This is an optimization exercise on Yosys and OpenROAD, whose aim is small area and a short achievable clock period, not a production implementation. At most, simulation tests tie the RTL to the original design; equivalence was not proved. The series may have gaps, and a smaller design here may also do less where the tests do not look. Function not checked in runs 4 and 5: the RTL went through the layout flow alone.

File: flow/config.mk
export PLATFORM = sky130hd
export DESIGN_NAME = project3Top
export DESIGN_NICKNAME = project3Top
export VERILOG_FILES = /design/flow/design.v
export SDC_FILE = /design/flow/constraint.sdc
export NUM_CORES = 4
export LEC_CHECK = 0
export ABC_CLOCK_PERIOD_IN_PS = 120000
export CAP_MARGIN = 20
export CORE_MARGIN = 2
export CORE_UTILIZATION = 40
export SETUP_SLACK_MARGIN = 5
export SLEW_MARGIN = 20
File: flow/constraint.sdc
create_clock -name core_clock -period 120.0 [get_ports {CLOCK_50}]
set_input_delay 24.0000 -clock core_clock [delete_from_list [all_inputs] [get_ports {CLOCK_50}]]
set_output_delay 24.0000 -clock core_clock [all_outputs]
set_load 0.01 [all_outputs]
File: flow/design.v
module SW2dec (switches, dec, leds);
	input [9:0]	 switches;
	output [9:0] leds;
	output [3:0] dec;
	reg [9:0] leds;
	reg [3:0] dec;
	always @(switches) begin
		casex(switches)
			10'bxxxxxxxxx1:dec = 4'd0;
			10'bxxxxxxxx10:dec = 4'd1;
			10'bxxxxxxx100:dec = 4'd2;
			10'bxxxxxx1000:dec = 4'd3;
			10'bxxxxx10000:dec = 4'd4;
			10'bxxxx100000:dec = 4'd5;
			10'bxxx1000000:dec = 4'd6;
			10'bxx10000000:dec = 4'd7;
			10'bx100000000:dec = 4'd8;
			10'b1000000000:dec = 4'd9;
			default:dec = 4'd0;
		endcase
		leds = 1<<dec;
	end
endmodule
module seven_seg_driver(din,HEX);
	input [3:0] din;
	output [6:0] HEX;
	reg [6:0] HEX;
	always@(*) begin
		case(din)
			4'b0000: HEX = 7'b100_0000;
			4'b0001: HEX = 7'b111_1001;
			4'b0010: HEX = 7'b010_0100;
			4'b0011: HEX = 7'b011_0000;
			4'b0100: HEX = 7'b001_1001;
			4'b0101: HEX = 7'b001_0010;
			4'b0110: HEX = 7'b000_0010;
			4'b0111: HEX = 7'b111_1000;
			4'b1000: HEX = 7'b000_0000;
			4'b1001: HEX = 7'b001_1000;
			4'b1010: HEX = 7'b000_1000;
			4'b1011: HEX = 7'b000_0011;
			4'b1100: HEX = 7'b100_0110;            
			4'b1101: HEX = 7'b010_0001;            
			4'b1110: HEX = 7'b000_0110;            
			4'b1111: HEX = 7'b000_1110;
		endcase
	end
endmodule
module keypressed(clock, reset, enable_in, enable_out);
	input  clock;			 
	input	 reset;			 
	input  enable_in;		 
	output enable_out;	 
	reg    enable_out;
	reg [1:0] key_state, next_key_state;
	parameter [1:0] KEY_FREE = 2'b00, KEY_PRESSED = 2'b01, KEY_RELEASED = 2'b10;
	always @(posedge clock or negedge reset) begin
		if(reset == 1'b0)
			key_state <= KEY_FREE;
		else
			key_state <= next_key_state;
	end
	always@(key_state or enable_in) begin
		next_key_state = key_state;
		case(key_state)
			KEY_FREE: begin
				if(enable_in == 1'b0)
					next_key_state = KEY_PRESSED;
			end
			KEY_PRESSED: begin
				if(enable_in == 1'b1)
					next_key_state = KEY_RELEASED;
				end
			KEY_RELEASED: next_key_state = KEY_FREE;
			default: next_key_state = 2'bxx;
		endcase
	end
	always@(key_state) begin
		enable_out = 1'b0;
		case (key_state)
			KEY_FREE: enable_out = 1'b0;
			KEY_PRESSED: enable_out = 1'b0;
			KEY_RELEASED: enable_out = 1'b1;
			default: enable_out = 1'bx;
		endcase
	end
endmodule
module newton(in_dec, out_dec);
   input [23:0] in_dec;
   output [23:0] out_dec;   
   wire [31:0] inVal;
   reg  [31:0] outVal;
   assign inVal = in_dec[23:20]*20'd100000 +
						 in_dec[19:16]*20'd10000 +
						 in_dec[15:12]*20'd1000 +
						 in_dec[11:8]*20'd100 +
						 in_dec[7:4]*20'd10 +
						 in_dec[3:0];
   	assign out_dec[23:20] = (outVal/20'd100000) ;
   	assign out_dec[19:16] = (outVal - out_dec[23:20] *20'd100000) / 20'd10000;
   	assign out_dec[15:12] = (outVal - out_dec[23:20] *20'd100000 - 
										out_dec[19:16] * 20'd10000) / 20'd1000;
   	assign out_dec[11:8] = (outVal - out_dec[23:20] *20'd100000 - 
										out_dec[19:16] * 20'd10000 -
										out_dec[15:12] *20'd1000) / 20'd100;
	assign out_dec[7:4] = (outVal - out_dec[23:20] *20'd100000 - 
									out_dec[19:16] * 20'd10000 -
									out_dec[15:12] *20'd1000 - 
									out_dec[11:8]*20'd100) / 20'd10;
	assign out_dec[3:0] = (outVal - out_dec[23:20] *20'd100000 - 
									out_dec[19:16] * 20'd10000 -
									out_dec[15:12] *20'd1000 - 
									out_dec[11:8]*20'd100- 
									out_dec[7:4]*20'd10) ;
function [15:0] sqrt;
    input [31:0] num;   
    reg [31:0] a;
    reg [15:0] q;
    reg [17:0] left,right,r;    
    integer i;
begin
    a = num;
    q = 0;
    i = 0;
    left = 0;    
    right = 0;   
    r = 0;   
    for(i=0;i<16;i=i+1) begin 
        right = {q,r[17],1'b1};
        left = {r[15:0],a[31:30]};
        a = {a[29:0],2'b00};     
        if (r[17] == 1)  
            r = left + right;
        else     
            r = left - right;
        q = {q[14:0],!r[17]};       
    end
    sqrt = q;    
end
endfunction  
always @(*) begin
		outVal = sqrt(inVal);
end
endmodule
module project3Top(CLOCK_50, SW, KEY, LED, HEX0, HEX1, HEX2, HEX3, HEX4, HEX5);
	input        CLOCK_50;
	input  [9:0] SW;
	input  [2:0] KEY;
	output [9:0] LED;
	output [6:0] HEX0, HEX1, HEX2, HEX3, HEX4, HEX5;
	wire 		push, sqrt, reset;
	wire [3:0]	push_num;
	wire [23:0] sqrt_dec;
	reg [23:0] hexDigits, input_num_dec;
	reg 		state;
	parameter get_num=1'b0, get_root=1'b1;
	SW2dec F1 (.switches(SW),
			   .dec(push_num),
			   .leds(LED));
	newton F2 (.in_dec(input_num_dec), .out_dec(sqrt_dec));
	assign reset = KEY[1];
	seven_seg_driver S0(hexDigits[3:0],HEX0);
	seven_seg_driver S1(hexDigits[7:4],HEX1);
	seven_seg_driver S2(hexDigits[11:8],HEX2);
	seven_seg_driver S3(hexDigits[15:12],HEX3);
	seven_seg_driver S4(hexDigits[19:16],HEX4);
	seven_seg_driver S5(hexDigits[23:20],HEX5);
	keypressed U1 (.clock(CLOCK_50),			 
				  .reset(reset),				 
				  .enable_in(KEY[2]),			 
				  .enable_out(push));			 
	keypressed U2 (.clock(CLOCK_50),			 
				  .reset(reset),				 
				  .enable_in(KEY[0]),			 
				  .enable_out(sqrt));			 
	always @(posedge CLOCK_50 or negedge reset) begin
		if (reset==1'b0) begin
			state = get_num;
			input_num_dec = 24'h000000;
			hexDigits = 24'h000000;
		end
		else begin
			case(state)
				get_num: begin
					if(sqrt)
						state = get_root;	 
					else if(push && input_num_dec[23:20]==4'b0000) begin	 
						input_num_dec = input_num_dec<<4;	 
						input_num_dec = input_num_dec + push_num;
					end
					hexDigits = input_num_dec;
				end
				get_root: begin
					hexDigits = sqrt_dec;
				end
			endcase
		end
	end
endmodule
File: flow/run.sh
#!/bin/bash
# synth_recipe.tcl (not shown) runs the flow's synth.tcl, then flattens the netlist and writes it again
# the make line also repeats each setting of config.mk as NAME=value (left out here)
make -C /OpenROAD-flow-scripts/flow DESIGN_CONFIG=/design/flow/config.mk WORK_HOME=/design/flow/orfs CLKGATE_MAP_FILE= SYNTH_SCRIPT=/design/flow/synth_recipe.tcl finish
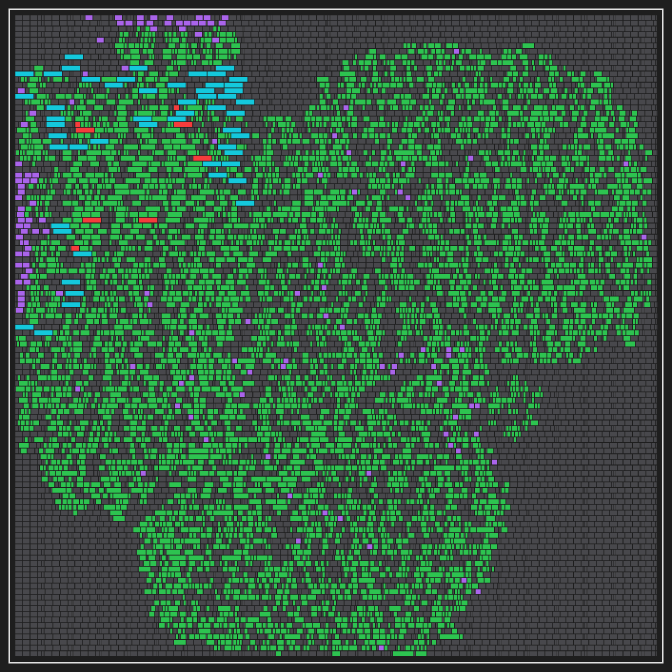
Run 1: placed cells, one colour a class
Fill, decap, tap and diode cells in grey.
[flip-flops] cyan | cells: 53 | share of their area: 3.4%
[other buffers and delay cells] purple | cells: 131 | share of their area: 2.9%
[clock drivers and dummy loads] red | cells: 8 | share of their area: 0.38%
[all other logic] green | cells: 5,318 | share of their area: 93%

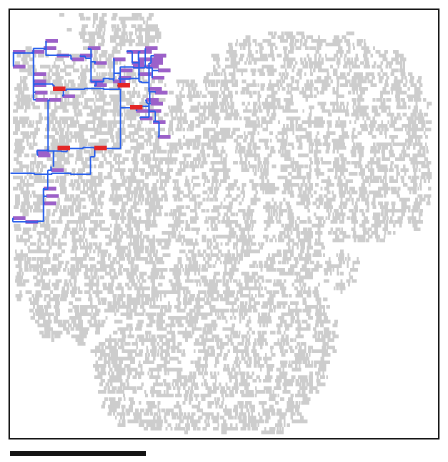
Run 1: clock wires, drivers and flops
Bar = 100 um.
[clock wires] blue | length: 864 um
[cells driving clock nets] red | count: 5
[flip-flops] purple | count: 53
routed clock nets: 6

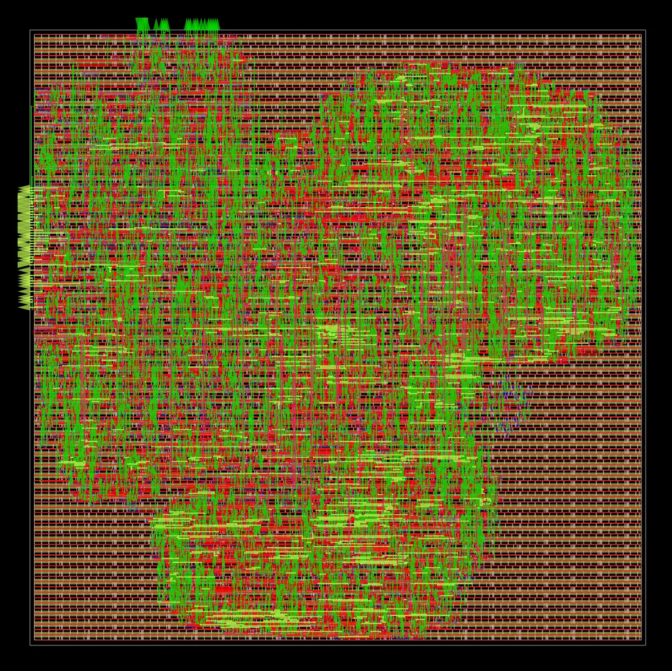
Run 1: signal routing as the flow saved it
final WL: 129.7 mm
Total Routing Usage GR: 0.2482

==> impl_metrics.toml, run 1 <==
[layout]
antenna_cells = 0
layout_common_cells = "525 x nor2_1, 523 x nand2_1, 418 x xnor2_1, 362 x a21oi_1, 337 x ha_1"
fin_cells = 6786
buffers = 131
drive_above_1_share = 0.07913
largestClassByArea = "multi-input combinational cells"
fillers = 10070
clock_buffers = 5
multi_input_cells = 5054
multi_input_area_mm2 = 0.03593
syn2layout_area_growth_pct = 6.264
multi_input_area_share = 0.8734
nNetsFinal = 5912
sh_seq_area = 0.03224

[clocking]
post_cts_buffers = 0
clk_pin_slew_ns = 0.08
holdBufCountCts = 0
cts_tree = "done"
cts_buffer_depth = 2
clock_tree.root_cell = "clkbuf_16"
clock-sinks = 53

[critical_path]
r2r-start = "input_num_dec[14]"
path_depth = 431
endpoint_kind = "flop"
critPathTopFamily = "compound AO/OA/AOI/OAI gates"
critPathLaunchType = "flop"
r2r_setup_slack_ns = 13.37
crit_path_start = "input_num_dec[14]"
cp.required_ns = 120.17
crit_slowest_cell = "xor2_1"
rr_endpoint = "hexDigits[3]"

[synth]
yosysMostFrequentCell = "nor2_1"
yosys.area.top_type_share = 0.1089
synth-compound-area-share = 0.3271
yosysTopAreaCell = "ha_1"
syn_area_per_cell_um2 = 7.002
synthCells = 5528
synthAdderAreaFrac = 0.1371
synthXorXnorAreaFrac = 0.1410
yosys.area_share.simple = 0.2760
synth_top_family_by_area = "compound AO/OA/AOI/OAI gates"

[timing]
min_period_over_period = 0.8885
max_slew_margin = 0.2438
rsz0062_at_grt = "no"
hold_viol_final = 0
fin_skew_ns = 0.009040
fmax_mhz = 9.379
timing.hold.ws_ns = 0.5891

[routing]
drt_first_iter_violations = 3528
remaining_drc_errors = 0
vias = 42010

[global_routing]
grt.overflow.total = 0

[worst_hold_path]
min-delay-start = "input_num_dec[1]"
whs_path_depth = 2

[floorplanning]
row_count = 114
die_area_mm2 = 0.09928
initial_core_util = 0.4021

[outcome]
outcome = "complete, no violations"

[place]
post-place-ws_ns = 8.257
--- run 2 (changed files replaced; the others as in run 1) ---
==> flow/design.v <==
module SW2dec (switches, dec, leds);
	input [9:0]	 switches;
	output [9:0] leds;
	output [3:0] dec;
	reg [9:0] leds;
	reg [3:0] dec;
	always @(switches) begin
		casex(switches)
			10'bxxxxxxxxx1:dec = 4'd0;
			10'bxxxxxxxx10:dec = 4'd1;
			10'bxxxxxxx100:dec = 4'd2;
			10'bxxxxxx1000:dec = 4'd3;
			10'bxxxxx10000:dec = 4'd4;
			10'bxxxx100000:dec = 4'd5;
			10'bxxx1000000:dec = 4'd6;
			10'bxx10000000:dec = 4'd7;
			10'bx100000000:dec = 4'd8;
			10'b1000000000:dec = 4'd9;
			default:dec = 4'd0;
		endcase
		leds = 1<<dec;
	end
endmodule
module seven_seg_driver(din,HEX);
	input [3:0] din;
	output [6:0] HEX;
	reg [6:0] HEX;
	always@(*) begin
		case(din)
			4'd0: HEX = 7'b100_0000;
			4'd1: HEX = 7'b111_1001;
			4'd2: HEX = 7'b010_0100;
			4'd3: HEX = 7'b011_0000;
			4'd4: HEX = 7'b001_1001;
			4'd5: HEX = 7'b001_0010;
			4'd6: HEX = 7'b000_0010;
			4'd7: HEX = 7'b111_1000;
			4'd8: HEX = 7'b000_0000;
			4'd9: HEX = 7'b001_1000;
			default: HEX = 7'bxxx_xxxx;
		endcase
	end
endmodule
module keypressed(clock, reset, enable_in, enable_out);
	input  clock;
	input  reset;        
	input  enable_in;    
	output enable_out;
	reg [1:0] key_state;    
	always @(posedge clock or negedge reset) begin
		if (reset == 1'b0)
			key_state <= 2'b00;
		else begin
			key_state[0] <= ~key_state[1] & ~enable_in;
			key_state[1] <= key_state[0] & enable_in;
		end
	end
	assign enable_out = key_state[1];
endmodule
module newton(r, y, d, b1, b3);
	input  [15:0] r;
	input  [11:0] y;
	output [15:0] d;
	output b1, b3;
	wire [15:0] ye = {3'b000, y[11], y[10:3], y[2:0], 1'b1};
	wire [3:0] bo;
	genvar i;
	generate for (i = 0; i < 4; i = i + 1) begin : dig
		wire bi = (i == 0) ? 1'b0 : bo[i-1];
		wire [4:0] t = {1'b0, r[4*i+3:4*i]} - {1'b0, ye[4*i+3:4*i]} - bi;
		assign bo[i] = t[4];
		assign d[4*i+3:4*i] = t[4] ? t[3:0] - 4'd6 : t[3:0];
	end endgenerate
	assign b1 = bo[1];
	assign b3 = bo[3];
endmodule
module project3Top(CLOCK_50, SW, KEY, LED, HEX0, HEX1, HEX2, HEX3, HEX4, HEX5);
	input        CLOCK_50;
	input  [9:0] SW;
	input  [2:0] KEY;
	output [9:0] LED;
	output [6:0] HEX0, HEX1, HEX2, HEX3, HEX4, HEX5;
	wire        push, sqrt, reset;
	wire [3:0]  push_num;
	reg  [23:0] num;      
	reg         state;    
	reg  [3:0]  ph;       
	reg  [11:0] y;        
	assign reset = KEY[1];
	SW2dec F1 (.switches(SW), .dec(push_num), .leds(LED));
	seven_seg_driver S0(num[3:0],HEX0);
	seven_seg_driver S1(num[7:4],HEX1);
	seven_seg_driver S2(num[11:8],HEX2);
	seven_seg_driver S3(num[15:12],HEX3);
	seven_seg_driver S4(num[19:16],HEX4);
	seven_seg_driver S5(num[23:20],HEX5);
	keypressed U1 (.clock(CLOCK_50), .reset(reset), .enable_in(KEY[2]), .enable_out(push));
	keypressed U2 (.clock(CLOCK_50), .reset(reset), .enable_in(KEY[0]), .enable_out(sqrt));
	wire [15:0] diff;
	wire        b1, b3;
	newton F2 (.r(num[15:0]), .y(y), .d(diff), .b1(b1), .b3(b3));
	wire rot   = (ph == 4'd0) | (ph == 4'd1) | (ph == 4'd3) | (ph == 4'd4) |
	             (ph == 4'd6) | (ph == 4'd7);
	wire sub   = (ph == 4'd2) | (ph == 4'd5) | (ph == 4'd8);
	wire zero  = (ph == 4'd9) | (ph == 4'd10) | (ph == 4'd11);
	wire outd  = (ph == 4'd12) | (ph == 4'd13) | (ph == 4'd14);
	wire ysh   = (ph == 4'd1) | (ph == 4'd4) | (ph == 4'd7) | (ph == 4'd12) | (ph == 4'd13);
	wire ge    = (ph == 4'd2) ? ~b1 : (~b3 | (ph == 4'd8 & num[16]));
	wire take  = sub & ge;
	wire [3:0] qd  = {1'b0, y[10:8]} + (y[11] ? 4'd5 : 4'd0);
	wire [3:0] ins = rot ? num[23:20] : outd ? qd : 4'd0;
	always @(posedge CLOCK_50 or negedge reset) begin
		if (reset == 1'b0) begin
			state <= 1'b0;
			num   <= 24'h000000;
		end else if (state == 1'b0) begin
			if (sqrt)
				state <= 1'b1;
			else if (push && num[23:20] == 4'd0)
				num <= {num[19:0], push_num};
		end else begin
			if (rot | zero | outd)
				num <= {num[19:0], ins};
			else if (take) begin
				num[15:0] <= diff;
				num[16]   <= num[16] & ~b3;
			end
		end
	end
	always @(posedge CLOCK_50) begin
		if (state == 1'b0) begin
			ph <= 4'd0;
			y  <= 12'd0;           
		end else begin
			if (!take && ph != 4'd15)
				ph <= ph + 4'd1;
			if (take) begin
				y[2:0] <= (y[2:0] == 3'd4) ? 3'd0 : y[2:0] + 3'd1;
				y[3]   <= y[3] | (y[2:0] == 3'd4);
			end else if (ysh)
				y <= {y[7], y[6:3], y[2:0], 1'b0, 3'd0};
		end
	end
endmodule
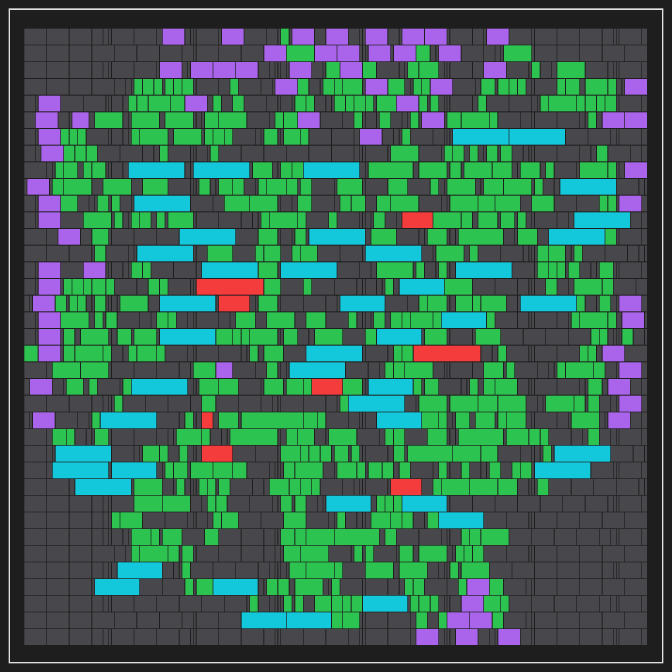
Run 2: placed cells, one colour a class
Fill, decap, tap and diode cells in grey.
Seq area share: 0.2067
post-route cell area: 0.005060 mm^2

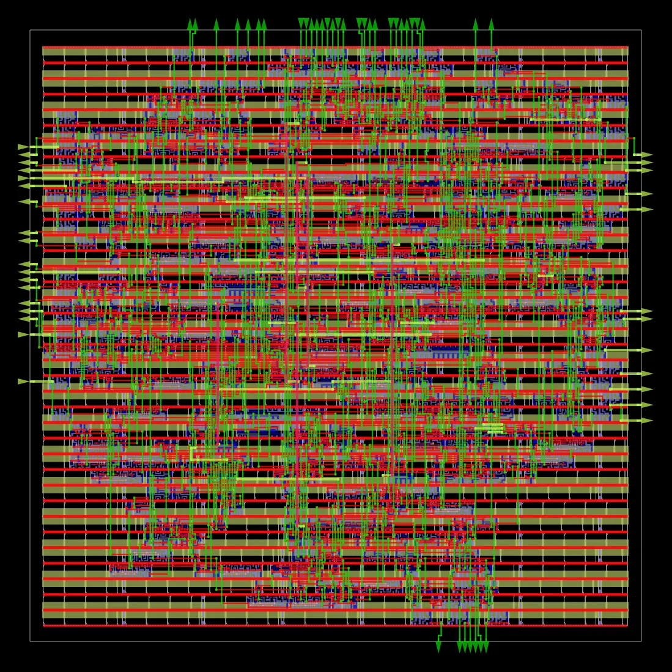
Run 2: signal routing as the flow saved it
top sig layer: met4
M1 wire length: 4.891 mm
met2 routed WL: 4.897 mm

==> impl_metrics.toml, run 2 <==
[routing]
vias = 3761
via_per_inst = 5.290
wl_met3_um = 364
postRouteWirelength_mm = 10.35
firstDrtPassIters = 4
drt_first_iter_violations = 251
remaining_drc_errors = 0

[synth]
synthAdderAreaFrac = 0.2060
synthCells = 519
syn_area_per_cell_um2 = 8.076
synth_area_mm2 = 0.004192
synthXorXnorAreaFrac = 0.04179
yosysTopAreaCell = "ha_1"
yosys.area_share.simple = 0.1887
yosys_register_bits = 45
synth_top_family_by_area = "compound AO/OA/AOI/OAI gates"
synth-compound-area-share = 0.2087
yosys.area.top_type_share = 0.1821
yosysMostFrequentCell = "nor2_1"

[critical_path]
crit_chain = "clkdlybuf4s50_1, nor4_2, nand3_1, nor3b_2, a21oi_1, nor3b_1, clkdlybuf4s50_1"
r2r-start = "num[2]"
cp.required_ns = 96.00
r2r_setup_slack_ns = 112.45
critPathMaxFanout = 6
endpoint_kind = "output pin"
critPathTopFamily = "simple AND/OR/NAND/NOR gates"
critPathLaunchType = "input port"
crit_slowest_cell = "clkdlybuf4s50_1"
rr_endpoint = "num[6]"
crit_path_start = "SW[0]"
path_depth = 7

[timing]
finalMaxSlewViolations = 0
fmax_mhz = 19.84
fin_skew_ns = 0.01606
hold_viol_final = 0
timing.hold.ws_ns = 0.4378
rsz0062_at_grt = "no"
min_period_over_period = 0.4200
finalSetupTns_ns = 0

[layout]
multi_input_area_mm2 = 0.002853
seqCellArea_mm2 = 0.001046
fillers = 990
largestClassByArea = "multi-input combinational cells"
syn2layout_area_growth_pct = 20.72
drive_above_1_share = 0.04696
clock_buffers = 5
nNetsFinal = 654
largest_register_ffs = 24
multi_input_cells = 404
layout_common_cells = "72 x nor2_1, 65 x clkdlybuf4s50_1, 61 x ha_1, 52 x a21oi_1, 50 x inv_1"
fin_cells = 711
buffers = 67
multi_input_area_share = 0.5638
antenna_cells = 0

[floorplanning]
row_count = 37
die_area_mm2 = 0.01131
initial_core_util = 0.4097

[clocking]
cts_buffer_depth = 2
holdBufCountCts = 0
post_cts_buffers = 0
clock-sinks = 45
cts_tree = "done"
h-tree-depth = 2
clk_pin_slew_ns = 0.09
clock_tree.root_cell = "clkbuf_8"

[place]
place_congestion = 0.8086
post-place-ws_ns = 69.58

[outcome]
outcome = "complete, no violations"

[global_routing]
busiest_layer = "met2"
grt_use_total = 0.1865
grt_max_degree = 30
grt.overflow.total = 0
grtUsageMet1 = 0.2541

[worst_hold_path]
whs_path_depth = 1
min-delay-start = "U2.key_state[1]"
## Run 3: what changed since run 2
==> flow/flow/run.sh (new file) <==
#!/bin/bash
# Own layout flow: the standard ORFS flow, with two changes:
#  - synthesis maps logic with an area-oriented ABC script (flow/abc.script)
#    and without the half/full-adder cell extraction;
#  - the port buffers are buf_1 cells.
# Everything else (registers, floorplan, power grid, CTS, routing) is standard.
set -euo pipefail
W=$(pwd)
F=$W/flow

# ORFS's synth.tcl, with the abc call pointed at our script
sed 's#^\( *\)log_cmd abc {\*}$abc_args#\1set abc_args [lreplace $abc_args 1 1 '"$F"'/abc.script]\n\1log_cmd abc {*}$abc_args#' \
  "$FLOW_HOME/scripts/synth.tcl" > "$W/own_synth.tcl"
grep -q "$F/abc.script" "$W/own_synth.tcl"
sed 's#source \$::env(SCRIPTS_DIR)/synth.tcl#source '"$W"'/own_synth.tcl#' "$W/synth_recipe.tcl" > "$W/own_synth_recipe.tcl"
grep -q own_synth.tcl "$W/own_synth_recipe.tcl"

bash "$W/standard.sh" ADDER_MAP_FILE= SYNTH_SCRIPT="$W/own_synth_recipe.tcl" \
  "BUFFER_PORTS_ARGS=-buffer_cell sky130_fd_sc_hd__buf_1" finish > "$W/orfs_flow.log" 2>&1
==> flow/flow/abc.script (new file) <==
strash
&get -n
&deepsyn -T 30
&put
dch -f
map -a
topo
==> flow/standard.sh (new file) <==
#!/bin/bash
# synth_recipe.tcl (not shown) runs the flow's synth.tcl, then flattens the netlist and writes it again
# the make line also repeats each setting of config.mk as NAME=value (left out here)
make -C /OpenROAD-flow-scripts/flow DESIGN_CONFIG=/design/flow/config.mk WORK_HOME=/design/flow/orfs CLKGATE_MAP_FILE= SYNTH_SCRIPT=/design/flow/synth_recipe.tcl "${@:-finish}"
removed: flow/run.sh
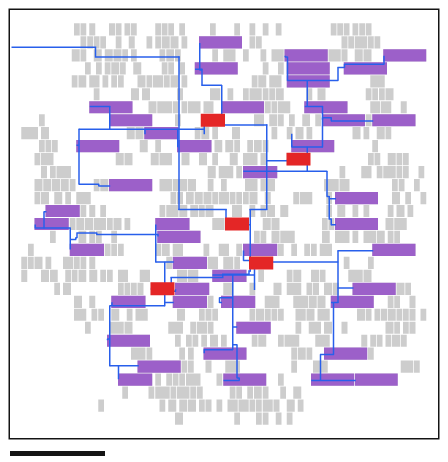
Run 3: clock wires, drivers and flops
Bar = 20 um.

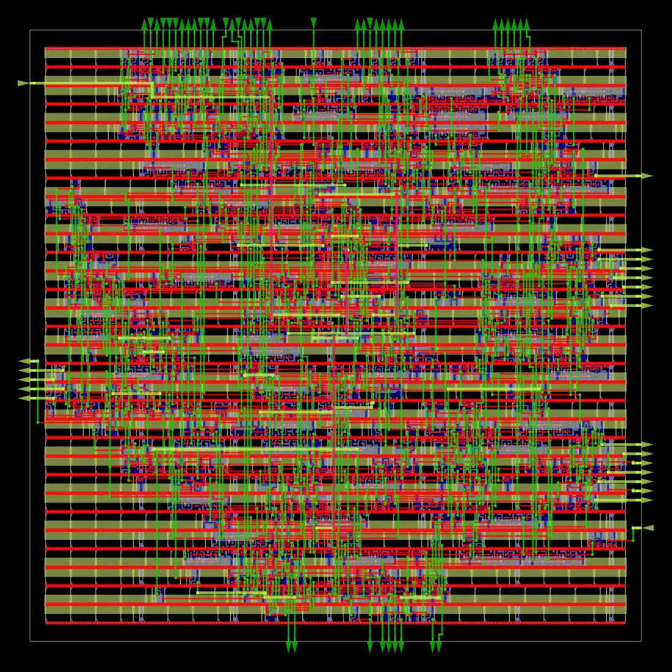
Run 3: signal routing as the flow saved it
routed wire length per instance: 13.06 um
M1 wire length: 3.894 mm
met2 routed WL: 3.752 mm
met3 WL: 322 um
final WL: 8.058 mm

==> impl_metrics.toml, run 3 <==
[clocking]
cts_buffer_depth = 2
clock_tree.root_cell = "clkbuf_8"
h-tree-depth = 2
holdBufCountCts = 0
cts_tree = "done"
clock-sinks = 45
post_cts_buffers = 0
clk_pin_slew_ns = 0.07

[floorplanning]
die_area_mm2 = 0.008056
initial_core_util = 0.4099
fp.coreArea_mm2 = 0.007176
fp.dieH_um = 89.76
row_count = 31

[critical_path]
r2r-start = "num[0]"
crit_path_start = "SW[0]"
crit_end = "LED[9]"
path_depth = 7
critPathTopFamily = "simple AND/OR/NAND/NOR gates"
r2r_setup_slack_ns = 114.01
path_buf_inv = 3
critPathMaxFanout = 5
crit_chain = "buf_1, nor2_1, clkinv_1, nor3_1, nand4_1, nor3_1, buf_1"
cp.required_ns = 96.00
critPathLaunchType = "input port"
endpoint_kind = "output pin"
crit_slowest_cell = "nor3_1"
rr_endpoint = "num[8]"

[global_routing]
grt_use_total = 0.2076
busiest_layer = "met2"
grtUsageMet1 = 0.2813
grt_antenna_before_repair = 0
grt_max_degree = 30
grt.overflow.total = 0

[layout]
largestClassByArea = "multi-input combinational cells"
multi_input_area_share = 0.4663
seqCellArea_mm2 = 0.001046
buffer_area_frac = 0.08010
layout_common_cells = "82 x nor2_1, 80 x clkinv_1, 65 x buf_1, 53 x nand2_1, 37 x o21ai_0"
nNetsFinal = 531
area_share_clock_buf_inv = 0.02377
nonClockInverterCount = 80
drive_above_1_share = 0.02703
largest_register_ffs = 24
sh_seq_area = 0.3058
clock_buffers = 7
antenna_cells = 0
buffers = 69
final_cell_area_mm2 = 0.003421
largest-register = "num"
fillers = 754
multi_input_area_mm2 = 0.001595
syn2layout_area_growth_pct = 16.29
fin_cells = 617
multi_input_cells = 316

[synth]
synthCells = 441
yosysMostFrequentCell = "nor2_1"
yosys_register_bits = 45
yosysWarnings = 4
syn_area_per_cell_um2 = 6.670
yosys.area_share.simple = 0.2667
yosysTopAreaCell = "dfrtp_1"
synth_top_family_by_area = "simple AND/OR/NAND/NOR gates"
synthXorXnorAreaFrac = 0.04168
async_flop_share = 0.6444
synth-compound-area-share = 0.2339
synthAdderAreaFrac = 0
yosys.area.top_type_share = 0.2467
synth_area_mm2 = 0.002942

[timing]
fin_skew_ns = 0.009586
max_slew_margin = 0.5434
rsz0062_at_grt = "no"
finalSetupTns_ns = 0
min_period_over_period = 0.4115
hold_viol_final = 0
timing.hold.ws_ns = 0.4393
finalMaxSlewViolations = 0
fmax_mhz = 20.25

[routing]
remaining_drc_errors = 0
top_layer_used = "met4"
drt_first_iter_violations = 142
via_per_inst = 5.229
firstDrtPassIters = 4
vias = 3226

[place]
post_dp_cell_area_mm2 = 0.003339
post-place-ws_ns = 70.62
place_congestion = 0.9437

[outcome]
outcome = "complete, no violations"

[worst_hold_path]
min-delay-start = "U1.key_state[1]"
whs_path_depth = 1
Run 3, placed cells, one colour a class:
Fill, decap, tap and diode cells in grey.
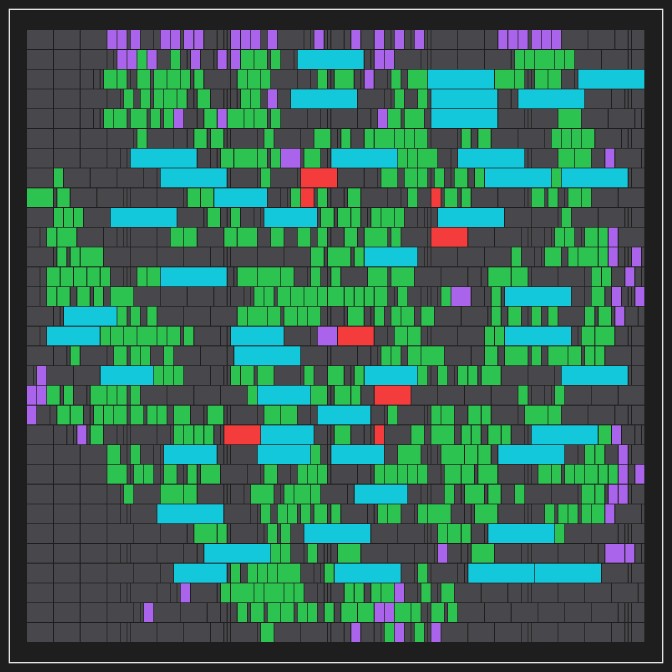

==> run 4: a larger rewrite; changed files in full <==
==> flow/design.v <==
module SW2dec (switches, dec, leds);
	input  [9:0] switches;
	output [9:0] leds;
	output [3:0] dec;
	wire [9:0] below;    
	assign below[0] = 1'b0;
	genvar k;
	generate for (k = 1; k < 10; k = k + 1) begin : pre
		assign below[k] = below[k-1] | switches[k-1];
	end endgenerate
	assign leds[0]   = switches[0] | ~(below[9] | switches[9]);
	assign leds[9:1] = switches[9:1] & ~below[9:1];
	assign dec[0] = leds[1] | leds[3] | leds[5] | leds[7] | leds[9];
	assign dec[1] = leds[2] | leds[3] | leds[6] | leds[7];
	assign dec[2] = leds[4] | leds[5] | leds[6] | leds[7];
	assign dec[3] = leds[8] | leds[9];
endmodule
module seven_seg_driver(din,HEX);
	input  [3:0] din;
	output [6:0] HEX;
	wire D = din[3], C = din[2], B = din[1], A = din[0];
	assign HEX[0] = (~D & ~C & ~B & A) | (C & ~B & ~A);
	assign HEX[1] = C & (B ^ A);
	assign HEX[2] = ~C & B & ~A;
	assign HEX[3] = (~C & ~B & A) | (C & ~B & ~A) | (C & B & A);
	assign HEX[4] = A | (C & ~B);
	assign HEX[5] = (~C & B) | (B & A) | (~D & ~C & A);
	assign HEX[6] = (~D & ~C & ~B) | (C & B & A);
endmodule
module keypressed(clock, reset, enable_in, enable_out);
	input  clock;
	input  reset;        
	input  enable_in;    
	output enable_out;
	reg [1:0] key_state;    
	always @(posedge clock or negedge reset) begin
		if (reset == 1'b0)
			key_state <= 2'b00;
		else begin
			key_state[0] <= ~key_state[1] & ~enable_in;
			key_state[1] <= key_state[0] & enable_in;
		end
	end
	assign enable_out = key_state[1];
endmodule
module newton(r, y, d, b1, b3);
	input  [15:0] r;
	input  [11:0] y;
	output [15:0] d;
	output b1, b3;
	wire [15:0] ye = {3'b000, y[11], y[10:3], y[2:0], 1'b1};
	wire [4:0] bo;
	assign bo[0] = 1'b0;
	genvar i;
	generate for (i = 0; i < 4; i = i + 1) begin : dig
		wire [4:0] t = {1'b0, r[4*i+3:4*i]} - {1'b0, ye[4*i+3:4*i]} - bo[i];
		assign bo[i+1] = t[4];
		assign d[4*i+3:4*i] = t[4] ? t[3:0] + 4'd10 : t[3:0];
	end endgenerate
	assign b1 = bo[2];
	assign b3 = bo[4];
endmodule
module project3Top(CLOCK_50, SW, KEY, LED, HEX0, HEX1, HEX2, HEX3, HEX4, HEX5);
	input        CLOCK_50;
	input  [9:0] SW;
	input  [2:0] KEY;
	output [9:0] LED;
	output [6:0] HEX0, HEX1, HEX2, HEX3, HEX4, HEX5;
	wire        push, sqrt, reset;
	wire [3:0]  push_num;
	reg  [23:0] num;      
	reg  [3:0]  ph;       
	reg  [11:0] y;        
	assign reset = KEY[1];
	SW2dec F1 (.switches(SW), .dec(push_num), .leds(LED));
	seven_seg_driver S0(num[3:0],HEX0);
	seven_seg_driver S1(num[7:4],HEX1);
	seven_seg_driver S2(num[11:8],HEX2);
	seven_seg_driver S3(num[15:12],HEX3);
	seven_seg_driver S4(num[19:16],HEX4);
	seven_seg_driver S5(num[23:20],HEX5);
	keypressed U1 (.clock(CLOCK_50), .reset(reset), .enable_in(KEY[2]), .enable_out(push));
	keypressed U2 (.clock(CLOCK_50), .reset(reset), .enable_in(KEY[0]), .enable_out(sqrt));
	wire [15:0] diff;
	wire        b1, b3;
	newton F2 (.r(num[15:0]), .y(y), .d(diff), .b1(b1), .b3(b3));
	wire entry = (ph == 4'd0);
	wire sub   = (ph == 4'd3) | (ph == 4'd5) | (ph == 4'd7);
	wire ge    = (ph == 4'd3) ? ~b1 : (~b3 | ((ph == 4'd7) & num[16]));
	wire take  = sub & ge;
	wire rot   = (ph >= 4'd1) & (ph <= 4'd6);
	wire outd  = (ph >= 4'd10) & (ph <= 4'd12);
	wire ysh   = (ph == 4'd2) | (ph == 4'd4) | (ph == 4'd6) | (ph == 4'd10) | (ph == 4'd11);
	wire shift = entry ? (push & ~sqrt & (num[23:20] == 4'd0)) : (~take & (ph != 4'd13));
	wire [3:0] qd  = y[11] ? {1'b0, y[10:8]} + 4'd5 : {1'b0, y[10:8]};
	wire [3:0] ins = entry ? push_num : rot ? num[23:20] : outd ? qd : 4'd0;
	always @(posedge CLOCK_50 or negedge reset) begin
		if (reset == 1'b0) begin
			ph  <= 4'd0;
			num <= 24'h000000;
		end else begin
			if (entry ? sqrt : (~take & (ph != 4'd13)))
				ph <= ph + 4'd1;
			if (shift)
				num <= {num[19:0], ins};
			else if (take) begin
				num[15:0] <= diff;
				num[16]   <= num[16] & ~b3;
			end
		end
	end
	always @(posedge CLOCK_50) begin
		if (entry)
			y <= 12'd0;            
		else if (take) begin
			y[2:0] <= (y[2:0] == 3'd4) ? 3'd0 : y[2:0] + 3'd1;
			y[3]   <= y[3] | (y[2:0] == 3'd4);
		end else if (ysh)
			y <= {y[7], y[6:3], y[2:0], 1'b0, 3'd0};
	end
endmodule
==> flow/flow/abc.script <==
strash
&get -n
&deepsyn -T 30
&put
dch -f
amap
topo
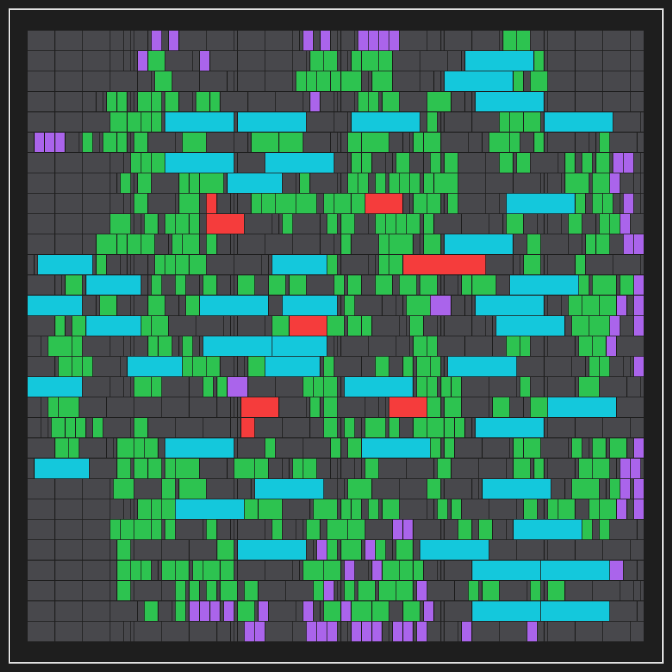
Run 4: placed cells, one colour a class
Fill, decap, tap and diode cells in grey.
[clock drivers and dummy loads] red | cells: 8 | share of their area: 3.4%
[all other logic] green | cells: 341 | share of their area: 55%
[flip-flops] cyan | cells: 44 | share of their area: 33%
[other buffers and delay cells] purple | cells: 67 | share of their area: 8.3%

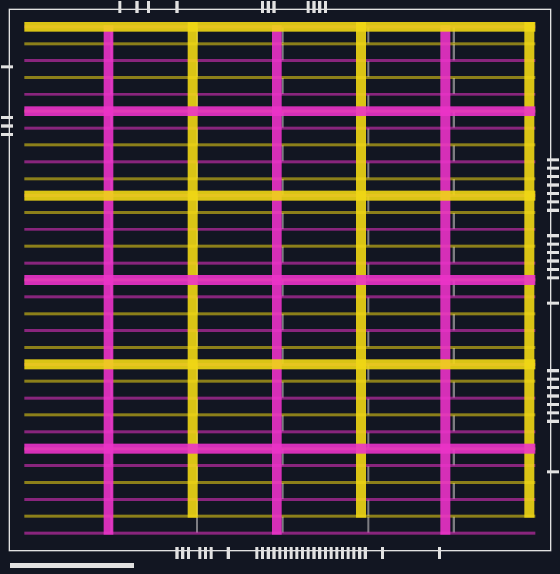
Run 4: supply network
Bar = 20 um. Pins as bars on the die edge. Tap cells in grey.
[VDD] yellow
[VSS] magenta
signal pins: 66
rows: 30
tap cells: 80
met4 straps: 6

==> impl_metrics.toml, run 4 <==
[outcome]
outcome = "complete, no violations"

[place]
post_dp_cell_area_mm2 = 0.003118

[layout]
seqCellArea_mm2 = 0.001041
largest-register = "num"
nNetsFinal = 473
fin_cells = 540
buffer_area_frac = 0.08068
largestClassByArea = "multi-input combinational cells"
multi_input_cells = 286
syn2layout_area_growth_pct = 16.97

[critical_path]
critPathTopFamily = "simple AND/OR/NAND/NOR gates"
cp.required_ns = 96.00
crit_chain = "buf_1, or3_1, or3_1, or3_1, nor3_1, clkinv_1, nor3b_1, buf_1"
crit_slowest_cell = "or3_1"
crit_path_start = "SW[0]"
endpoint_kind = "output pin"
critPathMaxFanout = 4
critPathLaunchType = "input port"

[timing]
timing.hold.ws_ns = 0.4443
finalMaxSlewViolations = 0
max_slew_margin = 0.2978
min_period_over_period = 0.4188

[clocking]
clock_tree.root_cell = "clkbuf_8"
clock-sinks = 44
h-tree-depth = 2

[synth]
synth_area_mm2 = 0.002758
yosysTopAreaCell = "dfrtp_1"
synthXorXnorAreaFrac = 0
yosysMostFrequentCell = "nor2_1"

[floorplanning]
fp.dieH_um = 87.03
row_count = 30
fp.coreArea_mm2 = 0.006719

[routing]
detail_route.wl_per_cell_um = 14.04
postRouteWirelength_mm = 7.583
remaining_drc_errors = 0
top_layer_used = "met4"

[global_routing]
busiest_layer = "met2"
Run 4, routed metal, one colour a layer:
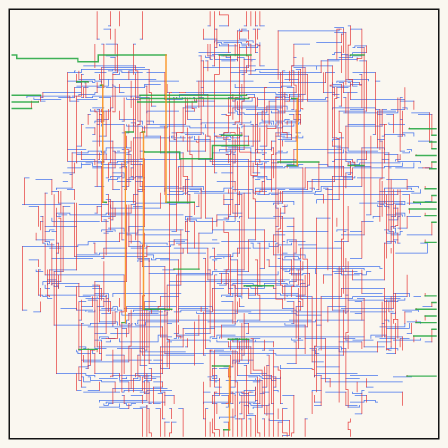

## Run 5: what changed since run 4
==> flow/flow/run.sh (replaced) <==
#!/bin/bash
# Own layout flow: the standard ORFS flow, with these changes:
#  - synthesis maps logic with ABC scripts of our own (flow/abc_pass.tcl):
#    delay-oriented for the SW -> LED cone, area-oriented for the rest,
#    and without the half/full-adder cell extraction;
#  - the port buffers are buf_1 cells.
# Registers, floorplan, power grid, CTS and routing are the standard flow's.
set -euo pipefail
W=$(pwd)
F=$W/flow

# ORFS's synth.tcl, with its abc call replaced by flow/abc_pass.tcl
sed 's#^\( *\)log_cmd abc {\*}$abc_args#\1set ::own_flow_dir '"$F"'\n\1source '"$F"'/abc_pass.tcl#' \
  "$FLOW_HOME/scripts/synth.tcl" > "$W/own_synth.tcl"
grep -q "abc_pass.tcl" "$W/own_synth.tcl"
sed 's#source \$::env(SCRIPTS_DIR)/synth.tcl#source '"$W"'/own_synth.tcl#' "$W/synth_recipe.tcl" > "$W/own_synth_recipe.tcl"
grep -q own_synth.tcl "$W/own_synth_recipe.tcl"

bash "$W/standard.sh" ADDER_MAP_FILE= SYNTH_SCRIPT="$W/own_synth_recipe.tcl" \
  "BUFFER_PORTS_ARGS=-buffer_cell sky130_fd_sc_hd__buf_1" finish > "$W/orfs_flow.log" 2>&1
==> flow/flow/abc_fast.script (new file) <==
strash
dch -f
map {D}
topo
buffer -p
upsize {D}
dnsize {D}
==> flow/flow/abc_pass.tcl (new file) <==
# Replaces ORFS's single abc call (sourced from own_synth.tcl).
# The LED outputs' cone (combinational from SW, the paths that set the
# achieved period) gets a delay-oriented mapping; the rest an area one.
set fast_args [lreplace $abc_args 1 1 $::own_flow_dir/abc_fast.script]
set i [lsearch -exact $fast_args -D]
if {$i >= 0} { set fast_args [lreplace $fast_args $i [expr {$i+1}]] }
lappend fast_args -D 100
log_cmd abc {*}$fast_args w:LED %ci*
set abc_args [lreplace $abc_args 1 1 $::own_flow_dir/abc.script]
log_cmd abc {*}$abc_args
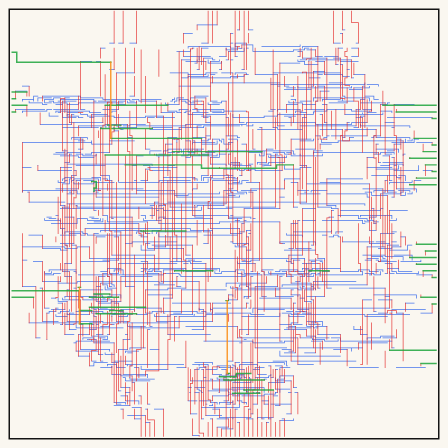
Run 5: routed metal, one colour a layer
[met4] orange | wire length: 38.1 um
[met1] blue | wire length: 3,680 um
[met3] green | wire length: 338 um
[met2] red | wire length: 3,640 um

==> impl_metrics.toml, run 5 <==
[job]
drv_cap = 0

[layout]
largest-register = "num"
buffer_area_frac = 0.08359
sh_seq_area = 0.3161
drive_above_1_share = 0.02941
clock_buffers = 7
largestClassByArea = "multi-input combinational cells"
multi_input_cells = 285
largest_register_ffs = 24
seqCellArea_mm2 = 0.001041
syn2layout_area_growth_pct = 16.93
fin_cells = 572
nonClockInverterCount = 70
nNetsFinal = 489
fillers = 700
area_share_clock_buf_inv = 0.02470

[critical_path]
path_depth = 5
crit_slowest_cell = "nor4_2"
cp.required_ns = 96.00
crit_path_frequent_cell = "buf_1"
rr_endpoint = "num[14]"
endpoint_kind = "output pin"
critPathLaunchType = "input port"
path_buf_inv = 2
critPathKind = "in2out"
cp.arrival_ns = 25.04
r2r_setup_slack_ns = 112.98
crit_path_start = "SW[3]"
crit_chain = "buf_1, nor4_2, nand4_1, nor2_1, buf_1"
critPathTopFamily = "simple AND/OR/NAND/NOR gates"
r2r_cells = 34
critPathMaxFanout = 4

[place]
post_dp_cell_area_mm2 = 0.003212
post-place-ws_ns = 70.97
dp.cells = 564

[clocking]
cts_tree = "done"
cts_inserted_buffers = 5
h-tree-depth = 2
clock_tree.root_cell = "clkbuf_8"
clock-sinks = 44
cts_buffer_depth = 2
post_cts_buffers = 0
holdBufCountCts = 0

[synth]
synth-compound-area-share = 0.2936
yosysMostFrequentCell = "nor2_1"
yosys_register_bits = 44
syn_area_per_cell_um2 = 7.059
seq_area_frac_synth = 0.3696
synthMuxAreaShare = 0
ys_top_cells_by_count = "78 x nor2_1, 60 x clkinv_1, 33 x o21ai_0, 32 x dfrtp_1, 31 x a21oi_1"
yosys.area.top_type_share = 0.2843
yosys.area_share.simple = 0.2434
synthCells = 399
synthXorXnorAreaFrac = 0
yosysTopAreaCell = "dfrtp_1"
yosysUniqueCellTypes = 36
yosys-top-cells-area = "dfrtp_1 28%, nor2_1 10%, dfxtp_1 8.5%"
synth_top_family_by_area = "compound AO/OA/AOI/OAI gates"
yosysWarnings = 2
synth_area_mm2 = 0.002816

[timing]
rsz0062_at_grt = "no"
finalMaxSlewViolations = 0
fmax_mhz = 20.39
min_period_over_period = 0.4087
fin_skew_ns = 0.01015
finalSetupTns_ns = 0
timing.hold.ws_ns = 0.4264
worst_pin_slew_ns = 0.8292
fin_ws_ns = 70.96
hold_viol_final = 0
max_slew_margin = 0.4472

[routing]
antenna_left = 0
postRouteWirelength_mm = 7.694
drt_first_iter_violations = 150
firstDrtPassIters = 4
vias = 3069
via_per_inst = 5.365
detail_route.wl_per_cell_um = 13.45
remaining_drc_errors = 0
top_layer_used = "met4"
dr_wl_met2_mm = 3.640

[global_routing]
grt_max_degree = 33
grt_use_total = 0.2060
grt_antenna_before_repair = 0
met2_usage = 0.3423
grt_pass1_wl_mm = 12.58
busiest_layer = "met2"
grt_pass1_vias = 2658
grt.met3_usage = 0.03582
grt.overflow.total = 0

[worst_hold_path]
min-delay-start = "U1.key_state[1]"
whs_path_depth = 1
min_to = "U1.key_state[0]"
hp-class = "reg2reg"

[floorplanning]
fp.dieH_um = 87.91
die_area_mm2 = 0.007728
die_w_um = 87.91
io_pins = 66

[outcome]
outcome = "complete, no violations"
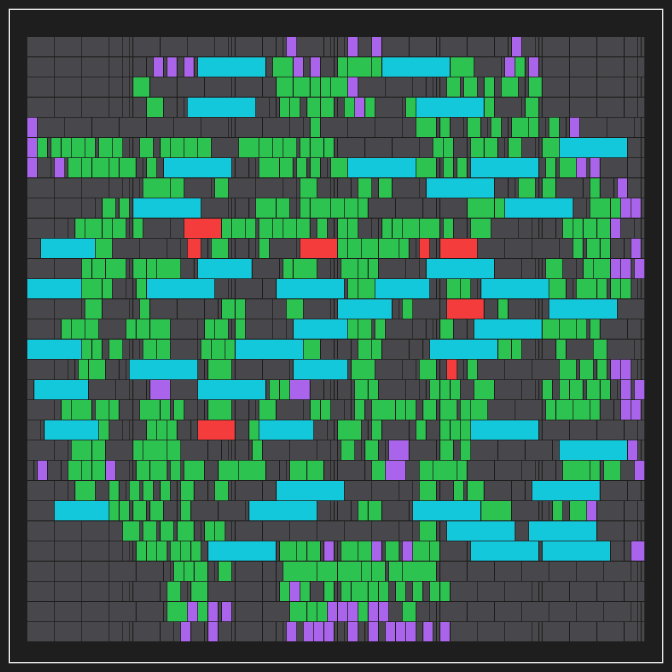
Run 5: placed cells, one colour a class
Fill, decap, tap and diode cells in grey.
post-route cell area: 0.003293 mm^2
core area: 0.006794 mm^2
FP Rows: 30
Core Util, Final: 0.4847

## Run 6: what changed since run 5
--- a/flow/design.v
+++ b/flow/design.v
@@ -12,18 +12,17 @@
 	assign leds[9:1] = switches[9:1] & ~below[9:1];
-	assign dec[0] = leds[1] | leds[3] | leds[5] | leds[7] | leds[9];
-	assign dec[1] = leds[2] | leds[3] | leds[6] | leds[7];
-	assign dec[2] = leds[4] | leds[5] | leds[6] | leds[7];
-	assign dec[3] = leds[8] | leds[9];
+	assign dec[0] = |(leds & 10'b0001101100);
+	assign dec[1] = |(leds & 10'b1111101100);
+	assign dec[2] = |(leds & 10'b0010001110);
+	assign dec[3] = |(leds & 10'b1010111010);
 endmodule
-module seven_seg_driver(din,HEX);
-	input  [3:0] din;
+module seven_seg_driver(din, HEX);
+	input [3:0] din;
 	output [6:0] HEX;
-	wire D = din[3], C = din[2], B = din[1], A = din[0];
-	assign HEX[0] = (~D & ~C & ~B & A) | (C & ~B & ~A);
-	assign HEX[1] = C & (B ^ A);
-	assign HEX[2] = ~C & B & ~A;
-	assign HEX[3] = (~C & ~B & A) | (C & ~B & ~A) | (C & B & A);
-	assign HEX[4] = A | (C & ~B);
-	assign HEX[5] = (~C & B) | (B & A) | (~D & ~C & A);
-	assign HEX[6] = (~D & ~C & ~B) | (C & B & A);
+	assign HEX[0] = (din[3] & ~din[1]);
+	assign HEX[1] = (~din[2] & din[0]);
+	assign HEX[2] = (~din[3] & din[2]);
+	assign HEX[3] = (din[3] & ~din[0]);
+	assign HEX[4] = (din[3]);
+	assign HEX[5] = (din[2]);
+	assign HEX[6] = (~din[3] & ~din[1]) | (din[2] & ~din[0]);
 endmodule
@@ -62,2 +61,18 @@
 endmodule
+module conv(c, d);
+	input [3:0] c;
+	output [3:0] d;
+	assign d[0] = (c[3] & c[1]) | (c[2] & ~c[0]);
+	assign d[1] = (~c[3] & c[0]) | (c[2] & c[1]);
+	assign d[2] = (~c[2] & c[0]) | (c[3] & ~c[2] & ~c[1]) | (c[2] & c[1] & ~c[0]);
+	assign d[3] = (~c[2] & c[1] & ~c[0]);
+endmodule
+module qdig(u, c);
+	input [3:0] u;
+	output [3:0] c;
+	assign c[0] = (~u[3] & u[1]) | (u[3] & ~u[2] & ~u[1]);
+	assign c[1] = (u[1]) | (u[3]);
+	assign c[2] = (~u[3] & u[0]) | (u[1] & ~u[0]);
+	assign c[3] = (~u[3] & u[0]) | (u[2]) | (u[3] & ~u[0]);
+endmodule
 module project3Top(CLOCK_50, SW, KEY, LED, HEX0, HEX1, HEX2, HEX3, HEX4, HEX5);
@@ -94,4 +109,6 @@
 	wire shift = entry ? (push & ~sqrt & (num[23:20] == 4'd0)) : (~take & (ph != 4'd13));
-	wire [3:0] qd  = y[11] ? {1'b0, y[10:8]} + 4'd5 : {1'b0, y[10:8]};
-	wire [3:0] ins = entry ? push_num : rot ? num[23:20] : outd ? qd : 4'd0;
+	wire [3:0] qd, top_bcd;
+	qdig Q (.u({y[11], y[10:8]}), .c(qd));
+	conv C (.c(num[23:20]), .d(top_bcd));
+	wire [3:0] ins = entry ? push_num : rot ? top_bcd : outd ? qd : 4'd0;
 	always @(posedge CLOCK_50 or negedge reset) begin
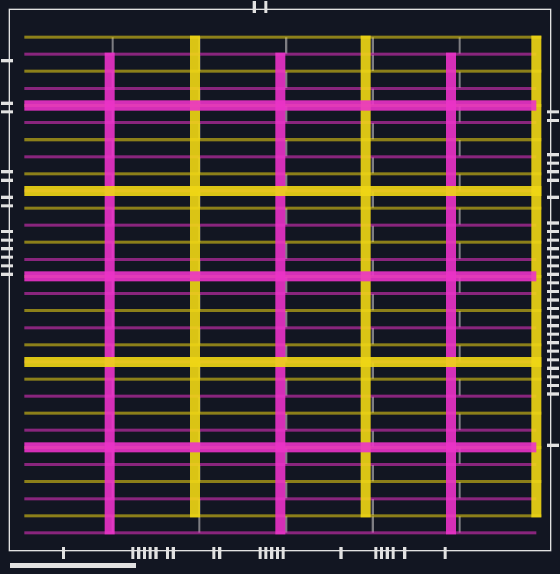
Run 6: supply network
Bar = 20 um. Pins as bars on the die edge. Tap cells in grey.
[VSS] magenta
[VDD] yellow
rows: 29
met1 rails: 30
signal pins: 66

==> impl_metrics.toml, run 6 <==
[critical_path]
critPathLaunchType = "input port"
crit_slowest_cell = "nor4_2"
crit_path_frequent_cell = "buf_1"
cp.arrival_ns = 25.07
critPathTopFamily = "simple AND/OR/NAND/NOR gates"
crit_chain = "buf_1, nor4_2, nand4_1, nor3_1, buf_1"
r2r_cells = 30
r2r_setup_slack_ns = 112.44
endpoint_kind = "output pin"

[timing]
worst_pin_slew_ns = 1.034
fin_ws_ns = 70.93
finalMaxSlewViolations = 0
fmax_mhz = 20.38
min_period_over_period = 0.4089
rsz0062_at_grt = "no"
hold_viol_final = 0
fin_skew_ns = 0.004546

[synth]
yosysTopAreaCell = "dfrtp_1"
synth_top_family_by_area = "compound AO/OA/AOI/OAI gates"
synthXorXnorAreaFrac = 0
yosys.area_share.simple = 0.1995
synth-compound-area-share = 0.2839
synthMuxAreaShare = 0
yosys.area.top_type_share = 0.2984
yosysWarnings = 2

[global_routing]
grt_pass1_wl_mm = 12.21
grt_max_degree = 33
met2_usage = 0.3510
grt.met3_usage = 0.03080

[layout]
largest-register = "num"
nNetsFinal = 440
nonClockInverterCount = 68
buffer_area_frac = 0.08682
area_share_clock_buf_inv = 0.04097

[clocking]
holdBufCountCts = 0
h-tree-depth = 2
cts_tree = "done"
clock_tree.root_cell = "clkbuf_8"
cts_buffer_depth = 2

[routing]
vias = 2751
via_per_inst = 5.458
postRouteWirelength_mm = 7.430
remaining_drc_errors = 0
dr_wl_met2_mm = 3.429
antenna_left = 0

[outcome]
outcome = "complete, no violations"
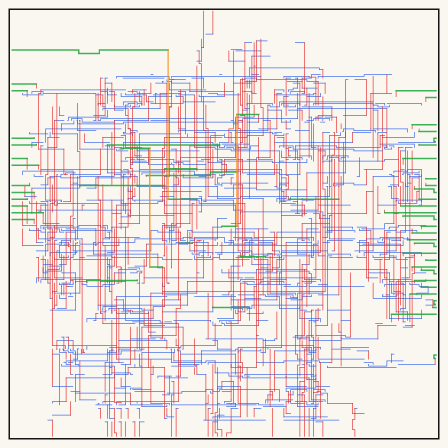
Run 6: routed metal, one colour a layer
[met4] orange | wire length: 76.2 um
[met3] green | wire length: 331 um
[met2] red | wire length: 3,430 um
[met1] blue | wire length: 3,590 um

## Run 7: what changed since run 6
--- a/flow/design.v
+++ b/flow/design.v
@@ -83,6 +83,7 @@
 	output [6:0] HEX0, HEX1, HEX2, HEX3, HEX4, HEX5;
-	wire        push, sqrt, reset;
+	wire        reset;
 	wire [3:0]  push_num;
 	reg  [23:0] num;      
-	reg  [3:0]  ph;       
+	reg         mode;     
+	reg  [3:0]  ks;       
 	reg  [11:0] y;        
@@ -96,4 +97,6 @@
 	seven_seg_driver S5(num[23:20],HEX5);
-	keypressed U1 (.clock(CLOCK_50), .reset(reset), .enable_in(KEY[2]), .enable_out(push));
-	keypressed U2 (.clock(CLOCK_50), .reset(reset), .enable_in(KEY[0]), .enable_out(sqrt));
+	wire push = ks[3];
+	wire sqrt = ks[1];
+	wire [1:0] push_next = {ks[2] & KEY[2], ~ks[3] & ~KEY[2]};
+	wire [1:0] sqrt_next = {ks[0] & KEY[0], ~ks[1] & ~KEY[0]};
 	wire [15:0] diff;
@@ -101,10 +104,11 @@
 	newton F2 (.r(num[15:0]), .y(y), .d(diff), .b1(b1), .b3(b3));
-	wire entry = (ph == 4'd0);
-	wire sub   = (ph == 4'd3) | (ph == 4'd5) | (ph == 4'd7);
-	wire ge    = (ph == 4'd3) ? ~b1 : (~b3 | ((ph == 4'd7) & num[16]));
-	wire take  = sub & ge;
-	wire rot   = (ph >= 4'd1) & (ph <= 4'd6);
-	wire outd  = (ph >= 4'd10) & (ph <= 4'd12);
-	wire ysh   = (ph == 4'd2) | (ph == 4'd4) | (ph == 4'd6) | (ph == 4'd10) | (ph == 4'd11);
-	wire shift = entry ? (push & ~sqrt & (num[23:20] == 4'd0)) : (~take & (ph != 4'd13));
+	wire [3:0] ph = ks;
+	wire sub   = (ph == 4'd2) | (ph == 4'd4) | (ph == 4'd6);
+	wire ge    = (ph == 4'd2) ? ~b1 : (~b3 | ((ph == 4'd6) & num[16]));
+	wire take  = mode & sub & ge;
+	wire rot   = (ph <= 4'd5);
+	wire outd  = (ph >= 4'd9) & (ph <= 4'd11);
+	wire ysh   = (ph == 4'd1) | (ph == 4'd3) | (ph == 4'd5) | (ph == 4'd9) | (ph == 4'd10);
+	wire done  = (ph == 4'd12);
+	wire shift = ~mode ? (push & ~sqrt & (num[23:20] == 4'd0)) : (~take & ~done);
 	wire [3:0] qd, top_bcd;
@@ -112,10 +116,17 @@
 	conv C (.c(num[23:20]), .d(top_bcd));
-	wire [3:0] ins = entry ? push_num : rot ? top_bcd : outd ? qd : 4'd0;
+	wire [3:0] ins = ~mode ? push_num : rot ? top_bcd : outd ? qd : 4'd0;
 	always @(posedge CLOCK_50 or negedge reset) begin
 		if (reset == 1'b0) begin
-			ph  <= 4'd0;
-			num <= 24'h000000;
+			mode <= 1'b0;
+			ks   <= 4'd0;
+			num  <= 24'h000000;
 		end else begin
-			if (entry ? sqrt : (~take & (ph != 4'd13)))
-				ph <= ph + 4'd1;
+			if (~mode) begin
+				if (sqrt) begin
+					mode <= 1'b1;
+					ks   <= 4'd0;
+				end else
+					ks <= {push_next, sqrt_next};
+			end else if (~take & ~done)
+				ks <= ks + 4'd1;
 			if (shift)
@@ -129,3 +140,3 @@
 	always @(posedge CLOCK_50) begin
-		if (entry)
+		if (~mode)
 			y <= 12'd0;            
==> flow/flow/abc.script (replaced) <==
strash
&get -n
&deepsyn -J 200 -T 200
&put
dch -f
amap
topo
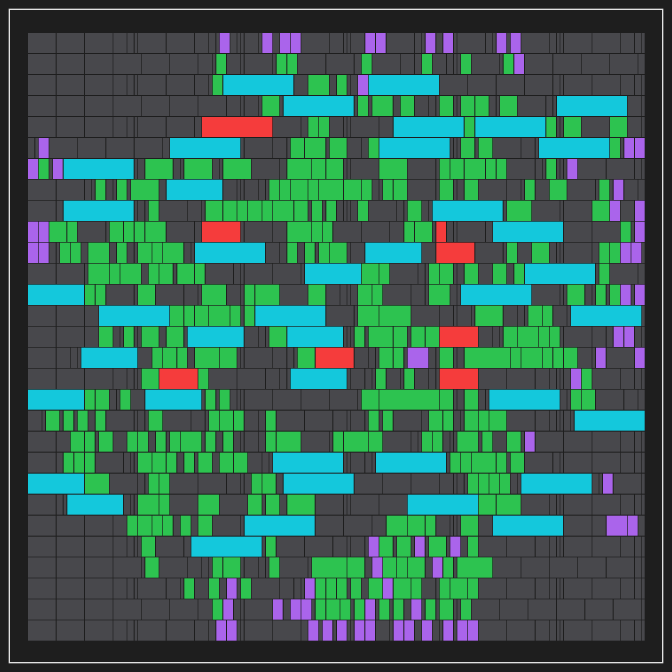
Run 7: placed cells, one colour a class
Fill, decap, tap and diode cells in grey.
core area: 0.006314 mm^2
Core Util, Final: 0.4740
post-route cell area: 0.002993 mm^2
FP Rows: 29
Seq area share: 0.3227

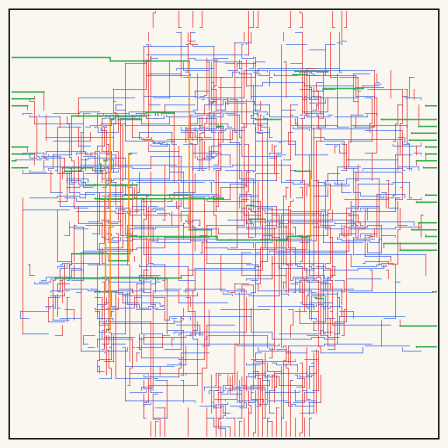
Run 7: routed metal, one colour a layer
[met4] orange | wire length: 135 um
[met2] red | wire length: 3,360 um
[met3] green | wire length: 347 um
[met1] blue | wire length: 3,340 um

==> impl_metrics.toml, run 7 <==
[global_routing]
grtUsageMet1 = 0.2831
busiest_layer = "met2"
grt.overflow.total = 0
grt.met3_usage = 0.03540
grt_pass1_vias = 2499
grt_antenna_before_repair = 0
grt_pass1_wl_mm = 12.02
grt_max_degree = 30
met2_usage = 0.3350

[timing]
fmax_mhz = 20.38
max_slew_margin = 0.3887
timing.hold.ws_ns = 0.5065
fin_crit_ns = 49.07
worst_pin_slew_ns = 0.9102
min_period_over_period = 0.4089
finalSetupTns_ns = 0
fin_skew_ns = 0.009939
finalMaxSlewViolations = 0
hold_viol_final = 0
fin_ws_ns = 70.93
setup_viol = 0
rsz0062_at_grt = "no"

[floorplanning]
initial_core_util = 0.4108
io_pins = 66

[layout]
fin_cells = 498
nonClockInverterCount = 65
fillers = 675
antenna_cells = 0
multi_input_cells = 240
layout_commonest_cell = "nor2_1"
nNetsFinal = 434
buffer_area_frac = 0.08654
clock_buffers = 8
seqCellArea_um2 = 965.9
nFlopsAndLatches = 41
largest-register = "num"
area_share_clock_buf_inv = 0.03721
syn2layout_area_growth_pct = 15.39

[clocking]
h-tree-depth = 2
clock-sinks = 41
cts_tree = "done"
holdBufCountCts = 0
cts_buffer_depth = 2
clock_tree.root_cell = "clkbuf_8"
post_cts_buffers = 0

[synth]
synth_edf_count = 0
yosysUniqueCellTypes = 34
synth_area_mm2 = 0.002594
async_flop_share = 0.7073
synthMuxAreaShare = 0
synth-compound-area-share = 0.2923
yosys-top-cells-area = "dfrtp_1 28%, nor2_1 11%, dfxtp_1 9.3%"
seq_area_frac_synth = 0.3724
yosys.area.top_type_share = 0.2798
yosys.area_share.simple = 0.2065
yosysWarnings = 1
yosysMostFrequentCell = "nor2_1"
synth_top_family_by_area = "compound AO/OA/AOI/OAI gates"
synthXorXnorAreaFrac = 0
synthCells = 358
yosysTopAreaCell = "dfrtp_1"
yosys_register_bits = 41

[routing]
dr_wl_met2_mm = 3.361
top_layer_used = "met4"
remaining_drc_errors = 0
via_per_inst = 5.627
antenna_left = 0
detail_route.wl_per_cell_um = 14.43
vias = 2802
drt_first_iter_violations = 242
wl_met3_um = 347
firstDrtPassIters = 7
postRouteWirelength_mm = 7.187

[worst_hold_path]
min-delay-start = "y[3]"
whs_path_depth = 2
hp-class = "reg2reg"

[critical_path]
crit_chain = "buf_1, nor4_2, nand4_1, nor3_1, buf_1"
crit_path_frequent_cell = "buf_1"
endpoint_kind = "output pin"
r2r_cells = 30
slowest_delay_ns = 0.32
rr_endpoint = "num[9]"
critPathKind = "in2out"
path_buf_inv = 2
crit_slowest_cell = "nor4_2"
cp.arrival_ns = 25.07
r2r_setup_slack_ns = 112.92
critPathTopFamily = "simple AND/OR/NAND/NOR gates"
critPathMaxFanout = 5
critPathLaunchType = "input port"

[place]
place_congestion = 0.8452
dp_hpwl_mm = 5.397
dp.cells = 490
io_buffers = 65

[outcome]
outcome = "complete, no violations"

[job]
drv_cap = 0
Run 7, signal routing as the flow saved it:
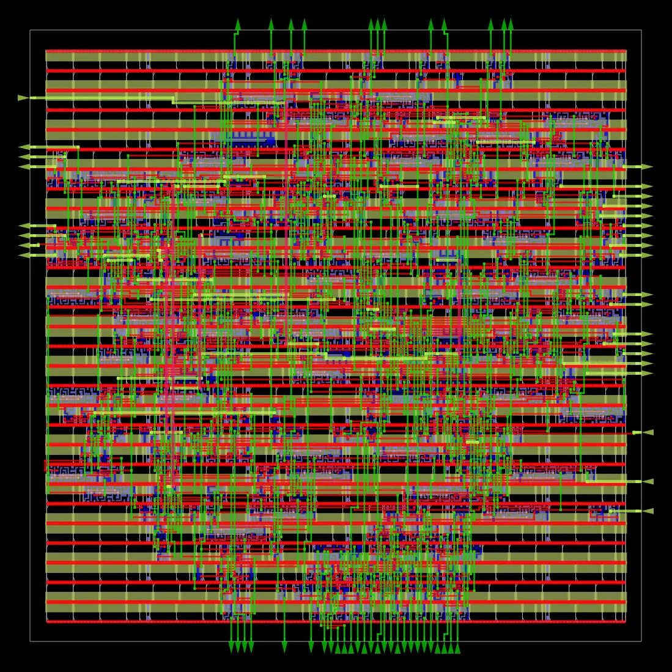

## Run 8: what changed since run 7
--- a/flow/config.mk
+++ b/flow/config.mk
@@ -11,2 +11,3 @@
 export CORE_UTILIZATION = 40
+export CTS_BUF_LIST = sky130_fd_sc_hd__clkbuf_8
 export SETUP_SLACK_MARGIN = 5
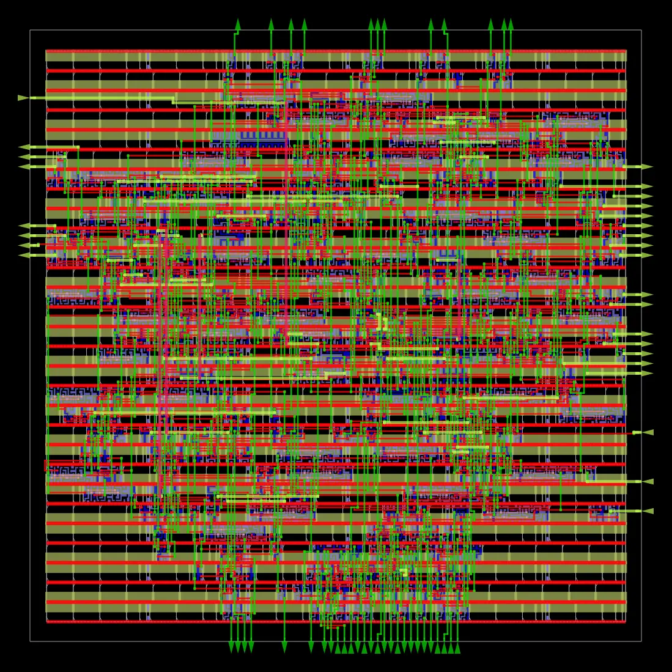
Run 8: signal routing as the flow saved it
Total Routing Usage GR: 0.2060
vias: 2,825
met2 routed WL: 3.385 mm
routed wire length per instance: 14.42 um

==> impl_metrics.toml, run 8 <==
[clocking]
clock_tree.root_cell = "clkbuf_8"
cts_buffer_depth = 2
clock-sinks = 41
holdBufCountCts = 0
cts_tree = "done"
h-tree-depth = 2
post_cts_buffers = 0

[synth]
synth_edf_count = 0
synth_area_mm2 = 0.002594
yosysWarnings = 1
yosysTopAreaCell = "dfrtp_1"
seq_area_frac_synth = 0.3724
yosys.area.top_type_share = 0.2798
yosys_register_bits = 41
synthXorXnorAreaFrac = 0
yosysUniqueCellTypes = 34
synthMuxAreaShare = 0
synth_top_family_by_area = "compound AO/OA/AOI/OAI gates"

[critical_path]
critPathKind = "in2out"
path_buf_inv = 2
critPathTopFamily = "simple AND/OR/NAND/NOR gates"
r2r_setup_slack_ns = 112.89
crit_chain = "buf_1, nor4_2, nand4_1, nor3_1, buf_1"
crit_path_frequent_cell = "buf_1"
critPathLaunchType = "input port"
rr_endpoint = "num[9]"

[global_routing]
met2_usage = 0.3350
grtUsageMet1 = 0.2831
grt_pass1_vias = 2505
grt_pass1_wl_mm = 12.01
grt.met3_usage = 0.03540
grt_antenna_before_repair = 0
grt.overflow.total = 0

[layout]
nFlopsAndLatches = 41
sh_seq_area = 0.3222
syn2layout_area_growth_pct = 15.58
fin_util = 0.4748
fin_cells = 498
buffer_area_frac = 0.08639
clock_buffers = 6
nNetsFinal = 434
multi_input_cells = 240
fillers = 675
largest-register = "num"
layout_commonest_cell = "nor2_1"
antenna_cells = 0
area_share_clock_buf_inv = 0.03881

[worst_hold_path]
min-delay-start = "y[0]"
whs_path_depth = 2
hp-class = "reg2reg"

[timing]
rsz0062_at_grt = "no"
finalSetupTns_ns = 0
setup_viol = 0
fmax_mhz = 20.38
fin_crit_ns = 49.07
hold_viol_final = 0
min_period_over_period = 0.4089
timing.hold.ws_ns = 0.5071
fin_skew_ns = 0.009040
finalMaxSlewViolations = 0

[routing]
drt_first_iter_violations = 241
firstDrtPassIters = 5
antenna_left = 0
wl_met3_um = 454
postRouteWirelength_mm = 7.181
top_layer_used = "met4"

[place]
io_buffers = 65
dp.cells = 490
dp_hpwl_mm = 5.397

[floorplanning]
io_pins = 66
initial_core_util = 0.4108

[job]
drv_cap = 0

[outcome]
outcome = "complete, no violations"
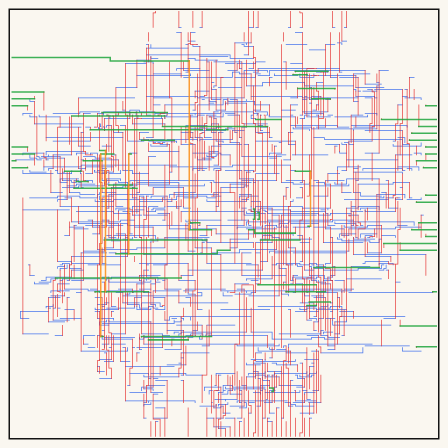
Run 8: routed metal, one colour a layer
[met4] orange | wire length: 128 um
[met2] red | wire length: 3,390 um
[met3] green | wire length: 455 um
[met1] blue | wire length: 3,210 um

Run 8, placed cells, one colour a class:
Fill, decap, tap and diode cells in grey.
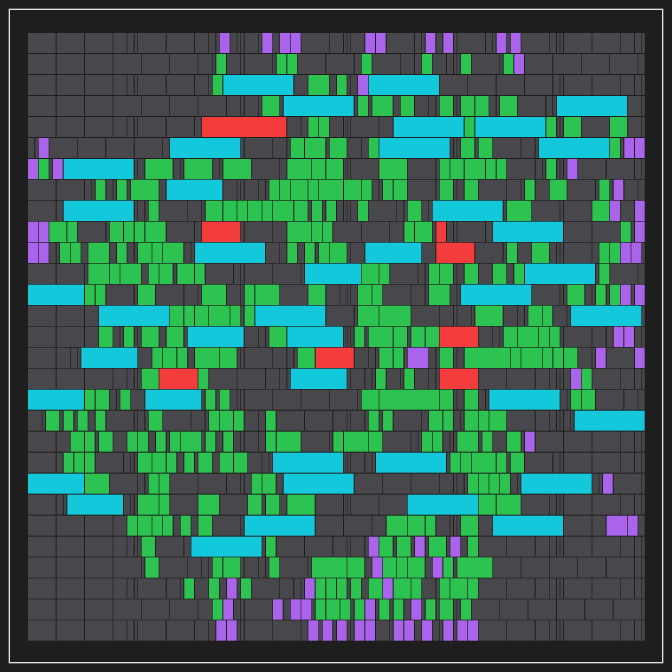

## Run 9: what changed since run 8
--- a/flow/flow/run.sh
+++ b/flow/flow/run.sh
@@ -5,3 +5,4 @@
 #    and without the half/full-adder cell extraction;
-#  - the port buffers are buf_1 cells.
+#  - the port buffers are buf_1 cells;
+#  - clock tree synthesis adds no dummy loads.
 # Registers, floorplan, power grid, CTS and routing are the standard flow's.
@@ -19,2 +20,3 @@
 bash "$W/standard.sh" ADDER_MAP_FILE= SYNTH_SCRIPT="$W/own_synth_recipe.tcl" \
-  "BUFFER_PORTS_ARGS=-buffer_cell sky130_fd_sc_hd__buf_1" finish > "$W/orfs_flow.log" 2>&1
+  "BUFFER_PORTS_ARGS=-buffer_cell sky130_fd_sc_hd__buf_1" \
+  "CTS_ARGS=-sink_clustering_enable -repair_clock_nets -dont_use_dummy_load" finish > "$W/orfs_flow.log" 2>&1
--- a/flow/config.mk
+++ b/flow/config.mk
@@ -11,3 +11,2 @@
 export CORE_UTILIZATION = 40
-export CTS_BUF_LIST = sky130_fd_sc_hd__clkbuf_8
 export SETUP_SLACK_MARGIN = 5
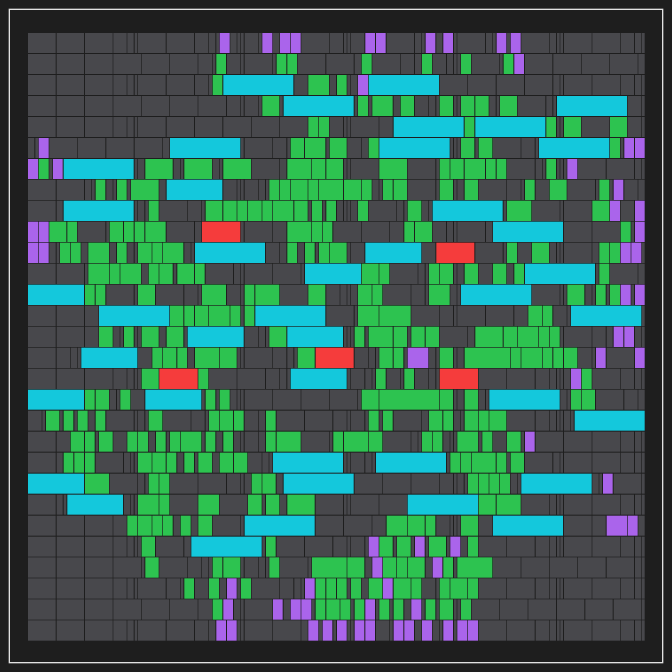
Run 9: placed cells, one colour a class
Fill, decap, tap and diode cells in grey.
[flip-flops] cyan | cells: 41 | share of their area: 34%
[other buffers and delay cells] purple | cells: 67 | share of their area: 9.1%
[all other logic] green | cells: 305 | share of their area: 55%
[cells driving clock nets] red | cells: 5 | share of their area: 2.4%

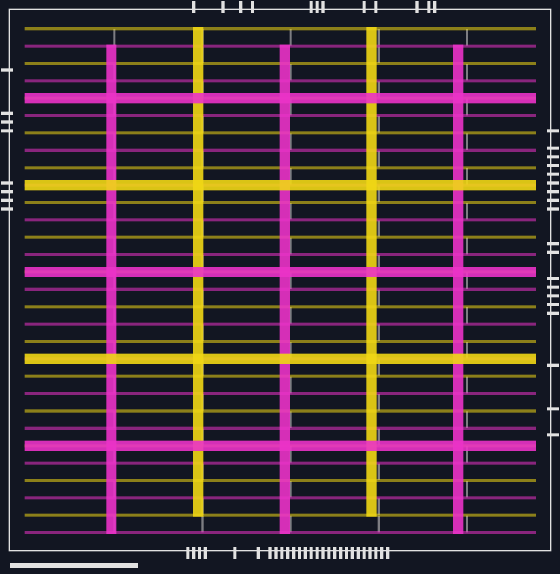
Run 9: supply network
Bar = 20 um. Pins as bars on the die edge. Tap cells in grey.
[VSS] magenta
[VDD] yellow
tap cells: 77
met5 straps: 5
met4 straps: 5
met1 rails: 30

==> impl_metrics.toml, run 9 <==
[global_routing]
grt.overflow.total = 0
grt_pass1_vias = 2502
grtUsageMet1 = 0.2818
grt_antenna_before_repair = 0
met2_usage = 0.3329
grt.met3_usage = 0.03638
grt_use_total = 0.2058
grt_pass1_wl_mm = 11.98

[timing]
setup_viol = 0
fin_skew_ns = 0.01240
min_period_over_period = 0.4089
fmax_mhz = 20.38
rsz0062_at_grt = "no"
finalSetupTns_ns = 0
finalMaxSlewViolations = 0
timing.hold.ws_ns = 0.5080
fin_crit_ns = 49.07

[layout]
antenna_cells = 0
fin_cells = 495
layout_commonest_cell = "nor2_1"
nNetsFinal = 434
syn2layout_area_growth_pct = 13.75
largest-register = "num"
largestClassByArea = "multi-input combinational cells"
fin_util = 0.4673
multi_input_cells = 240
buffer_area_frac = 0.08779
fillers = 673
nonClockInverterCount = 65
nFlopsAndLatches = 41
area_share_clock_buf_inv = 0.02332
sh_seq_area = 0.3274
clock_buffers = 5

[place]
dp.cells = 490
dp_hpwl_mm = 5.397
post-place-ws_ns = 70.93
post_dp_cell_area_mm2 = 0.002882
io_buffers = 65

[clocking]
h-tree-depth = 2
cts_buffer_depth = 2
clock_tree.root_cell = "clkbuf_8"
clock-sinks = 41
post_cts_buffers = 0
holdBufCountCts = 0
cts_tree = "done"

[synth]
synthMuxAreaShare = 0
synth_top_family_by_area = "compound AO/OA/AOI/OAI gates"
synth_area_mm2 = 0.002594
yosysUniqueCellTypes = 34
synthXorXnorAreaFrac = 0
yosysWarnings = 1
synthAdderAreaFrac = 0
yosys_register_bits = 41
yosysTopAreaCell = "dfrtp_1"
synth_edf_count = 0
yosys.area.top_type_share = 0.2798
seq_area_frac_synth = 0.3724

[floorplanning]
io_pins = 66
initial_core_util = 0.4108

[routing]
antenna_left = 0
firstDrtPassIters = 6
wl_met3_um = 401
detail_route.wl_per_cell_um = 14.45
top_layer_used = "met4"
vias = 2782
drt_first_iter_violations = 255
postRouteWirelength_mm = 7.154
dr_wl_met2_mm = 3.400

[critical_path]
critPathKind = "in2out"
cp.required_ns = 96.00
r2r_setup_slack_ns = 112.89
crit_path_frequent_cell = "buf_1"
crit_chain = "buf_1, nor4_2, nand4_1, nor3_1, buf_1"
rr_endpoint = "num[9]"
path_buf_inv = 2
critPathLaunchType = "input port"
critPathTopFamily = "simple AND/OR/NAND/NOR gates"

[worst_hold_path]
whs_path_depth = 2
hp-class = "reg2reg"
min-delay-start = "y[0]"

[outcome]
outcome = "complete, no violations"

[job]
drv_cap = 0
## Run 10: what changed since run 9
==> flow/flow/abc.script (replaced) <==
strash
&get -n
&deepsyn -J 1000
&put
dch -f
amap
topo
==> impl_metrics.toml, run 10 <==
[outcome]
outcome = "complete, no violations"

[clocking]
holdBufCountCts = 0
cts_tree = "done"
h-tree-depth = 2

[critical_path]
rr_endpoint = "num[1]"
cp.required_ns = 96.00

[layout]
nonClockInverterCount = 60
largest-register = "num"
antenna_cells = 0
buffer_area_frac = 0.09072
syn2layout_area_growth_pct = 13.16
area_share_clock_buf_inv = 0.02342
largestClassByArea = "multi-input combinational cells"

[global_routing]
grt.overflow.total = 0
grt_pass1_wl_mm = 12.11
grt_use_total = 0.2105
grt_pass1_vias = 2476
grt_antenna_before_repair = 0
met2_usage = 0.3329

[worst_hold_path]
min-delay-start = "y[7]"
hp-class = "reg2reg"

[timing]
min_period_over_period = 0.4094
setup_viol = 0
finalMaxSlewViolations = 0
rsz0062_at_grt = "no"

[place]
post-place-ws_ns = 70.90

[synth]
synthMuxAreaShare = 0
synth_top_family_by_area = "compound AO/OA/AOI/OAI gates"
seq_area_frac_synth = 0.3720
synth_edf_count = 0
synth_area_mm2 = 0.002596
yosys.area.top_type_share = 0.2795
yosysTopAreaCell = "dfrtp_1"

[routing]
firstDrtPassIters = 6
wl_met3_um = 434

[floorplanning]
io_pins = 66
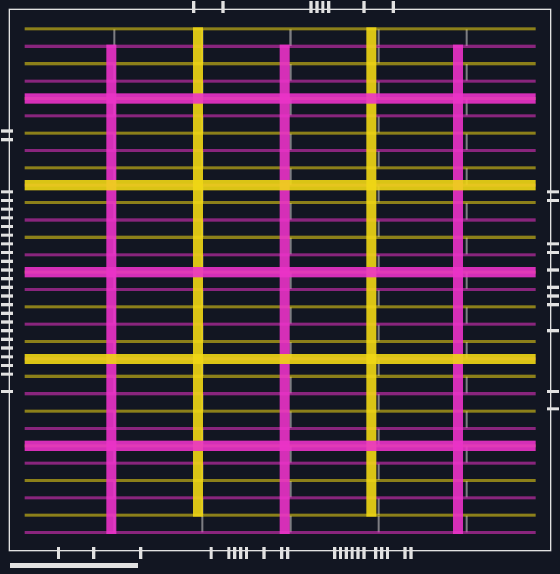
Run 10: supply network
Bar = 20 um. Pins as bars on the die edge. Tap cells in grey.
Horiz. Die Dim: 84.57 um
die height: 84.57 um

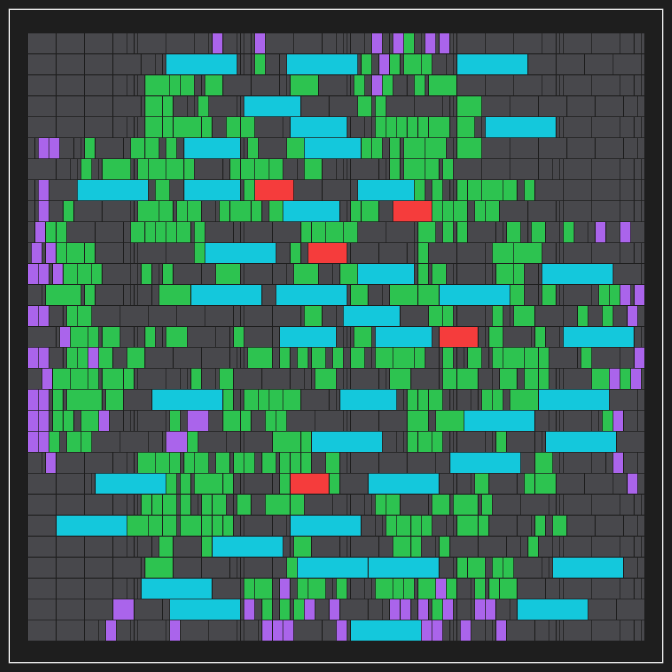
Run 10: placed cells, one colour a class
Fill, decap, tap and diode cells in grey.
Core Util, Final: 0.4653
post-route cell area: 0.002938 mm^2
Seq area share: 0.3288

## Run 11: what changed since run 10
--- a/flow/flow/run.sh
+++ b/flow/flow/run.sh
@@ -21,2 +21,2 @@
   "BUFFER_PORTS_ARGS=-buffer_cell sky130_fd_sc_hd__buf_1" \
-  "CTS_ARGS=-sink_clustering_enable -repair_clock_nets -dont_use_dummy_load" finish > "$W/orfs_flow.log" 2>&1
+  "CTS_ARGS=-sink_clustering_enable -sink_clustering_size 45 -repair_clock_nets -dont_use_dummy_load" finish > "$W/orfs_flow.log" 2>&1
==> flow/flow/abc.script (replaced) <==
strash
&get -n
&deepsyn -J 200 -T 200
&put
dch -f
amap
topo
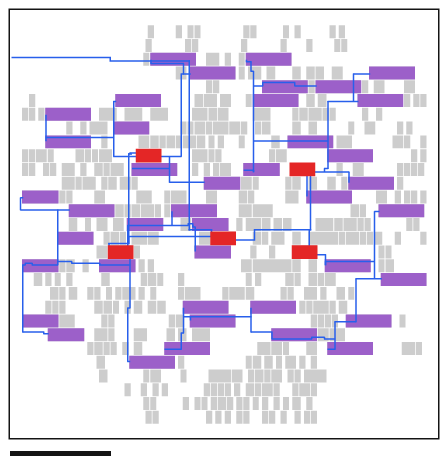
Run 11: clock wires, drivers and flops
Bar = 20 um.
[flip-flops] purple | count: 41
[cells driving clock nets] red | count: 5
[clock wires] blue | length: 569 um
routed clock nets: 6

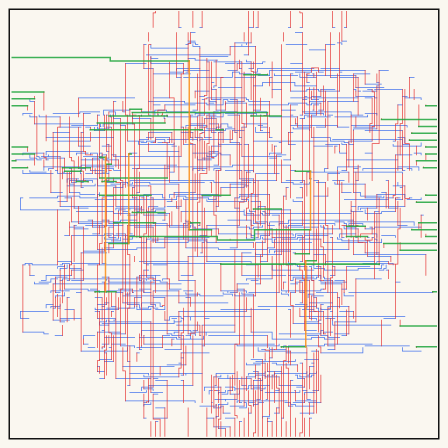
Run 11: routed metal, one colour a layer
[met3] green | wire length: 402 um
[met2] red | wire length: 3,400 um
[met1] blue | wire length: 3,250 um
[met4] orange | wire length: 106 um

==> impl_metrics.toml, run 11 <==
[synth]
synth_edf_count = 0
seq_area_frac_synth = 0.3724
synth_area_mm2 = 0.002594
yosys_register_bits = 41
ys_top_cells_by_count = "75 x nor2_1, 55 x clkinv_1, 29 x dfrtp_1, 26 x a21oi_1, 26 x o22ai_1"
yosys.area_share.simple = 0.2065
yosys.area.top_type_share = 0.2798
synthXorXnorAreaFrac = 0
yosysTopAreaCell = "dfrtp_1"
synth_top_family_by_area = "compound AO/OA/AOI/OAI gates"
synthMuxAreaShare = 0

[floorplanning]
io_pins = 66
die_w_um = 84.53
tap_cells = 77
fp.dieH_um = 84.53
row_count = 29

[timing]
rsz0062_at_grt = "no"
fin_skew_ns = 0.01240
timing.hold.ws_ns = 0.5080
setup_viol = 0
fin_crit_ns = 49.07
min_period_over_period = 0.4089
finalMaxSlewViolations = 0
max_slew_margin = 0.3911
fmax_mhz = 20.38

[global_routing]
grt_pass1_vias = 2502
grt_antenna_before_repair = 0
grt.met3_usage = 0.03638
grt_pass1_wl_mm = 11.98
busiest_layer = "met2"
met2_usage = 0.3329
grt.overflow.total = 0
grt_use_total = 0.2058

[layout]
nonClockInverterCount = 65
buffer_area_frac = 0.08779
fillers = 673
antenna_cells = 0
largestClassByArea = "multi-input combinational cells"
area_share_clock_buf_inv = 0.02332
final_cell_area_mm2 = 0.002950
multi_input_area_share = 0.4461
sh_seq_area = 0.3274
layout_common_cells = "75 x nor2_1, 65 x buf_1, 55 x clkinv_1, 29 x dfrtp_1"
syn2layout_area_growth_pct = 13.75
largest-register = "num"
fin_util = 0.4673
layout_commonest_cell = "nor2_1"

[clocking]
clock_tree.root_cell = "clkbuf_8"
cts_tree = "done"
cts_resized = 0
h-tree-depth = 2
cts_buffer_depth = 2
holdBufCountCts = 0
clk_pin_slew_ns = 0.08
clk_latency_ns = 0.30

[critical_path]
path_depth = 5
rr_endpoint = "num[9]"
crit_slowest_cell = "nor4_2"
cp.required_ns = 96.00
critPathKind = "in2out"

[worst_hold_path]
min-delay-start = "y[0]"
hp-class = "reg2reg"
whs_path_depth = 2

[place]
place_congestion = 0.8452
post_dp_cell_area_mm2 = 0.002882
post-place-ws_ns = 70.93
io_buffers = 65

[routing]
antenna_left = 0
top_layer_used = "met4"
firstDrtPassIters = 6
wl_met3_um = 401

[outcome]
outcome = "complete, no violations"
## Run 12: what changed since run 11
--- a/flow/flow/run.sh
+++ b/flow/flow/run.sh
@@ -21,2 +21,2 @@
   "BUFFER_PORTS_ARGS=-buffer_cell sky130_fd_sc_hd__buf_1" \
-  "CTS_ARGS=-sink_clustering_enable -sink_clustering_size 45 -repair_clock_nets -dont_use_dummy_load" finish > "$W/orfs_flow.log" 2>&1
+  "CTS_ARGS=-sink_clustering_enable -sink_clustering_size 25 -repair_clock_nets -dont_use_dummy_load" finish > "$W/orfs_flow.log" 2>&1
==> impl_metrics.toml, run 12 <==
[outcome]
outcome = "complete, no violations"

[synth]
synth_area_mm2 = 0.002594
synthMuxAreaShare = 0
yosys.area.top_type_share = 0.2798
yosysTopAreaCell = "dfrtp_1"
ys_top_cells_by_count = "75 x nor2_1, 55 x clkinv_1, 29 x dfrtp_1, 26 x a21oi_1, 26 x o22ai_1"
synth_edf_count = 0
yosys_register_bits = 41

[global_routing]
grt_antenna_before_repair = 0
met2_usage = 0.3329
grt.met3_usage = 0.03638
grt_pass1_wl_mm = 11.98

[timing]
rsz0062_at_grt = "no"
setup_viol = 0
fin_crit_ns = 49.07
timing.hold.ws_ns = 0.5080
fin_skew_ns = 0.01240
fmax_mhz = 20.38

[place]
place_congestion = 0.8452
io_buffers = 65
post_dp_cell_area_mm2 = 0.002882
post-place-ws_ns = 70.93

[layout]
layout_commonest_cell = "nor2_1"
nonClockInverterCount = 65
layout_common_cells = "75 x nor2_1, 65 x buf_1, 55 x clkinv_1, 29 x dfrtp_1"
largest-register = "num"
area_share_clock_buf_inv = 0.02332
fin_util = 0.4673
final_cell_area_mm2 = 0.002950
buffer_area_frac = 0.08779

[routing]
antenna_left = 0
top_layer_used = "met4"

[critical_path]
critPathKind = "in2out"

[clocking]
cts_tree = "done"
clk_pin_slew_ns = 0.08
clk_latency_ns = 0.30
holdBufCountCts = 0
h-tree-depth = 2

[worst_hold_path]
whs_path_depth = 2
hp-class = "reg2reg"

[floorplanning]
row_count = 29
die_w_um = 84.53
io_pins = 66
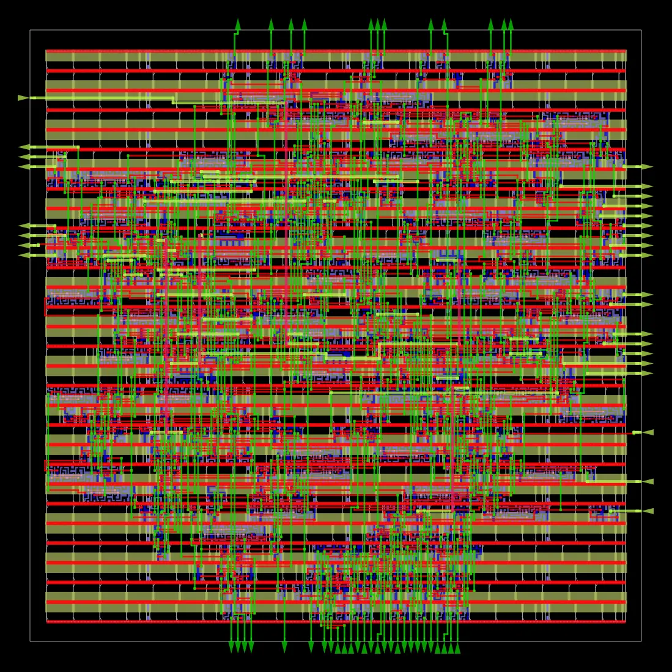
Run 12: signal routing as the flow saved it
met3 WL: 401 um
Total Routing Usage GR: 0.2058

## Run 13: what changed since run 12
--- a/flow/flow/run.sh
+++ b/flow/flow/run.sh
@@ -21,2 +21,2 @@
   "BUFFER_PORTS_ARGS=-buffer_cell sky130_fd_sc_hd__buf_1" \
-  "CTS_ARGS=-sink_clustering_enable -sink_clustering_size 25 -repair_clock_nets -dont_use_dummy_load" finish > "$W/orfs_flow.log" 2>&1
+  "CTS_ARGS=-buf_list sky130_fd_sc_hd__clkbuf_4 -root_buf sky130_fd_sc_hd__clkbuf_4 -sink_clustering_enable -repair_clock_nets -dont_use_dummy_load" finish > "$W/orfs_flow.log" 2>&1
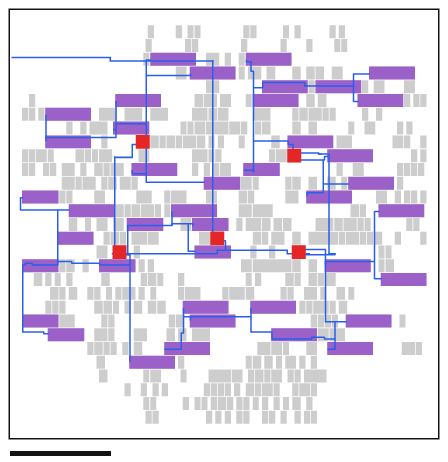
Run 13: clock wires, drivers and flops
Bar = 20 um.
[clock wires] blue | length: 576 um
[cells driving clock nets] red | count: 5
[flip-flops] purple | count: 41
routed clock nets: 6

==> impl_metrics.toml, run 13 <==
[global_routing]
met2_usage = 0.3343
grt_use_total = 0.2058
busiest_layer = "met2"
grt.met3_usage = 0.03343
grt_antenna_before_repair = 0

[clocking]
clk_latency_ns = 0.36
cts_tree = "done"
cts_buffer_depth = 2
clock_tree.root_cell = "clkbuf_4"
h-tree-depth = 2
clock-sinks = 41
clk_pin_slew_ns = 0.12
holdBufCountCts = 0

[synth]
yosysTopAreaCell = "dfrtp_1"
async_flop_share = 0.7073
synth_edf_count = 0
synthMuxAreaShare = 0
synth_area_mm2 = 0.002594
ys_top_cells_by_count = "75 x nor2_1, 55 x clkinv_1, 29 x dfrtp_1, 26 x a21oi_1, 26 x o22ai_1"
synthAdderAreaFrac = 0
yosys_register_bits = 41
yosys.area.top_type_share = 0.2798

[timing]
fin_skew_ns = 0.01992
setup_viol = 0
fin_crit_ns = 49.07
rsz0062_at_grt = "no"
timing.hold.ws_ns = 0.5134
fmax_mhz = 20.38
min_period_over_period = 0.4089

[routing]
wl_met3_um = 401
top_layer_used = "met4"
antenna_left = 0
postRouteWirelength_mm = 7.196

[critical_path]
critPathKind = "in2out"
critPathTopFamily = "simple AND/OR/NAND/NOR gates"
slowest_delay_ns = 0.32
cp.required_ns = 96.00

[place]
place_congestion = 0.8452
post-place-ws_ns = 70.93
io_buffers = 65
post_dp_cell_area_mm2 = 0.002882

[layout]
nonClockInverterCount = 65
largest-register = "num"
clock_buffers = 5
layout_commonest_cell = "nor2_1"
layout_common_cells = "75 x nor2_1, 65 x buf_1, 55 x clkinv_1, 29 x dfrtp_1"
largest_register_ffs = 24
buffers = 67
buffer_area_frac = 0.08873
area_share_clock_buf_inv = 0.01286
nFlopsAndLatches = 41

[worst_hold_path]
hp-class = "reg2reg"
whs_path_depth = 2
min-delay-start = "y[0]"

[floorplanning]
io_pins = 66
die_w_um = 84.53

[outcome]
outcome = "complete, no violations"
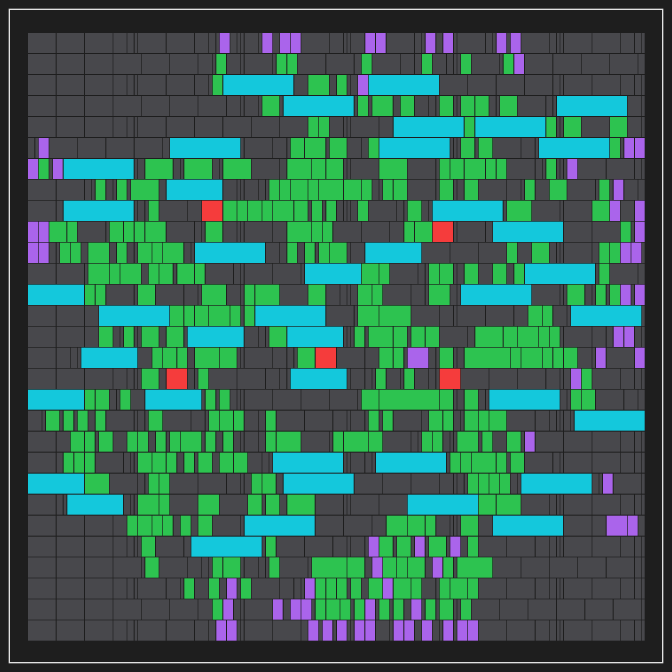
Run 13: placed cells, one colour a class
Fill, decap, tap and diode cells in grey.
Core Util, Final: 0.4623
Seq area share: 0.3309
post-route cell area: 0.002919 mm^2

## Run 14: what changed since run 13
--- a/flow/flow/run.sh
+++ b/flow/flow/run.sh
@@ -21,2 +21,2 @@
   "BUFFER_PORTS_ARGS=-buffer_cell sky130_fd_sc_hd__buf_1" \
-  "CTS_ARGS=-buf_list sky130_fd_sc_hd__clkbuf_4 -root_buf sky130_fd_sc_hd__clkbuf_4 -sink_clustering_enable -repair_clock_nets -dont_use_dummy_load" finish > "$W/orfs_flow.log" 2>&1
+  "CTS_ARGS=-buf_list sky130_fd_sc_hd__clkbuf_8 -root_buf sky130_fd_sc_hd__clkbuf_4 -sink_clustering_enable -sink_clustering_max_diameter 100 -repair_clock_nets -dont_use_dummy_load" finish > "$W/orfs_flow.log" 2>&1
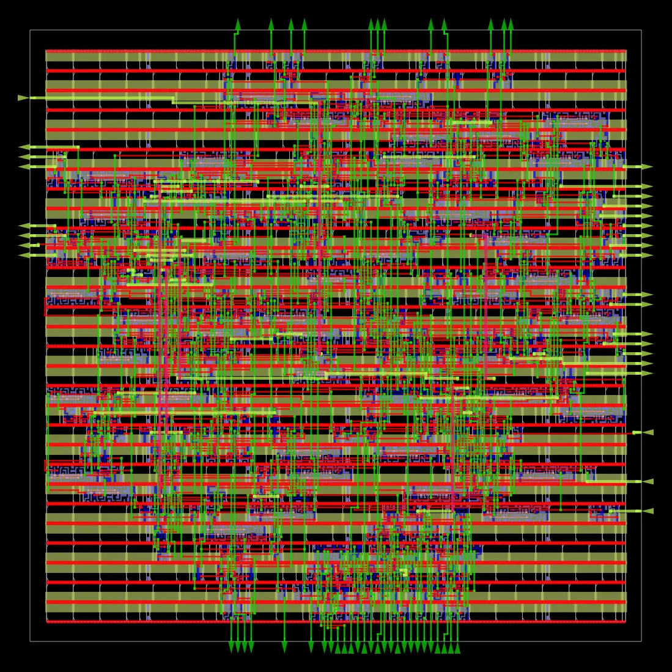
Run 14: signal routing as the flow saved it
met2 routed WL: 3.353 mm
M1 wire length: 3.284 mm
routed wire length per instance: 14.54 um
vias: 2,795
final WL: 7.196 mm

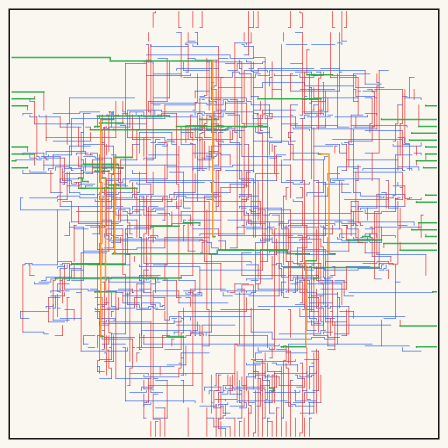
Run 14: routed metal, one colour a layer
[met3] green | wire length: 401 um
[met2] red | wire length: 3,350 um
[met1] blue | wire length: 3,280 um
[met4] orange | wire length: 158 um

==> impl_metrics.toml, run 14 <==
[outcome]
outcome = "complete, no violations"

[layout]
largest_register_ffs = 24
area_share_clock_buf_inv = 0.01286
sh_seq_area = 0.3309
final_cell_area_mm2 = 0.002919
clock_buffers = 5
largest-register = "num"
nNetsFinal = 434
largestClassByArea = "multi-input combinational cells"
nFlopsAndLatches = 41
buffers = 67
fin_util = 0.4623
buffer_area_frac = 0.08873
nonClockInverterCount = 65
layout_commonest_cell = "nor2_1"

[critical_path]
slowest_delay_ns = 0.32
critPathMaxFanout = 5
cp.required_ns = 96.00
critPathTopFamily = "simple AND/OR/NAND/NOR gates"
critPathLaunchType = "input port"
r2r-start = "num[1]"
crit_chain = "buf_1, nor4_2, nand4_1, nor3_1, buf_1"
critPathKind = "in2out"

[clocking]
holdBufCountCts = 0
clock-sinks = 41
cts_buffer_depth = 2
clk_pin_slew_ns = 0.12
cts_tree = "done"
clock_tree.root_cell = "clkbuf_4"

[synth]
ys_top_cells_by_count = "75 x nor2_1, 55 x clkinv_1, 29 x dfrtp_1, 26 x a21oi_1, 26 x o22ai_1"
yosysTopAreaCell = "dfrtp_1"
seq_area_frac_synth = 0.3724
async_flop_share = 0.7073
synth_edf_count = 0
synth_area_mm2 = 0.002594
synthAdderAreaFrac = 0
yosys_register_bits = 41
yosys.area.top_type_share = 0.2798
synthMuxAreaShare = 0

[job]
drv_cap = 0

[routing]
antenna_left = 0
wl_met3_um = 401
top_layer_used = "met4"

[timing]
fmax_mhz = 20.38
min_period_over_period = 0.4089
fin_crit_ns = 49.07
fin_skew_ns = 0.01992
rsz0062_at_grt = "no"
setup_viol = 0
worst_pin_slew_ns = 0.9263
fin_ws_ns = 70.93
timing.hold.ws_ns = 0.5134
finalSetupTns_ns = 0

[global_routing]
grt.met3_usage = 0.03343
busiest_layer = "met2"
grt_antenna_before_repair = 0
met2_usage = 0.3343

[place]
place_congestion = 0.8452
post_dp_cell_area_mm2 = 0.002882
post-place-ws_ns = 70.93
io_buffers = 65

[floorplanning]
io_pins = 66
die_w_um = 84.53
fp.dieH_um = 84.53

[worst_hold_path]
whs_path_depth = 2
hp-class = "reg2reg"
min-delay-start = "y[0]"
## Run 15: what changed since run 14
--- a/flow/flow/run.sh
+++ b/flow/flow/run.sh
@@ -21,2 +21,2 @@
   "BUFFER_PORTS_ARGS=-buffer_cell sky130_fd_sc_hd__buf_1" \
-  "CTS_ARGS=-buf_list sky130_fd_sc_hd__clkbuf_8 -root_buf sky130_fd_sc_hd__clkbuf_4 -sink_clustering_enable -sink_clustering_max_diameter 100 -repair_clock_nets -dont_use_dummy_load" finish > "$W/orfs_flow.log" 2>&1
+  "CTS_ARGS=-buf_list sky130_fd_sc_hd__clkbuf_4 -root_buf sky130_fd_sc_hd__clkbuf_8 -sink_clustering_enable -repair_clock_nets -dont_use_dummy_load" finish > "$W/orfs_flow.log" 2>&1
==> impl_metrics.toml, run 15 <==
[critical_path]
critPathKind = "in2out"
cp.required_ns = 96.00
slowest_delay_ns = 0.32
r2r-start = "num[1]"
crit_chain = "buf_1, nor4_2, nand4_1, nor3_1, buf_1"

[layout]
clock_buffers = 5
buffer_area_frac = 0.08779
layout_commonest_cell = "nor2_1"
largest-register = "num"
largest_register_ffs = 24
fin_util = 0.4673
buffers = 67
largestClassByArea = "multi-input combinational cells"
final_cell_area_mm2 = 0.002950
area_share_clock_buf_inv = 0.02332
sh_seq_area = 0.3274

[routing]
via_per_inst = 5.620
vias = 2782
postRouteWirelength_mm = 7.154
antenna_left = 0
wl_met3_um = 401
detail_route.wl_per_cell_um = 14.45
wl_met1_mm = 3.245
top_layer_used = "met4"

[global_routing]
grt.met3_usage = 0.03638
met2_usage = 0.3329
grt_antenna_before_repair = 0

[clocking]
cts_buffer_depth = 2
cts_tree = "done"
clock-sinks = 41
clock_tree.root_cell = "clkbuf_8"
holdBufCountCts = 0

[place]
post_dp_cell_area_mm2 = 0.002882
io_buffers = 65
place_congestion = 0.8452
post-place-ws_ns = 70.93

[synth]
yosysTopAreaCell = "dfrtp_1"
synthAdderAreaFrac = 0
synthMuxAreaShare = 0
ys_top_cells_by_count = "75 x nor2_1, 55 x clkinv_1, 29 x dfrtp_1, 26 x a21oi_1, 26 x o22ai_1"
synth_edf_count = 0
synth_area_mm2 = 0.002594
yosys_register_bits = 41
yosys.area.top_type_share = 0.2798

[timing]
fin_crit_ns = 49.07
finalSetupTns_ns = 0
fmax_mhz = 20.38
min_period_over_period = 0.4089
worst_pin_slew_ns = 0.9066
rsz0062_at_grt = "no"
fin_ws_ns = 70.93
timing.hold.ws_ns = 0.5080

[worst_hold_path]
hp-class = "reg2reg"
min-delay-start = "y[0]"
whs_path_depth = 2

[floorplanning]
io_pins = 66
die_w_um = 84.53

[outcome]
outcome = "complete, no violations"

[job]
drv_cap = 0
## Run 16: what changed since run 15
--- a/flow/flow/run.sh
+++ b/flow/flow/run.sh
@@ -21,2 +21,2 @@
   "BUFFER_PORTS_ARGS=-buffer_cell sky130_fd_sc_hd__buf_1" \
-  "CTS_ARGS=-buf_list sky130_fd_sc_hd__clkbuf_4 -root_buf sky130_fd_sc_hd__clkbuf_8 -sink_clustering_enable -repair_clock_nets -dont_use_dummy_load" finish > "$W/orfs_flow.log" 2>&1
+  "CTS_ARGS=-buf_list sky130_fd_sc_hd__clkbuf_4 -root_buf sky130_fd_sc_hd__clkbuf_4 -sink_clustering_enable -sink_clustering_size 10 -repair_clock_nets -dont_use_dummy_load" finish > "$W/orfs_flow.log" 2>&1
==> impl_metrics.toml, run 16 <==
[layout]
multi_input_cells = 240
buffers = 67
area_share_clock_buf_inv = 0.01286
nNetsFinal = 434
largest-register = "num"
syn2layout_area_growth_pct = 12.54
clock_buffers = 5
fillers = 674
multi_input_area_share = 0.4509
final_cell_area_mm2 = 0.002919
fin_cells = 495
drive_above_1_share = 0.02632
buffer_area_frac = 0.08873
largestClassByArea = "multi-input combinational cells"
layout_commonest_cell = "nor2_1"
fin_util = 0.4623
largest_register_ffs = 24
sh_seq_area = 0.3309

[worst_hold_path]
min_to = "y[0]"
hp-class = "reg2reg"
whs_path_depth = 2
min-delay-start = "y[0]"

[floorplanning]
die_w_um = 84.53
row_count = 29
fp.coreArea_mm2 = 0.006314
io_pins = 66
initial_core_util = 0.4108
tap_cells = 77

[synth]
yosys.area_share.simple = 0.2065
synth_area_mm2 = 0.002594
yosys_register_bits = 41
async_flop_share = 0.7073
synthXorXnorAreaFrac = 0
yosysTopAreaCell = "dfrtp_1"
ys_top_cells_by_count = "75 x nor2_1, 55 x clkinv_1, 29 x dfrtp_1, 26 x a21oi_1, 26 x o22ai_1"
synthMuxAreaShare = 0
synth_top_family_by_area = "compound AO/OA/AOI/OAI gates"
synthAdderAreaFrac = 0
synth_edf_count = 0
seq_area_frac_synth = 0.3724
syn_area_per_cell_um2 = 7.245
synthCells = 358
synth-compound-area-share = 0.2923
yosysUniqueCellTypes = 34
yosys.area.top_type_share = 0.2798

[timing]
fmax_mhz = 20.38
worst_pin_slew_ns = 0.9263
timing.hold.ws_ns = 0.5134
fin_ws_ns = 70.93
rsz0062_at_grt = "no"
fin_crit_ns = 49.07
finalSetupTns_ns = 0
min_period_over_period = 0.4089
hold_viol_final = 0
fin_skew_ns = 0.01992

[global_routing]
grt_antenna_before_repair = 0
grt_max_degree = 30
grt_pass1_wl_mm = 11.97
grtUsageMet1 = 0.2806
grt_use_total = 0.2058
busiest_layer = "met2"
grt.met3_usage = 0.03343
met2_usage = 0.3343

[critical_path]
cp.arrival_ns = 25.07
critPathKind = "in2out"
critPathMaxFanout = 5
path_depth = 5
cp.required_ns = 96.00
endpoint_kind = "output pin"
r2r-start = "num[1]"
crit_path_frequent_cell = "buf_1"
crit_chain = "buf_1, nor4_2, nand4_1, nor3_1, buf_1"
slowest_delay_ns = 0.32

[routing]
dr_wl_met2_mm = 3.353
antenna_left = 0
vias = 2795
firstDrtPassIters = 8
top_layer_used = "met4"
wl_met1_mm = 3.284
detail_route.wl_per_cell_um = 14.54
wl_met3_um = 401
via_per_inst = 5.646
postRouteWirelength_mm = 7.196
drt_first_iter_violations = 256

[place]
post-place-ws_ns = 70.93
place_congestion = 0.8452
dp_hpwl_mm = 5.397
io_buffers = 65
post_dp_cell_area_mm2 = 0.002882

[outcome]
outcome = "complete, no violations"

[clocking]
cts_tree = "done"
clock_tree.root_cell = "clkbuf_4"
clock-sinks = 41
holdBufCountCts = 0
cts_buffer_depth = 2

[job]
drv_cap = 0
## Run 17: what changed since run 16
--- a/flow/flow/run.sh
+++ b/flow/flow/run.sh
@@ -21,2 +21,2 @@
   "BUFFER_PORTS_ARGS=-buffer_cell sky130_fd_sc_hd__buf_1" \
-  "CTS_ARGS=-buf_list sky130_fd_sc_hd__clkbuf_4 -root_buf sky130_fd_sc_hd__clkbuf_4 -sink_clustering_enable -sink_clustering_size 10 -repair_clock_nets -dont_use_dummy_load" finish > "$W/orfs_flow.log" 2>&1
+  "CTS_ARGS=-root_buf sky130_fd_sc_hd__clkbuf_8 -sink_clustering_buffer sky130_fd_sc_hd__clkbuf_16 -sink_clustering_enable -sink_clustering_max_diameter 500 -repair_clock_nets -dont_use_dummy_load" finish > "$W/orfs_flow.log" 2>&1
==> impl_metrics.toml, run 17 <==
[outcome]
outcome = "complete, no violations"

[timing]
fin_skew_ns = 0.01240
rsz0062_at_grt = "no"
hold_viol_final = 0
timing.hold.ws_ns = 0.5080
fin_ws_ns = 70.93
worst_pin_slew_ns = 0.9066
fin_crit_ns = 49.07
fmax_mhz = 20.38

[critical_path]
endpoint_kind = "output pin"
critPathMaxFanout = 5
crit_path_frequent_cell = "buf_1"
path_depth = 5
critPathKind = "in2out"

[global_routing]
grt_antenna_before_repair = 0
grt.met3_usage = 0.03638
grt_pass1_wl_mm = 11.98
met2_usage = 0.3329
grt_max_degree = 30

[routing]
antenna_left = 0
postRouteWirelength_mm = 7.154
drt_first_iter_violations = 255
firstDrtPassIters = 6
top_layer_used = "met4"
dr_wl_met2_mm = 3.400
wl_met3_um = 401

[synth]
async_flop_share = 0.7073
syn_area_per_cell_um2 = 7.245
synthCells = 358
synthMuxAreaShare = 0
synthXorXnorAreaFrac = 0
yosysUniqueCellTypes = 34
yosys.area.top_type_share = 0.2798
synth_top_family_by_area = "compound AO/OA/AOI/OAI gates"

[layout]
clock_buffers = 5
multi_input_area_share = 0.4461
largestClassByArea = "multi-input combinational cells"
fillers = 673
multi_input_cells = 240
layout_commonest_cell = "nor2_1"

[place]
post-place-ws_ns = 70.93
place_congestion = 0.8452
io_buffers = 65

[worst_hold_path]
min-delay-start = "y[0]"
min_to = "y[0]"
whs_path_depth = 2

[clocking]
cts_buffer_depth = 2
cts_tree = "done"

[floorplanning]
io_pins = 66
initial_core_util = 0.4108
## Run 18: what changed since run 17
--- a/flow/flow/run.sh
+++ b/flow/flow/run.sh
@@ -21,2 +21,2 @@
   "BUFFER_PORTS_ARGS=-buffer_cell sky130_fd_sc_hd__buf_1" \
-  "CTS_ARGS=-root_buf sky130_fd_sc_hd__clkbuf_8 -sink_clustering_buffer sky130_fd_sc_hd__clkbuf_16 -sink_clustering_enable -sink_clustering_max_diameter 500 -repair_clock_nets -dont_use_dummy_load" finish > "$W/orfs_flow.log" 2>&1
+  "CTS_ARGS=-buf_list sky130_fd_sc_hd__clkbuf_16 -root_buf sky130_fd_sc_hd__clkbuf_16 -sink_clustering_buffer sky130_fd_sc_hd__clkbuf_16 -sink_clustering_enable -sink_clustering_max_diameter 500 -repair_clock_nets -dont_use_dummy_load" finish > "$W/orfs_flow.log" 2>&1
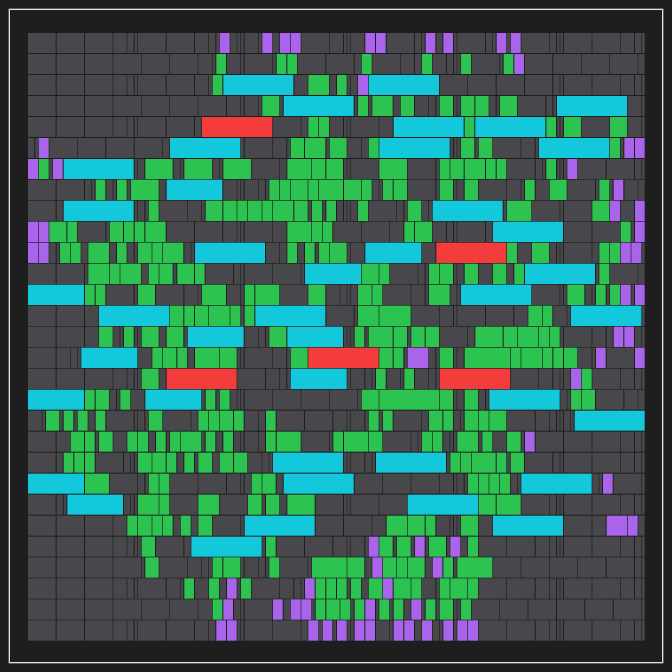
Run 18: placed cells, one colour a class
Fill, decap, tap and diode cells in grey.
[all other logic] green | cells: 305 | share of their area: 54%
[flip-flops] cyan | cells: 41 | share of their area: 33%
[cells driving clock nets] red | cells: 5 | share of their area: 4.3%
[other buffers and delay cells] purple | cells: 67 | share of their area: 8.9%

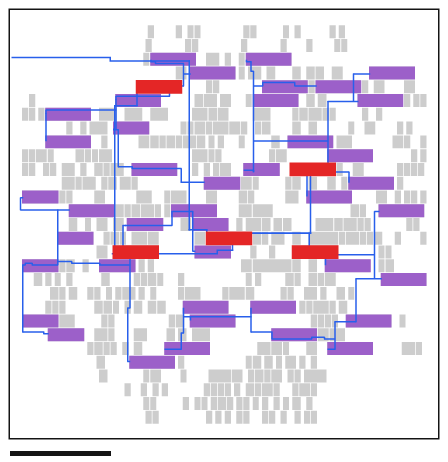
Run 18: clock wires, drivers and flops
Bar = 20 um.
clock insertion delay at the later pin of the skew report: 0.28 ns

==> impl_metrics.toml, run 18 <==
[layout]
drive_above_1_share = 0.02632
antenna_cells = 0
seqCellArea_um2 = 965.9
multi_input_area_share = 0.4378
area_share_clock_buf_inv = 0.04161
clock_buffers = 5
final_cell_area_mm2 = 0.003007
fillers = 665
largestClassByArea = "multi-input combinational cells"
layout_commonest_cell = "nor2_1"
nFlopsAndLatches = 41
nNetsFinal = 434
buffer_area_frac = 0.08614
multi_input_cells = 240
fin_cells = 495
fin_util = 0.4762

[critical_path]
critPathTopFamily = "simple AND/OR/NAND/NOR gates"
path_depth = 5
r2r_cells = 30
critPathMaxFanout = 5
crit_slowest_cell = "nor4_2"
endpoint_kind = "output pin"
critPathKind = "in2out"
critPathLaunchType = "input port"
r2r-start = "num[1]"
r2r_setup_slack_ns = 112.93
cp.arrival_ns = 25.07
crit_path_frequent_cell = "buf_1"
slowest_delay_ns = 0.32
path_buf_inv = 2
cp.required_ns = 96.00

[global_routing]
grt_pass1_vias = 2500
grtUsageMet1 = 0.2806
grt.overflow.total = 0
grt_max_degree = 30
busiest_layer = "met2"
grt_pass1_wl_mm = 11.96
met2_usage = 0.3329
grt.met3_usage = 0.03638
grt_antenna_before_repair = 0
grt_use_total = 0.2060

[synth]
synth_edf_count = 0
seq_area_frac_synth = 0.3724
syn_area_per_cell_um2 = 7.245
yosys-top-cells-area = "dfrtp_1 28%, nor2_1 11%, dfxtp_1 9.3%"
async_flop_share = 0.7073
yosysUniqueCellTypes = 34
synthMuxAreaShare = 0
yosys_register_bits = 41
yosys.area_share.simple = 0.2065
synthCells = 358
synthXorXnorAreaFrac = 0
synthFlopType = "dfrtp_1"
synth-compound-area-share = 0.2923
yosysMostFrequentCell = "nor2_1"
synth_top_family_by_area = "compound AO/OA/AOI/OAI gates"
yosys.area.top_type_share = 0.2798

[routing]
remaining_drc_errors = 0
firstDrtPassIters = 6
antenna_left = 0
dr_wl_met2_mm = 3.394
top_layer_used = "met4"
postRouteWirelength_mm = 7.172
drt_first_iter_violations = 224
wl_met1_mm = 3.284
wl_met3_um = 375
detail_route.wl_per_cell_um = 14.49
vias = 2805

[timing]
fin_ws_ns = 70.93
rsz0062_at_grt = "no"
fin_crit_ns = 49.07
worst_pin_slew_ns = 0.8931
min_period_over_period = 0.4089
fmax_mhz = 20.38
fin_skew_ns = 0.008665
hold_viol_final = 0
timing.hold.ws_ns = 0.5042

[clocking]
cts_buffer_depth = 2
clock-sinks = 41
holdBufCountCts = 0
clock_tree.root_cell = "clkbuf_16"
cts_tree = "done"
h-tree-depth = 2
cts_inserted_buffers = 5
cts_resized = 0

[floorplanning]
io_pins = 66
die_w_um = 84.53
initial_core_util = 0.4108
die_area_mm2 = 0.007144
tap_cells = 77

[worst_hold_path]
whs_path_depth = 2
min-delay-start = "y[0]"
min_to = "y[0]"
hp-class = "reg2reg"

[outcome]
outcome = "complete, no violations"

[job]
drv_cap = 0

[place]
dp.cells = 490
io_buffers = 65
place_congestion = 0.8452
dp_hpwl_mm = 5.397
post_dp_cell_area_mm2 = 0.002882
post-place-ws_ns = 70.93

==> gallery <==
Routed metal, one colour a layer.
picture 1
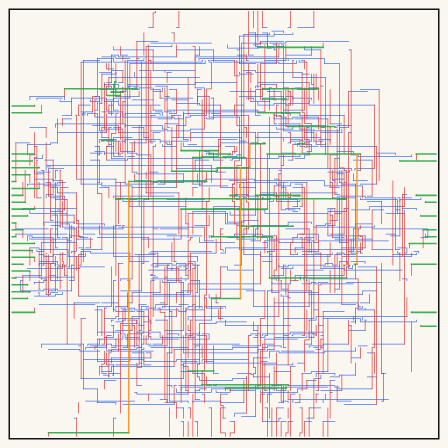
picture 2
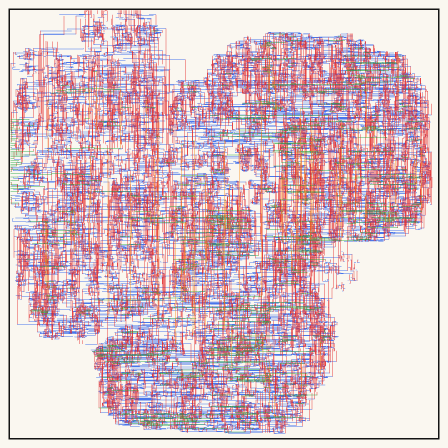
picture 3
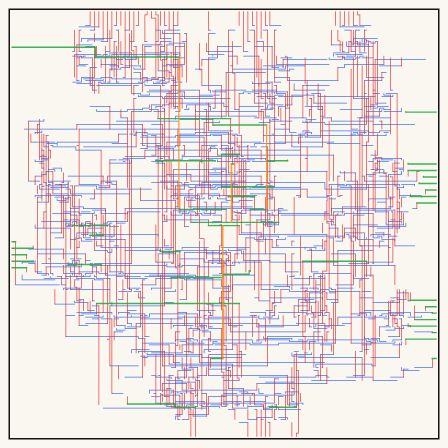
picture 4
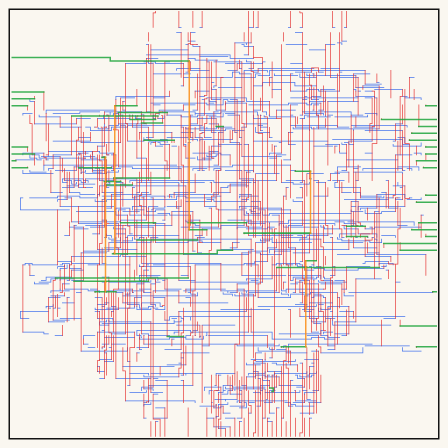
picture 5
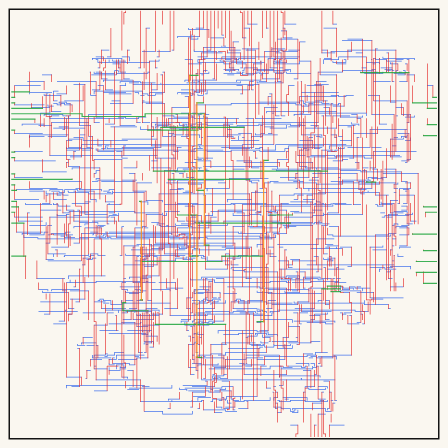
For run 18, see picture 4.
For run 1, see picture 2.
For run 3, see picture 3.
For run 10, see picture 1.
For run 2, see picture 5.
Of these, most wire: picture 2


==> notes/layouts.md <==
Pictures saved along the way, in no particular order.

Clock wires, drivers and flops.
Bar = 20 um.
image #1
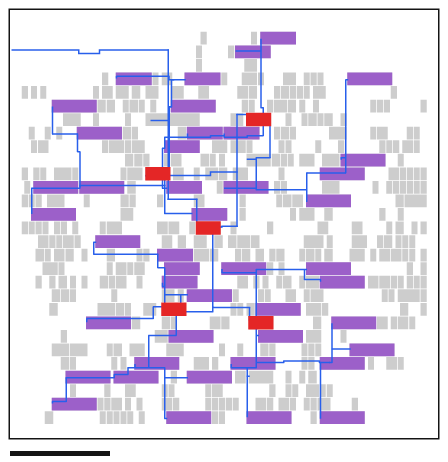
image #2
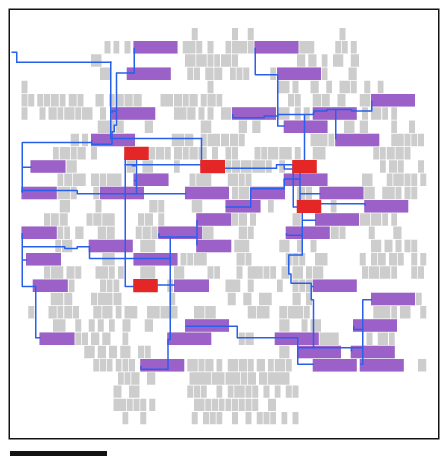
image #3
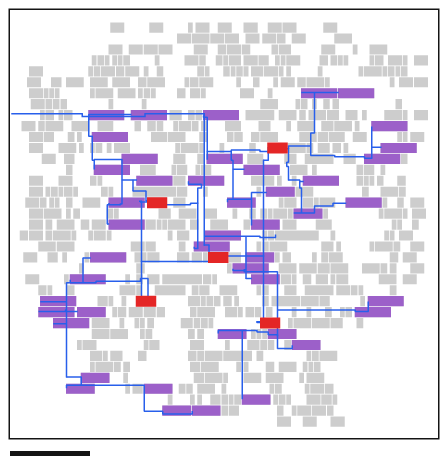
image #4
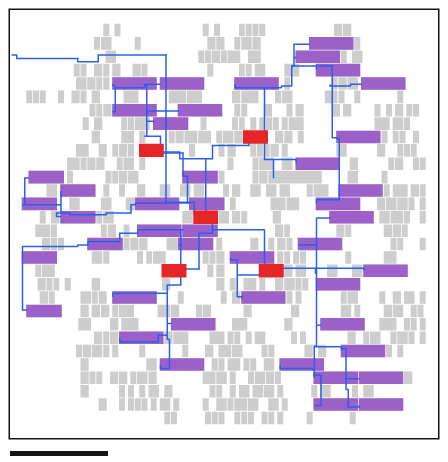
image #5
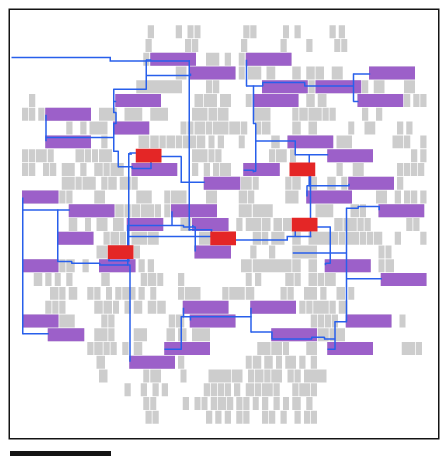
image #6
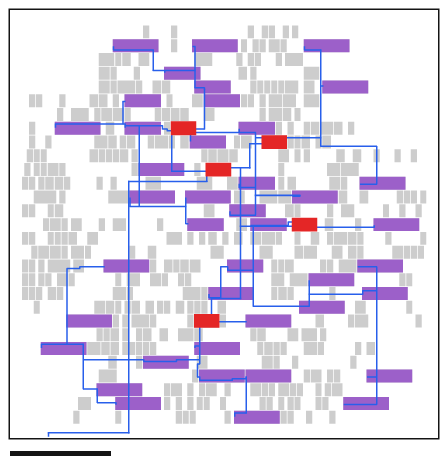
image #4 -> run 4
image #1 -> run 6
image #3 -> run 2
image #5 -> run 7
image #6 -> run 10
image #2 -> run 5
- largest die: image #3

==> static timing again, ports no longer ideal <==
In the flow no input, the clock included, has a driving cell. The finished layouts below were timed again as built, in two steps.
Step 1 (the two cells are an assumption about what drives the block):
set clk [get_ports {CLOCK_50}]
set_driving_cell -lib_cell sky130_fd_sc_hd__clkbuf_16 $clk
set_driving_cell -lib_cell sky130_fd_sc_hd__buf_2 [delete_from_list [all_inputs] $clk]
Step 2 also shifts input and output timing later by t, the mid clock arrival at the registers, as if the neighbouring blocks saw the same clock.
Slacks: no drivers / after step 1 / after step 2; pairs: no drivers / after step 1.
run	shift t [ns]	setup WS [ns]	worst register clock-pin slew, ns	worst data-port slew with drivers (ns)
run 1	0.342	13.374 / 13.374 / 13.374	0.08 / 0.08	0.07
run 2	0.344	69.604 / 69.582 / 69.582	0.10 / 0.10	0.04
run 3	0.323	70.618 / 70.597 / 70.597	0.09 / 0.09	0.03
run 4	0.321	69.749 / 69.725 / 69.725	0.09 / 0.09	0.04
run 5	0.316	70.956 / 70.934 / 70.934	0.09 / 0.09	0.03
run 6	0.327	70.927 / 70.907 / 70.907	0.09 / 0.09	0.03
run 7	0.326	70.929 / 70.910 / 70.910	0.09 / 0.09	0.03
run 8	0.323	70.930 / 70.910 / 70.910	0.08 / 0.08	0.03
run 9	0.321	70.930 / 70.910 / 70.910	0.08 / 0.08	0.03
run 10	0.323	70.870 / 70.850 / 70.850	0.08 / 0.08	0.03
run 11	0.321	70.930 / 70.910 / 70.910	0.08 / 0.08	0.03
run 12	0.321	70.930 / 70.910 / 70.910	0.08 / 0.08	0.03
run 13	0.377	70.930 / 70.910 / 70.910	0.12 / 0.12	0.03
run 14	0.377	70.930 / 70.910 / 70.910	0.12 / 0.12	0.03
run 15	0.321	70.930 / 70.910 / 70.910	0.08 / 0.08	0.03
run 16	0.377	70.930 / 70.910 / 70.910	0.12 / 0.12	0.03
run 17	0.321	70.930 / 70.910 / 70.910	0.08 / 0.08	0.03
run 18	0.315	70.934 / 70.914 / 70.914	0.06 / 0.06	0.03
After both steps every run listed still meets setup and hold. For run 4, which loses most, drivers alone change the setup slack by -0.024 ns; drivers and shift together by -0.024 ns.
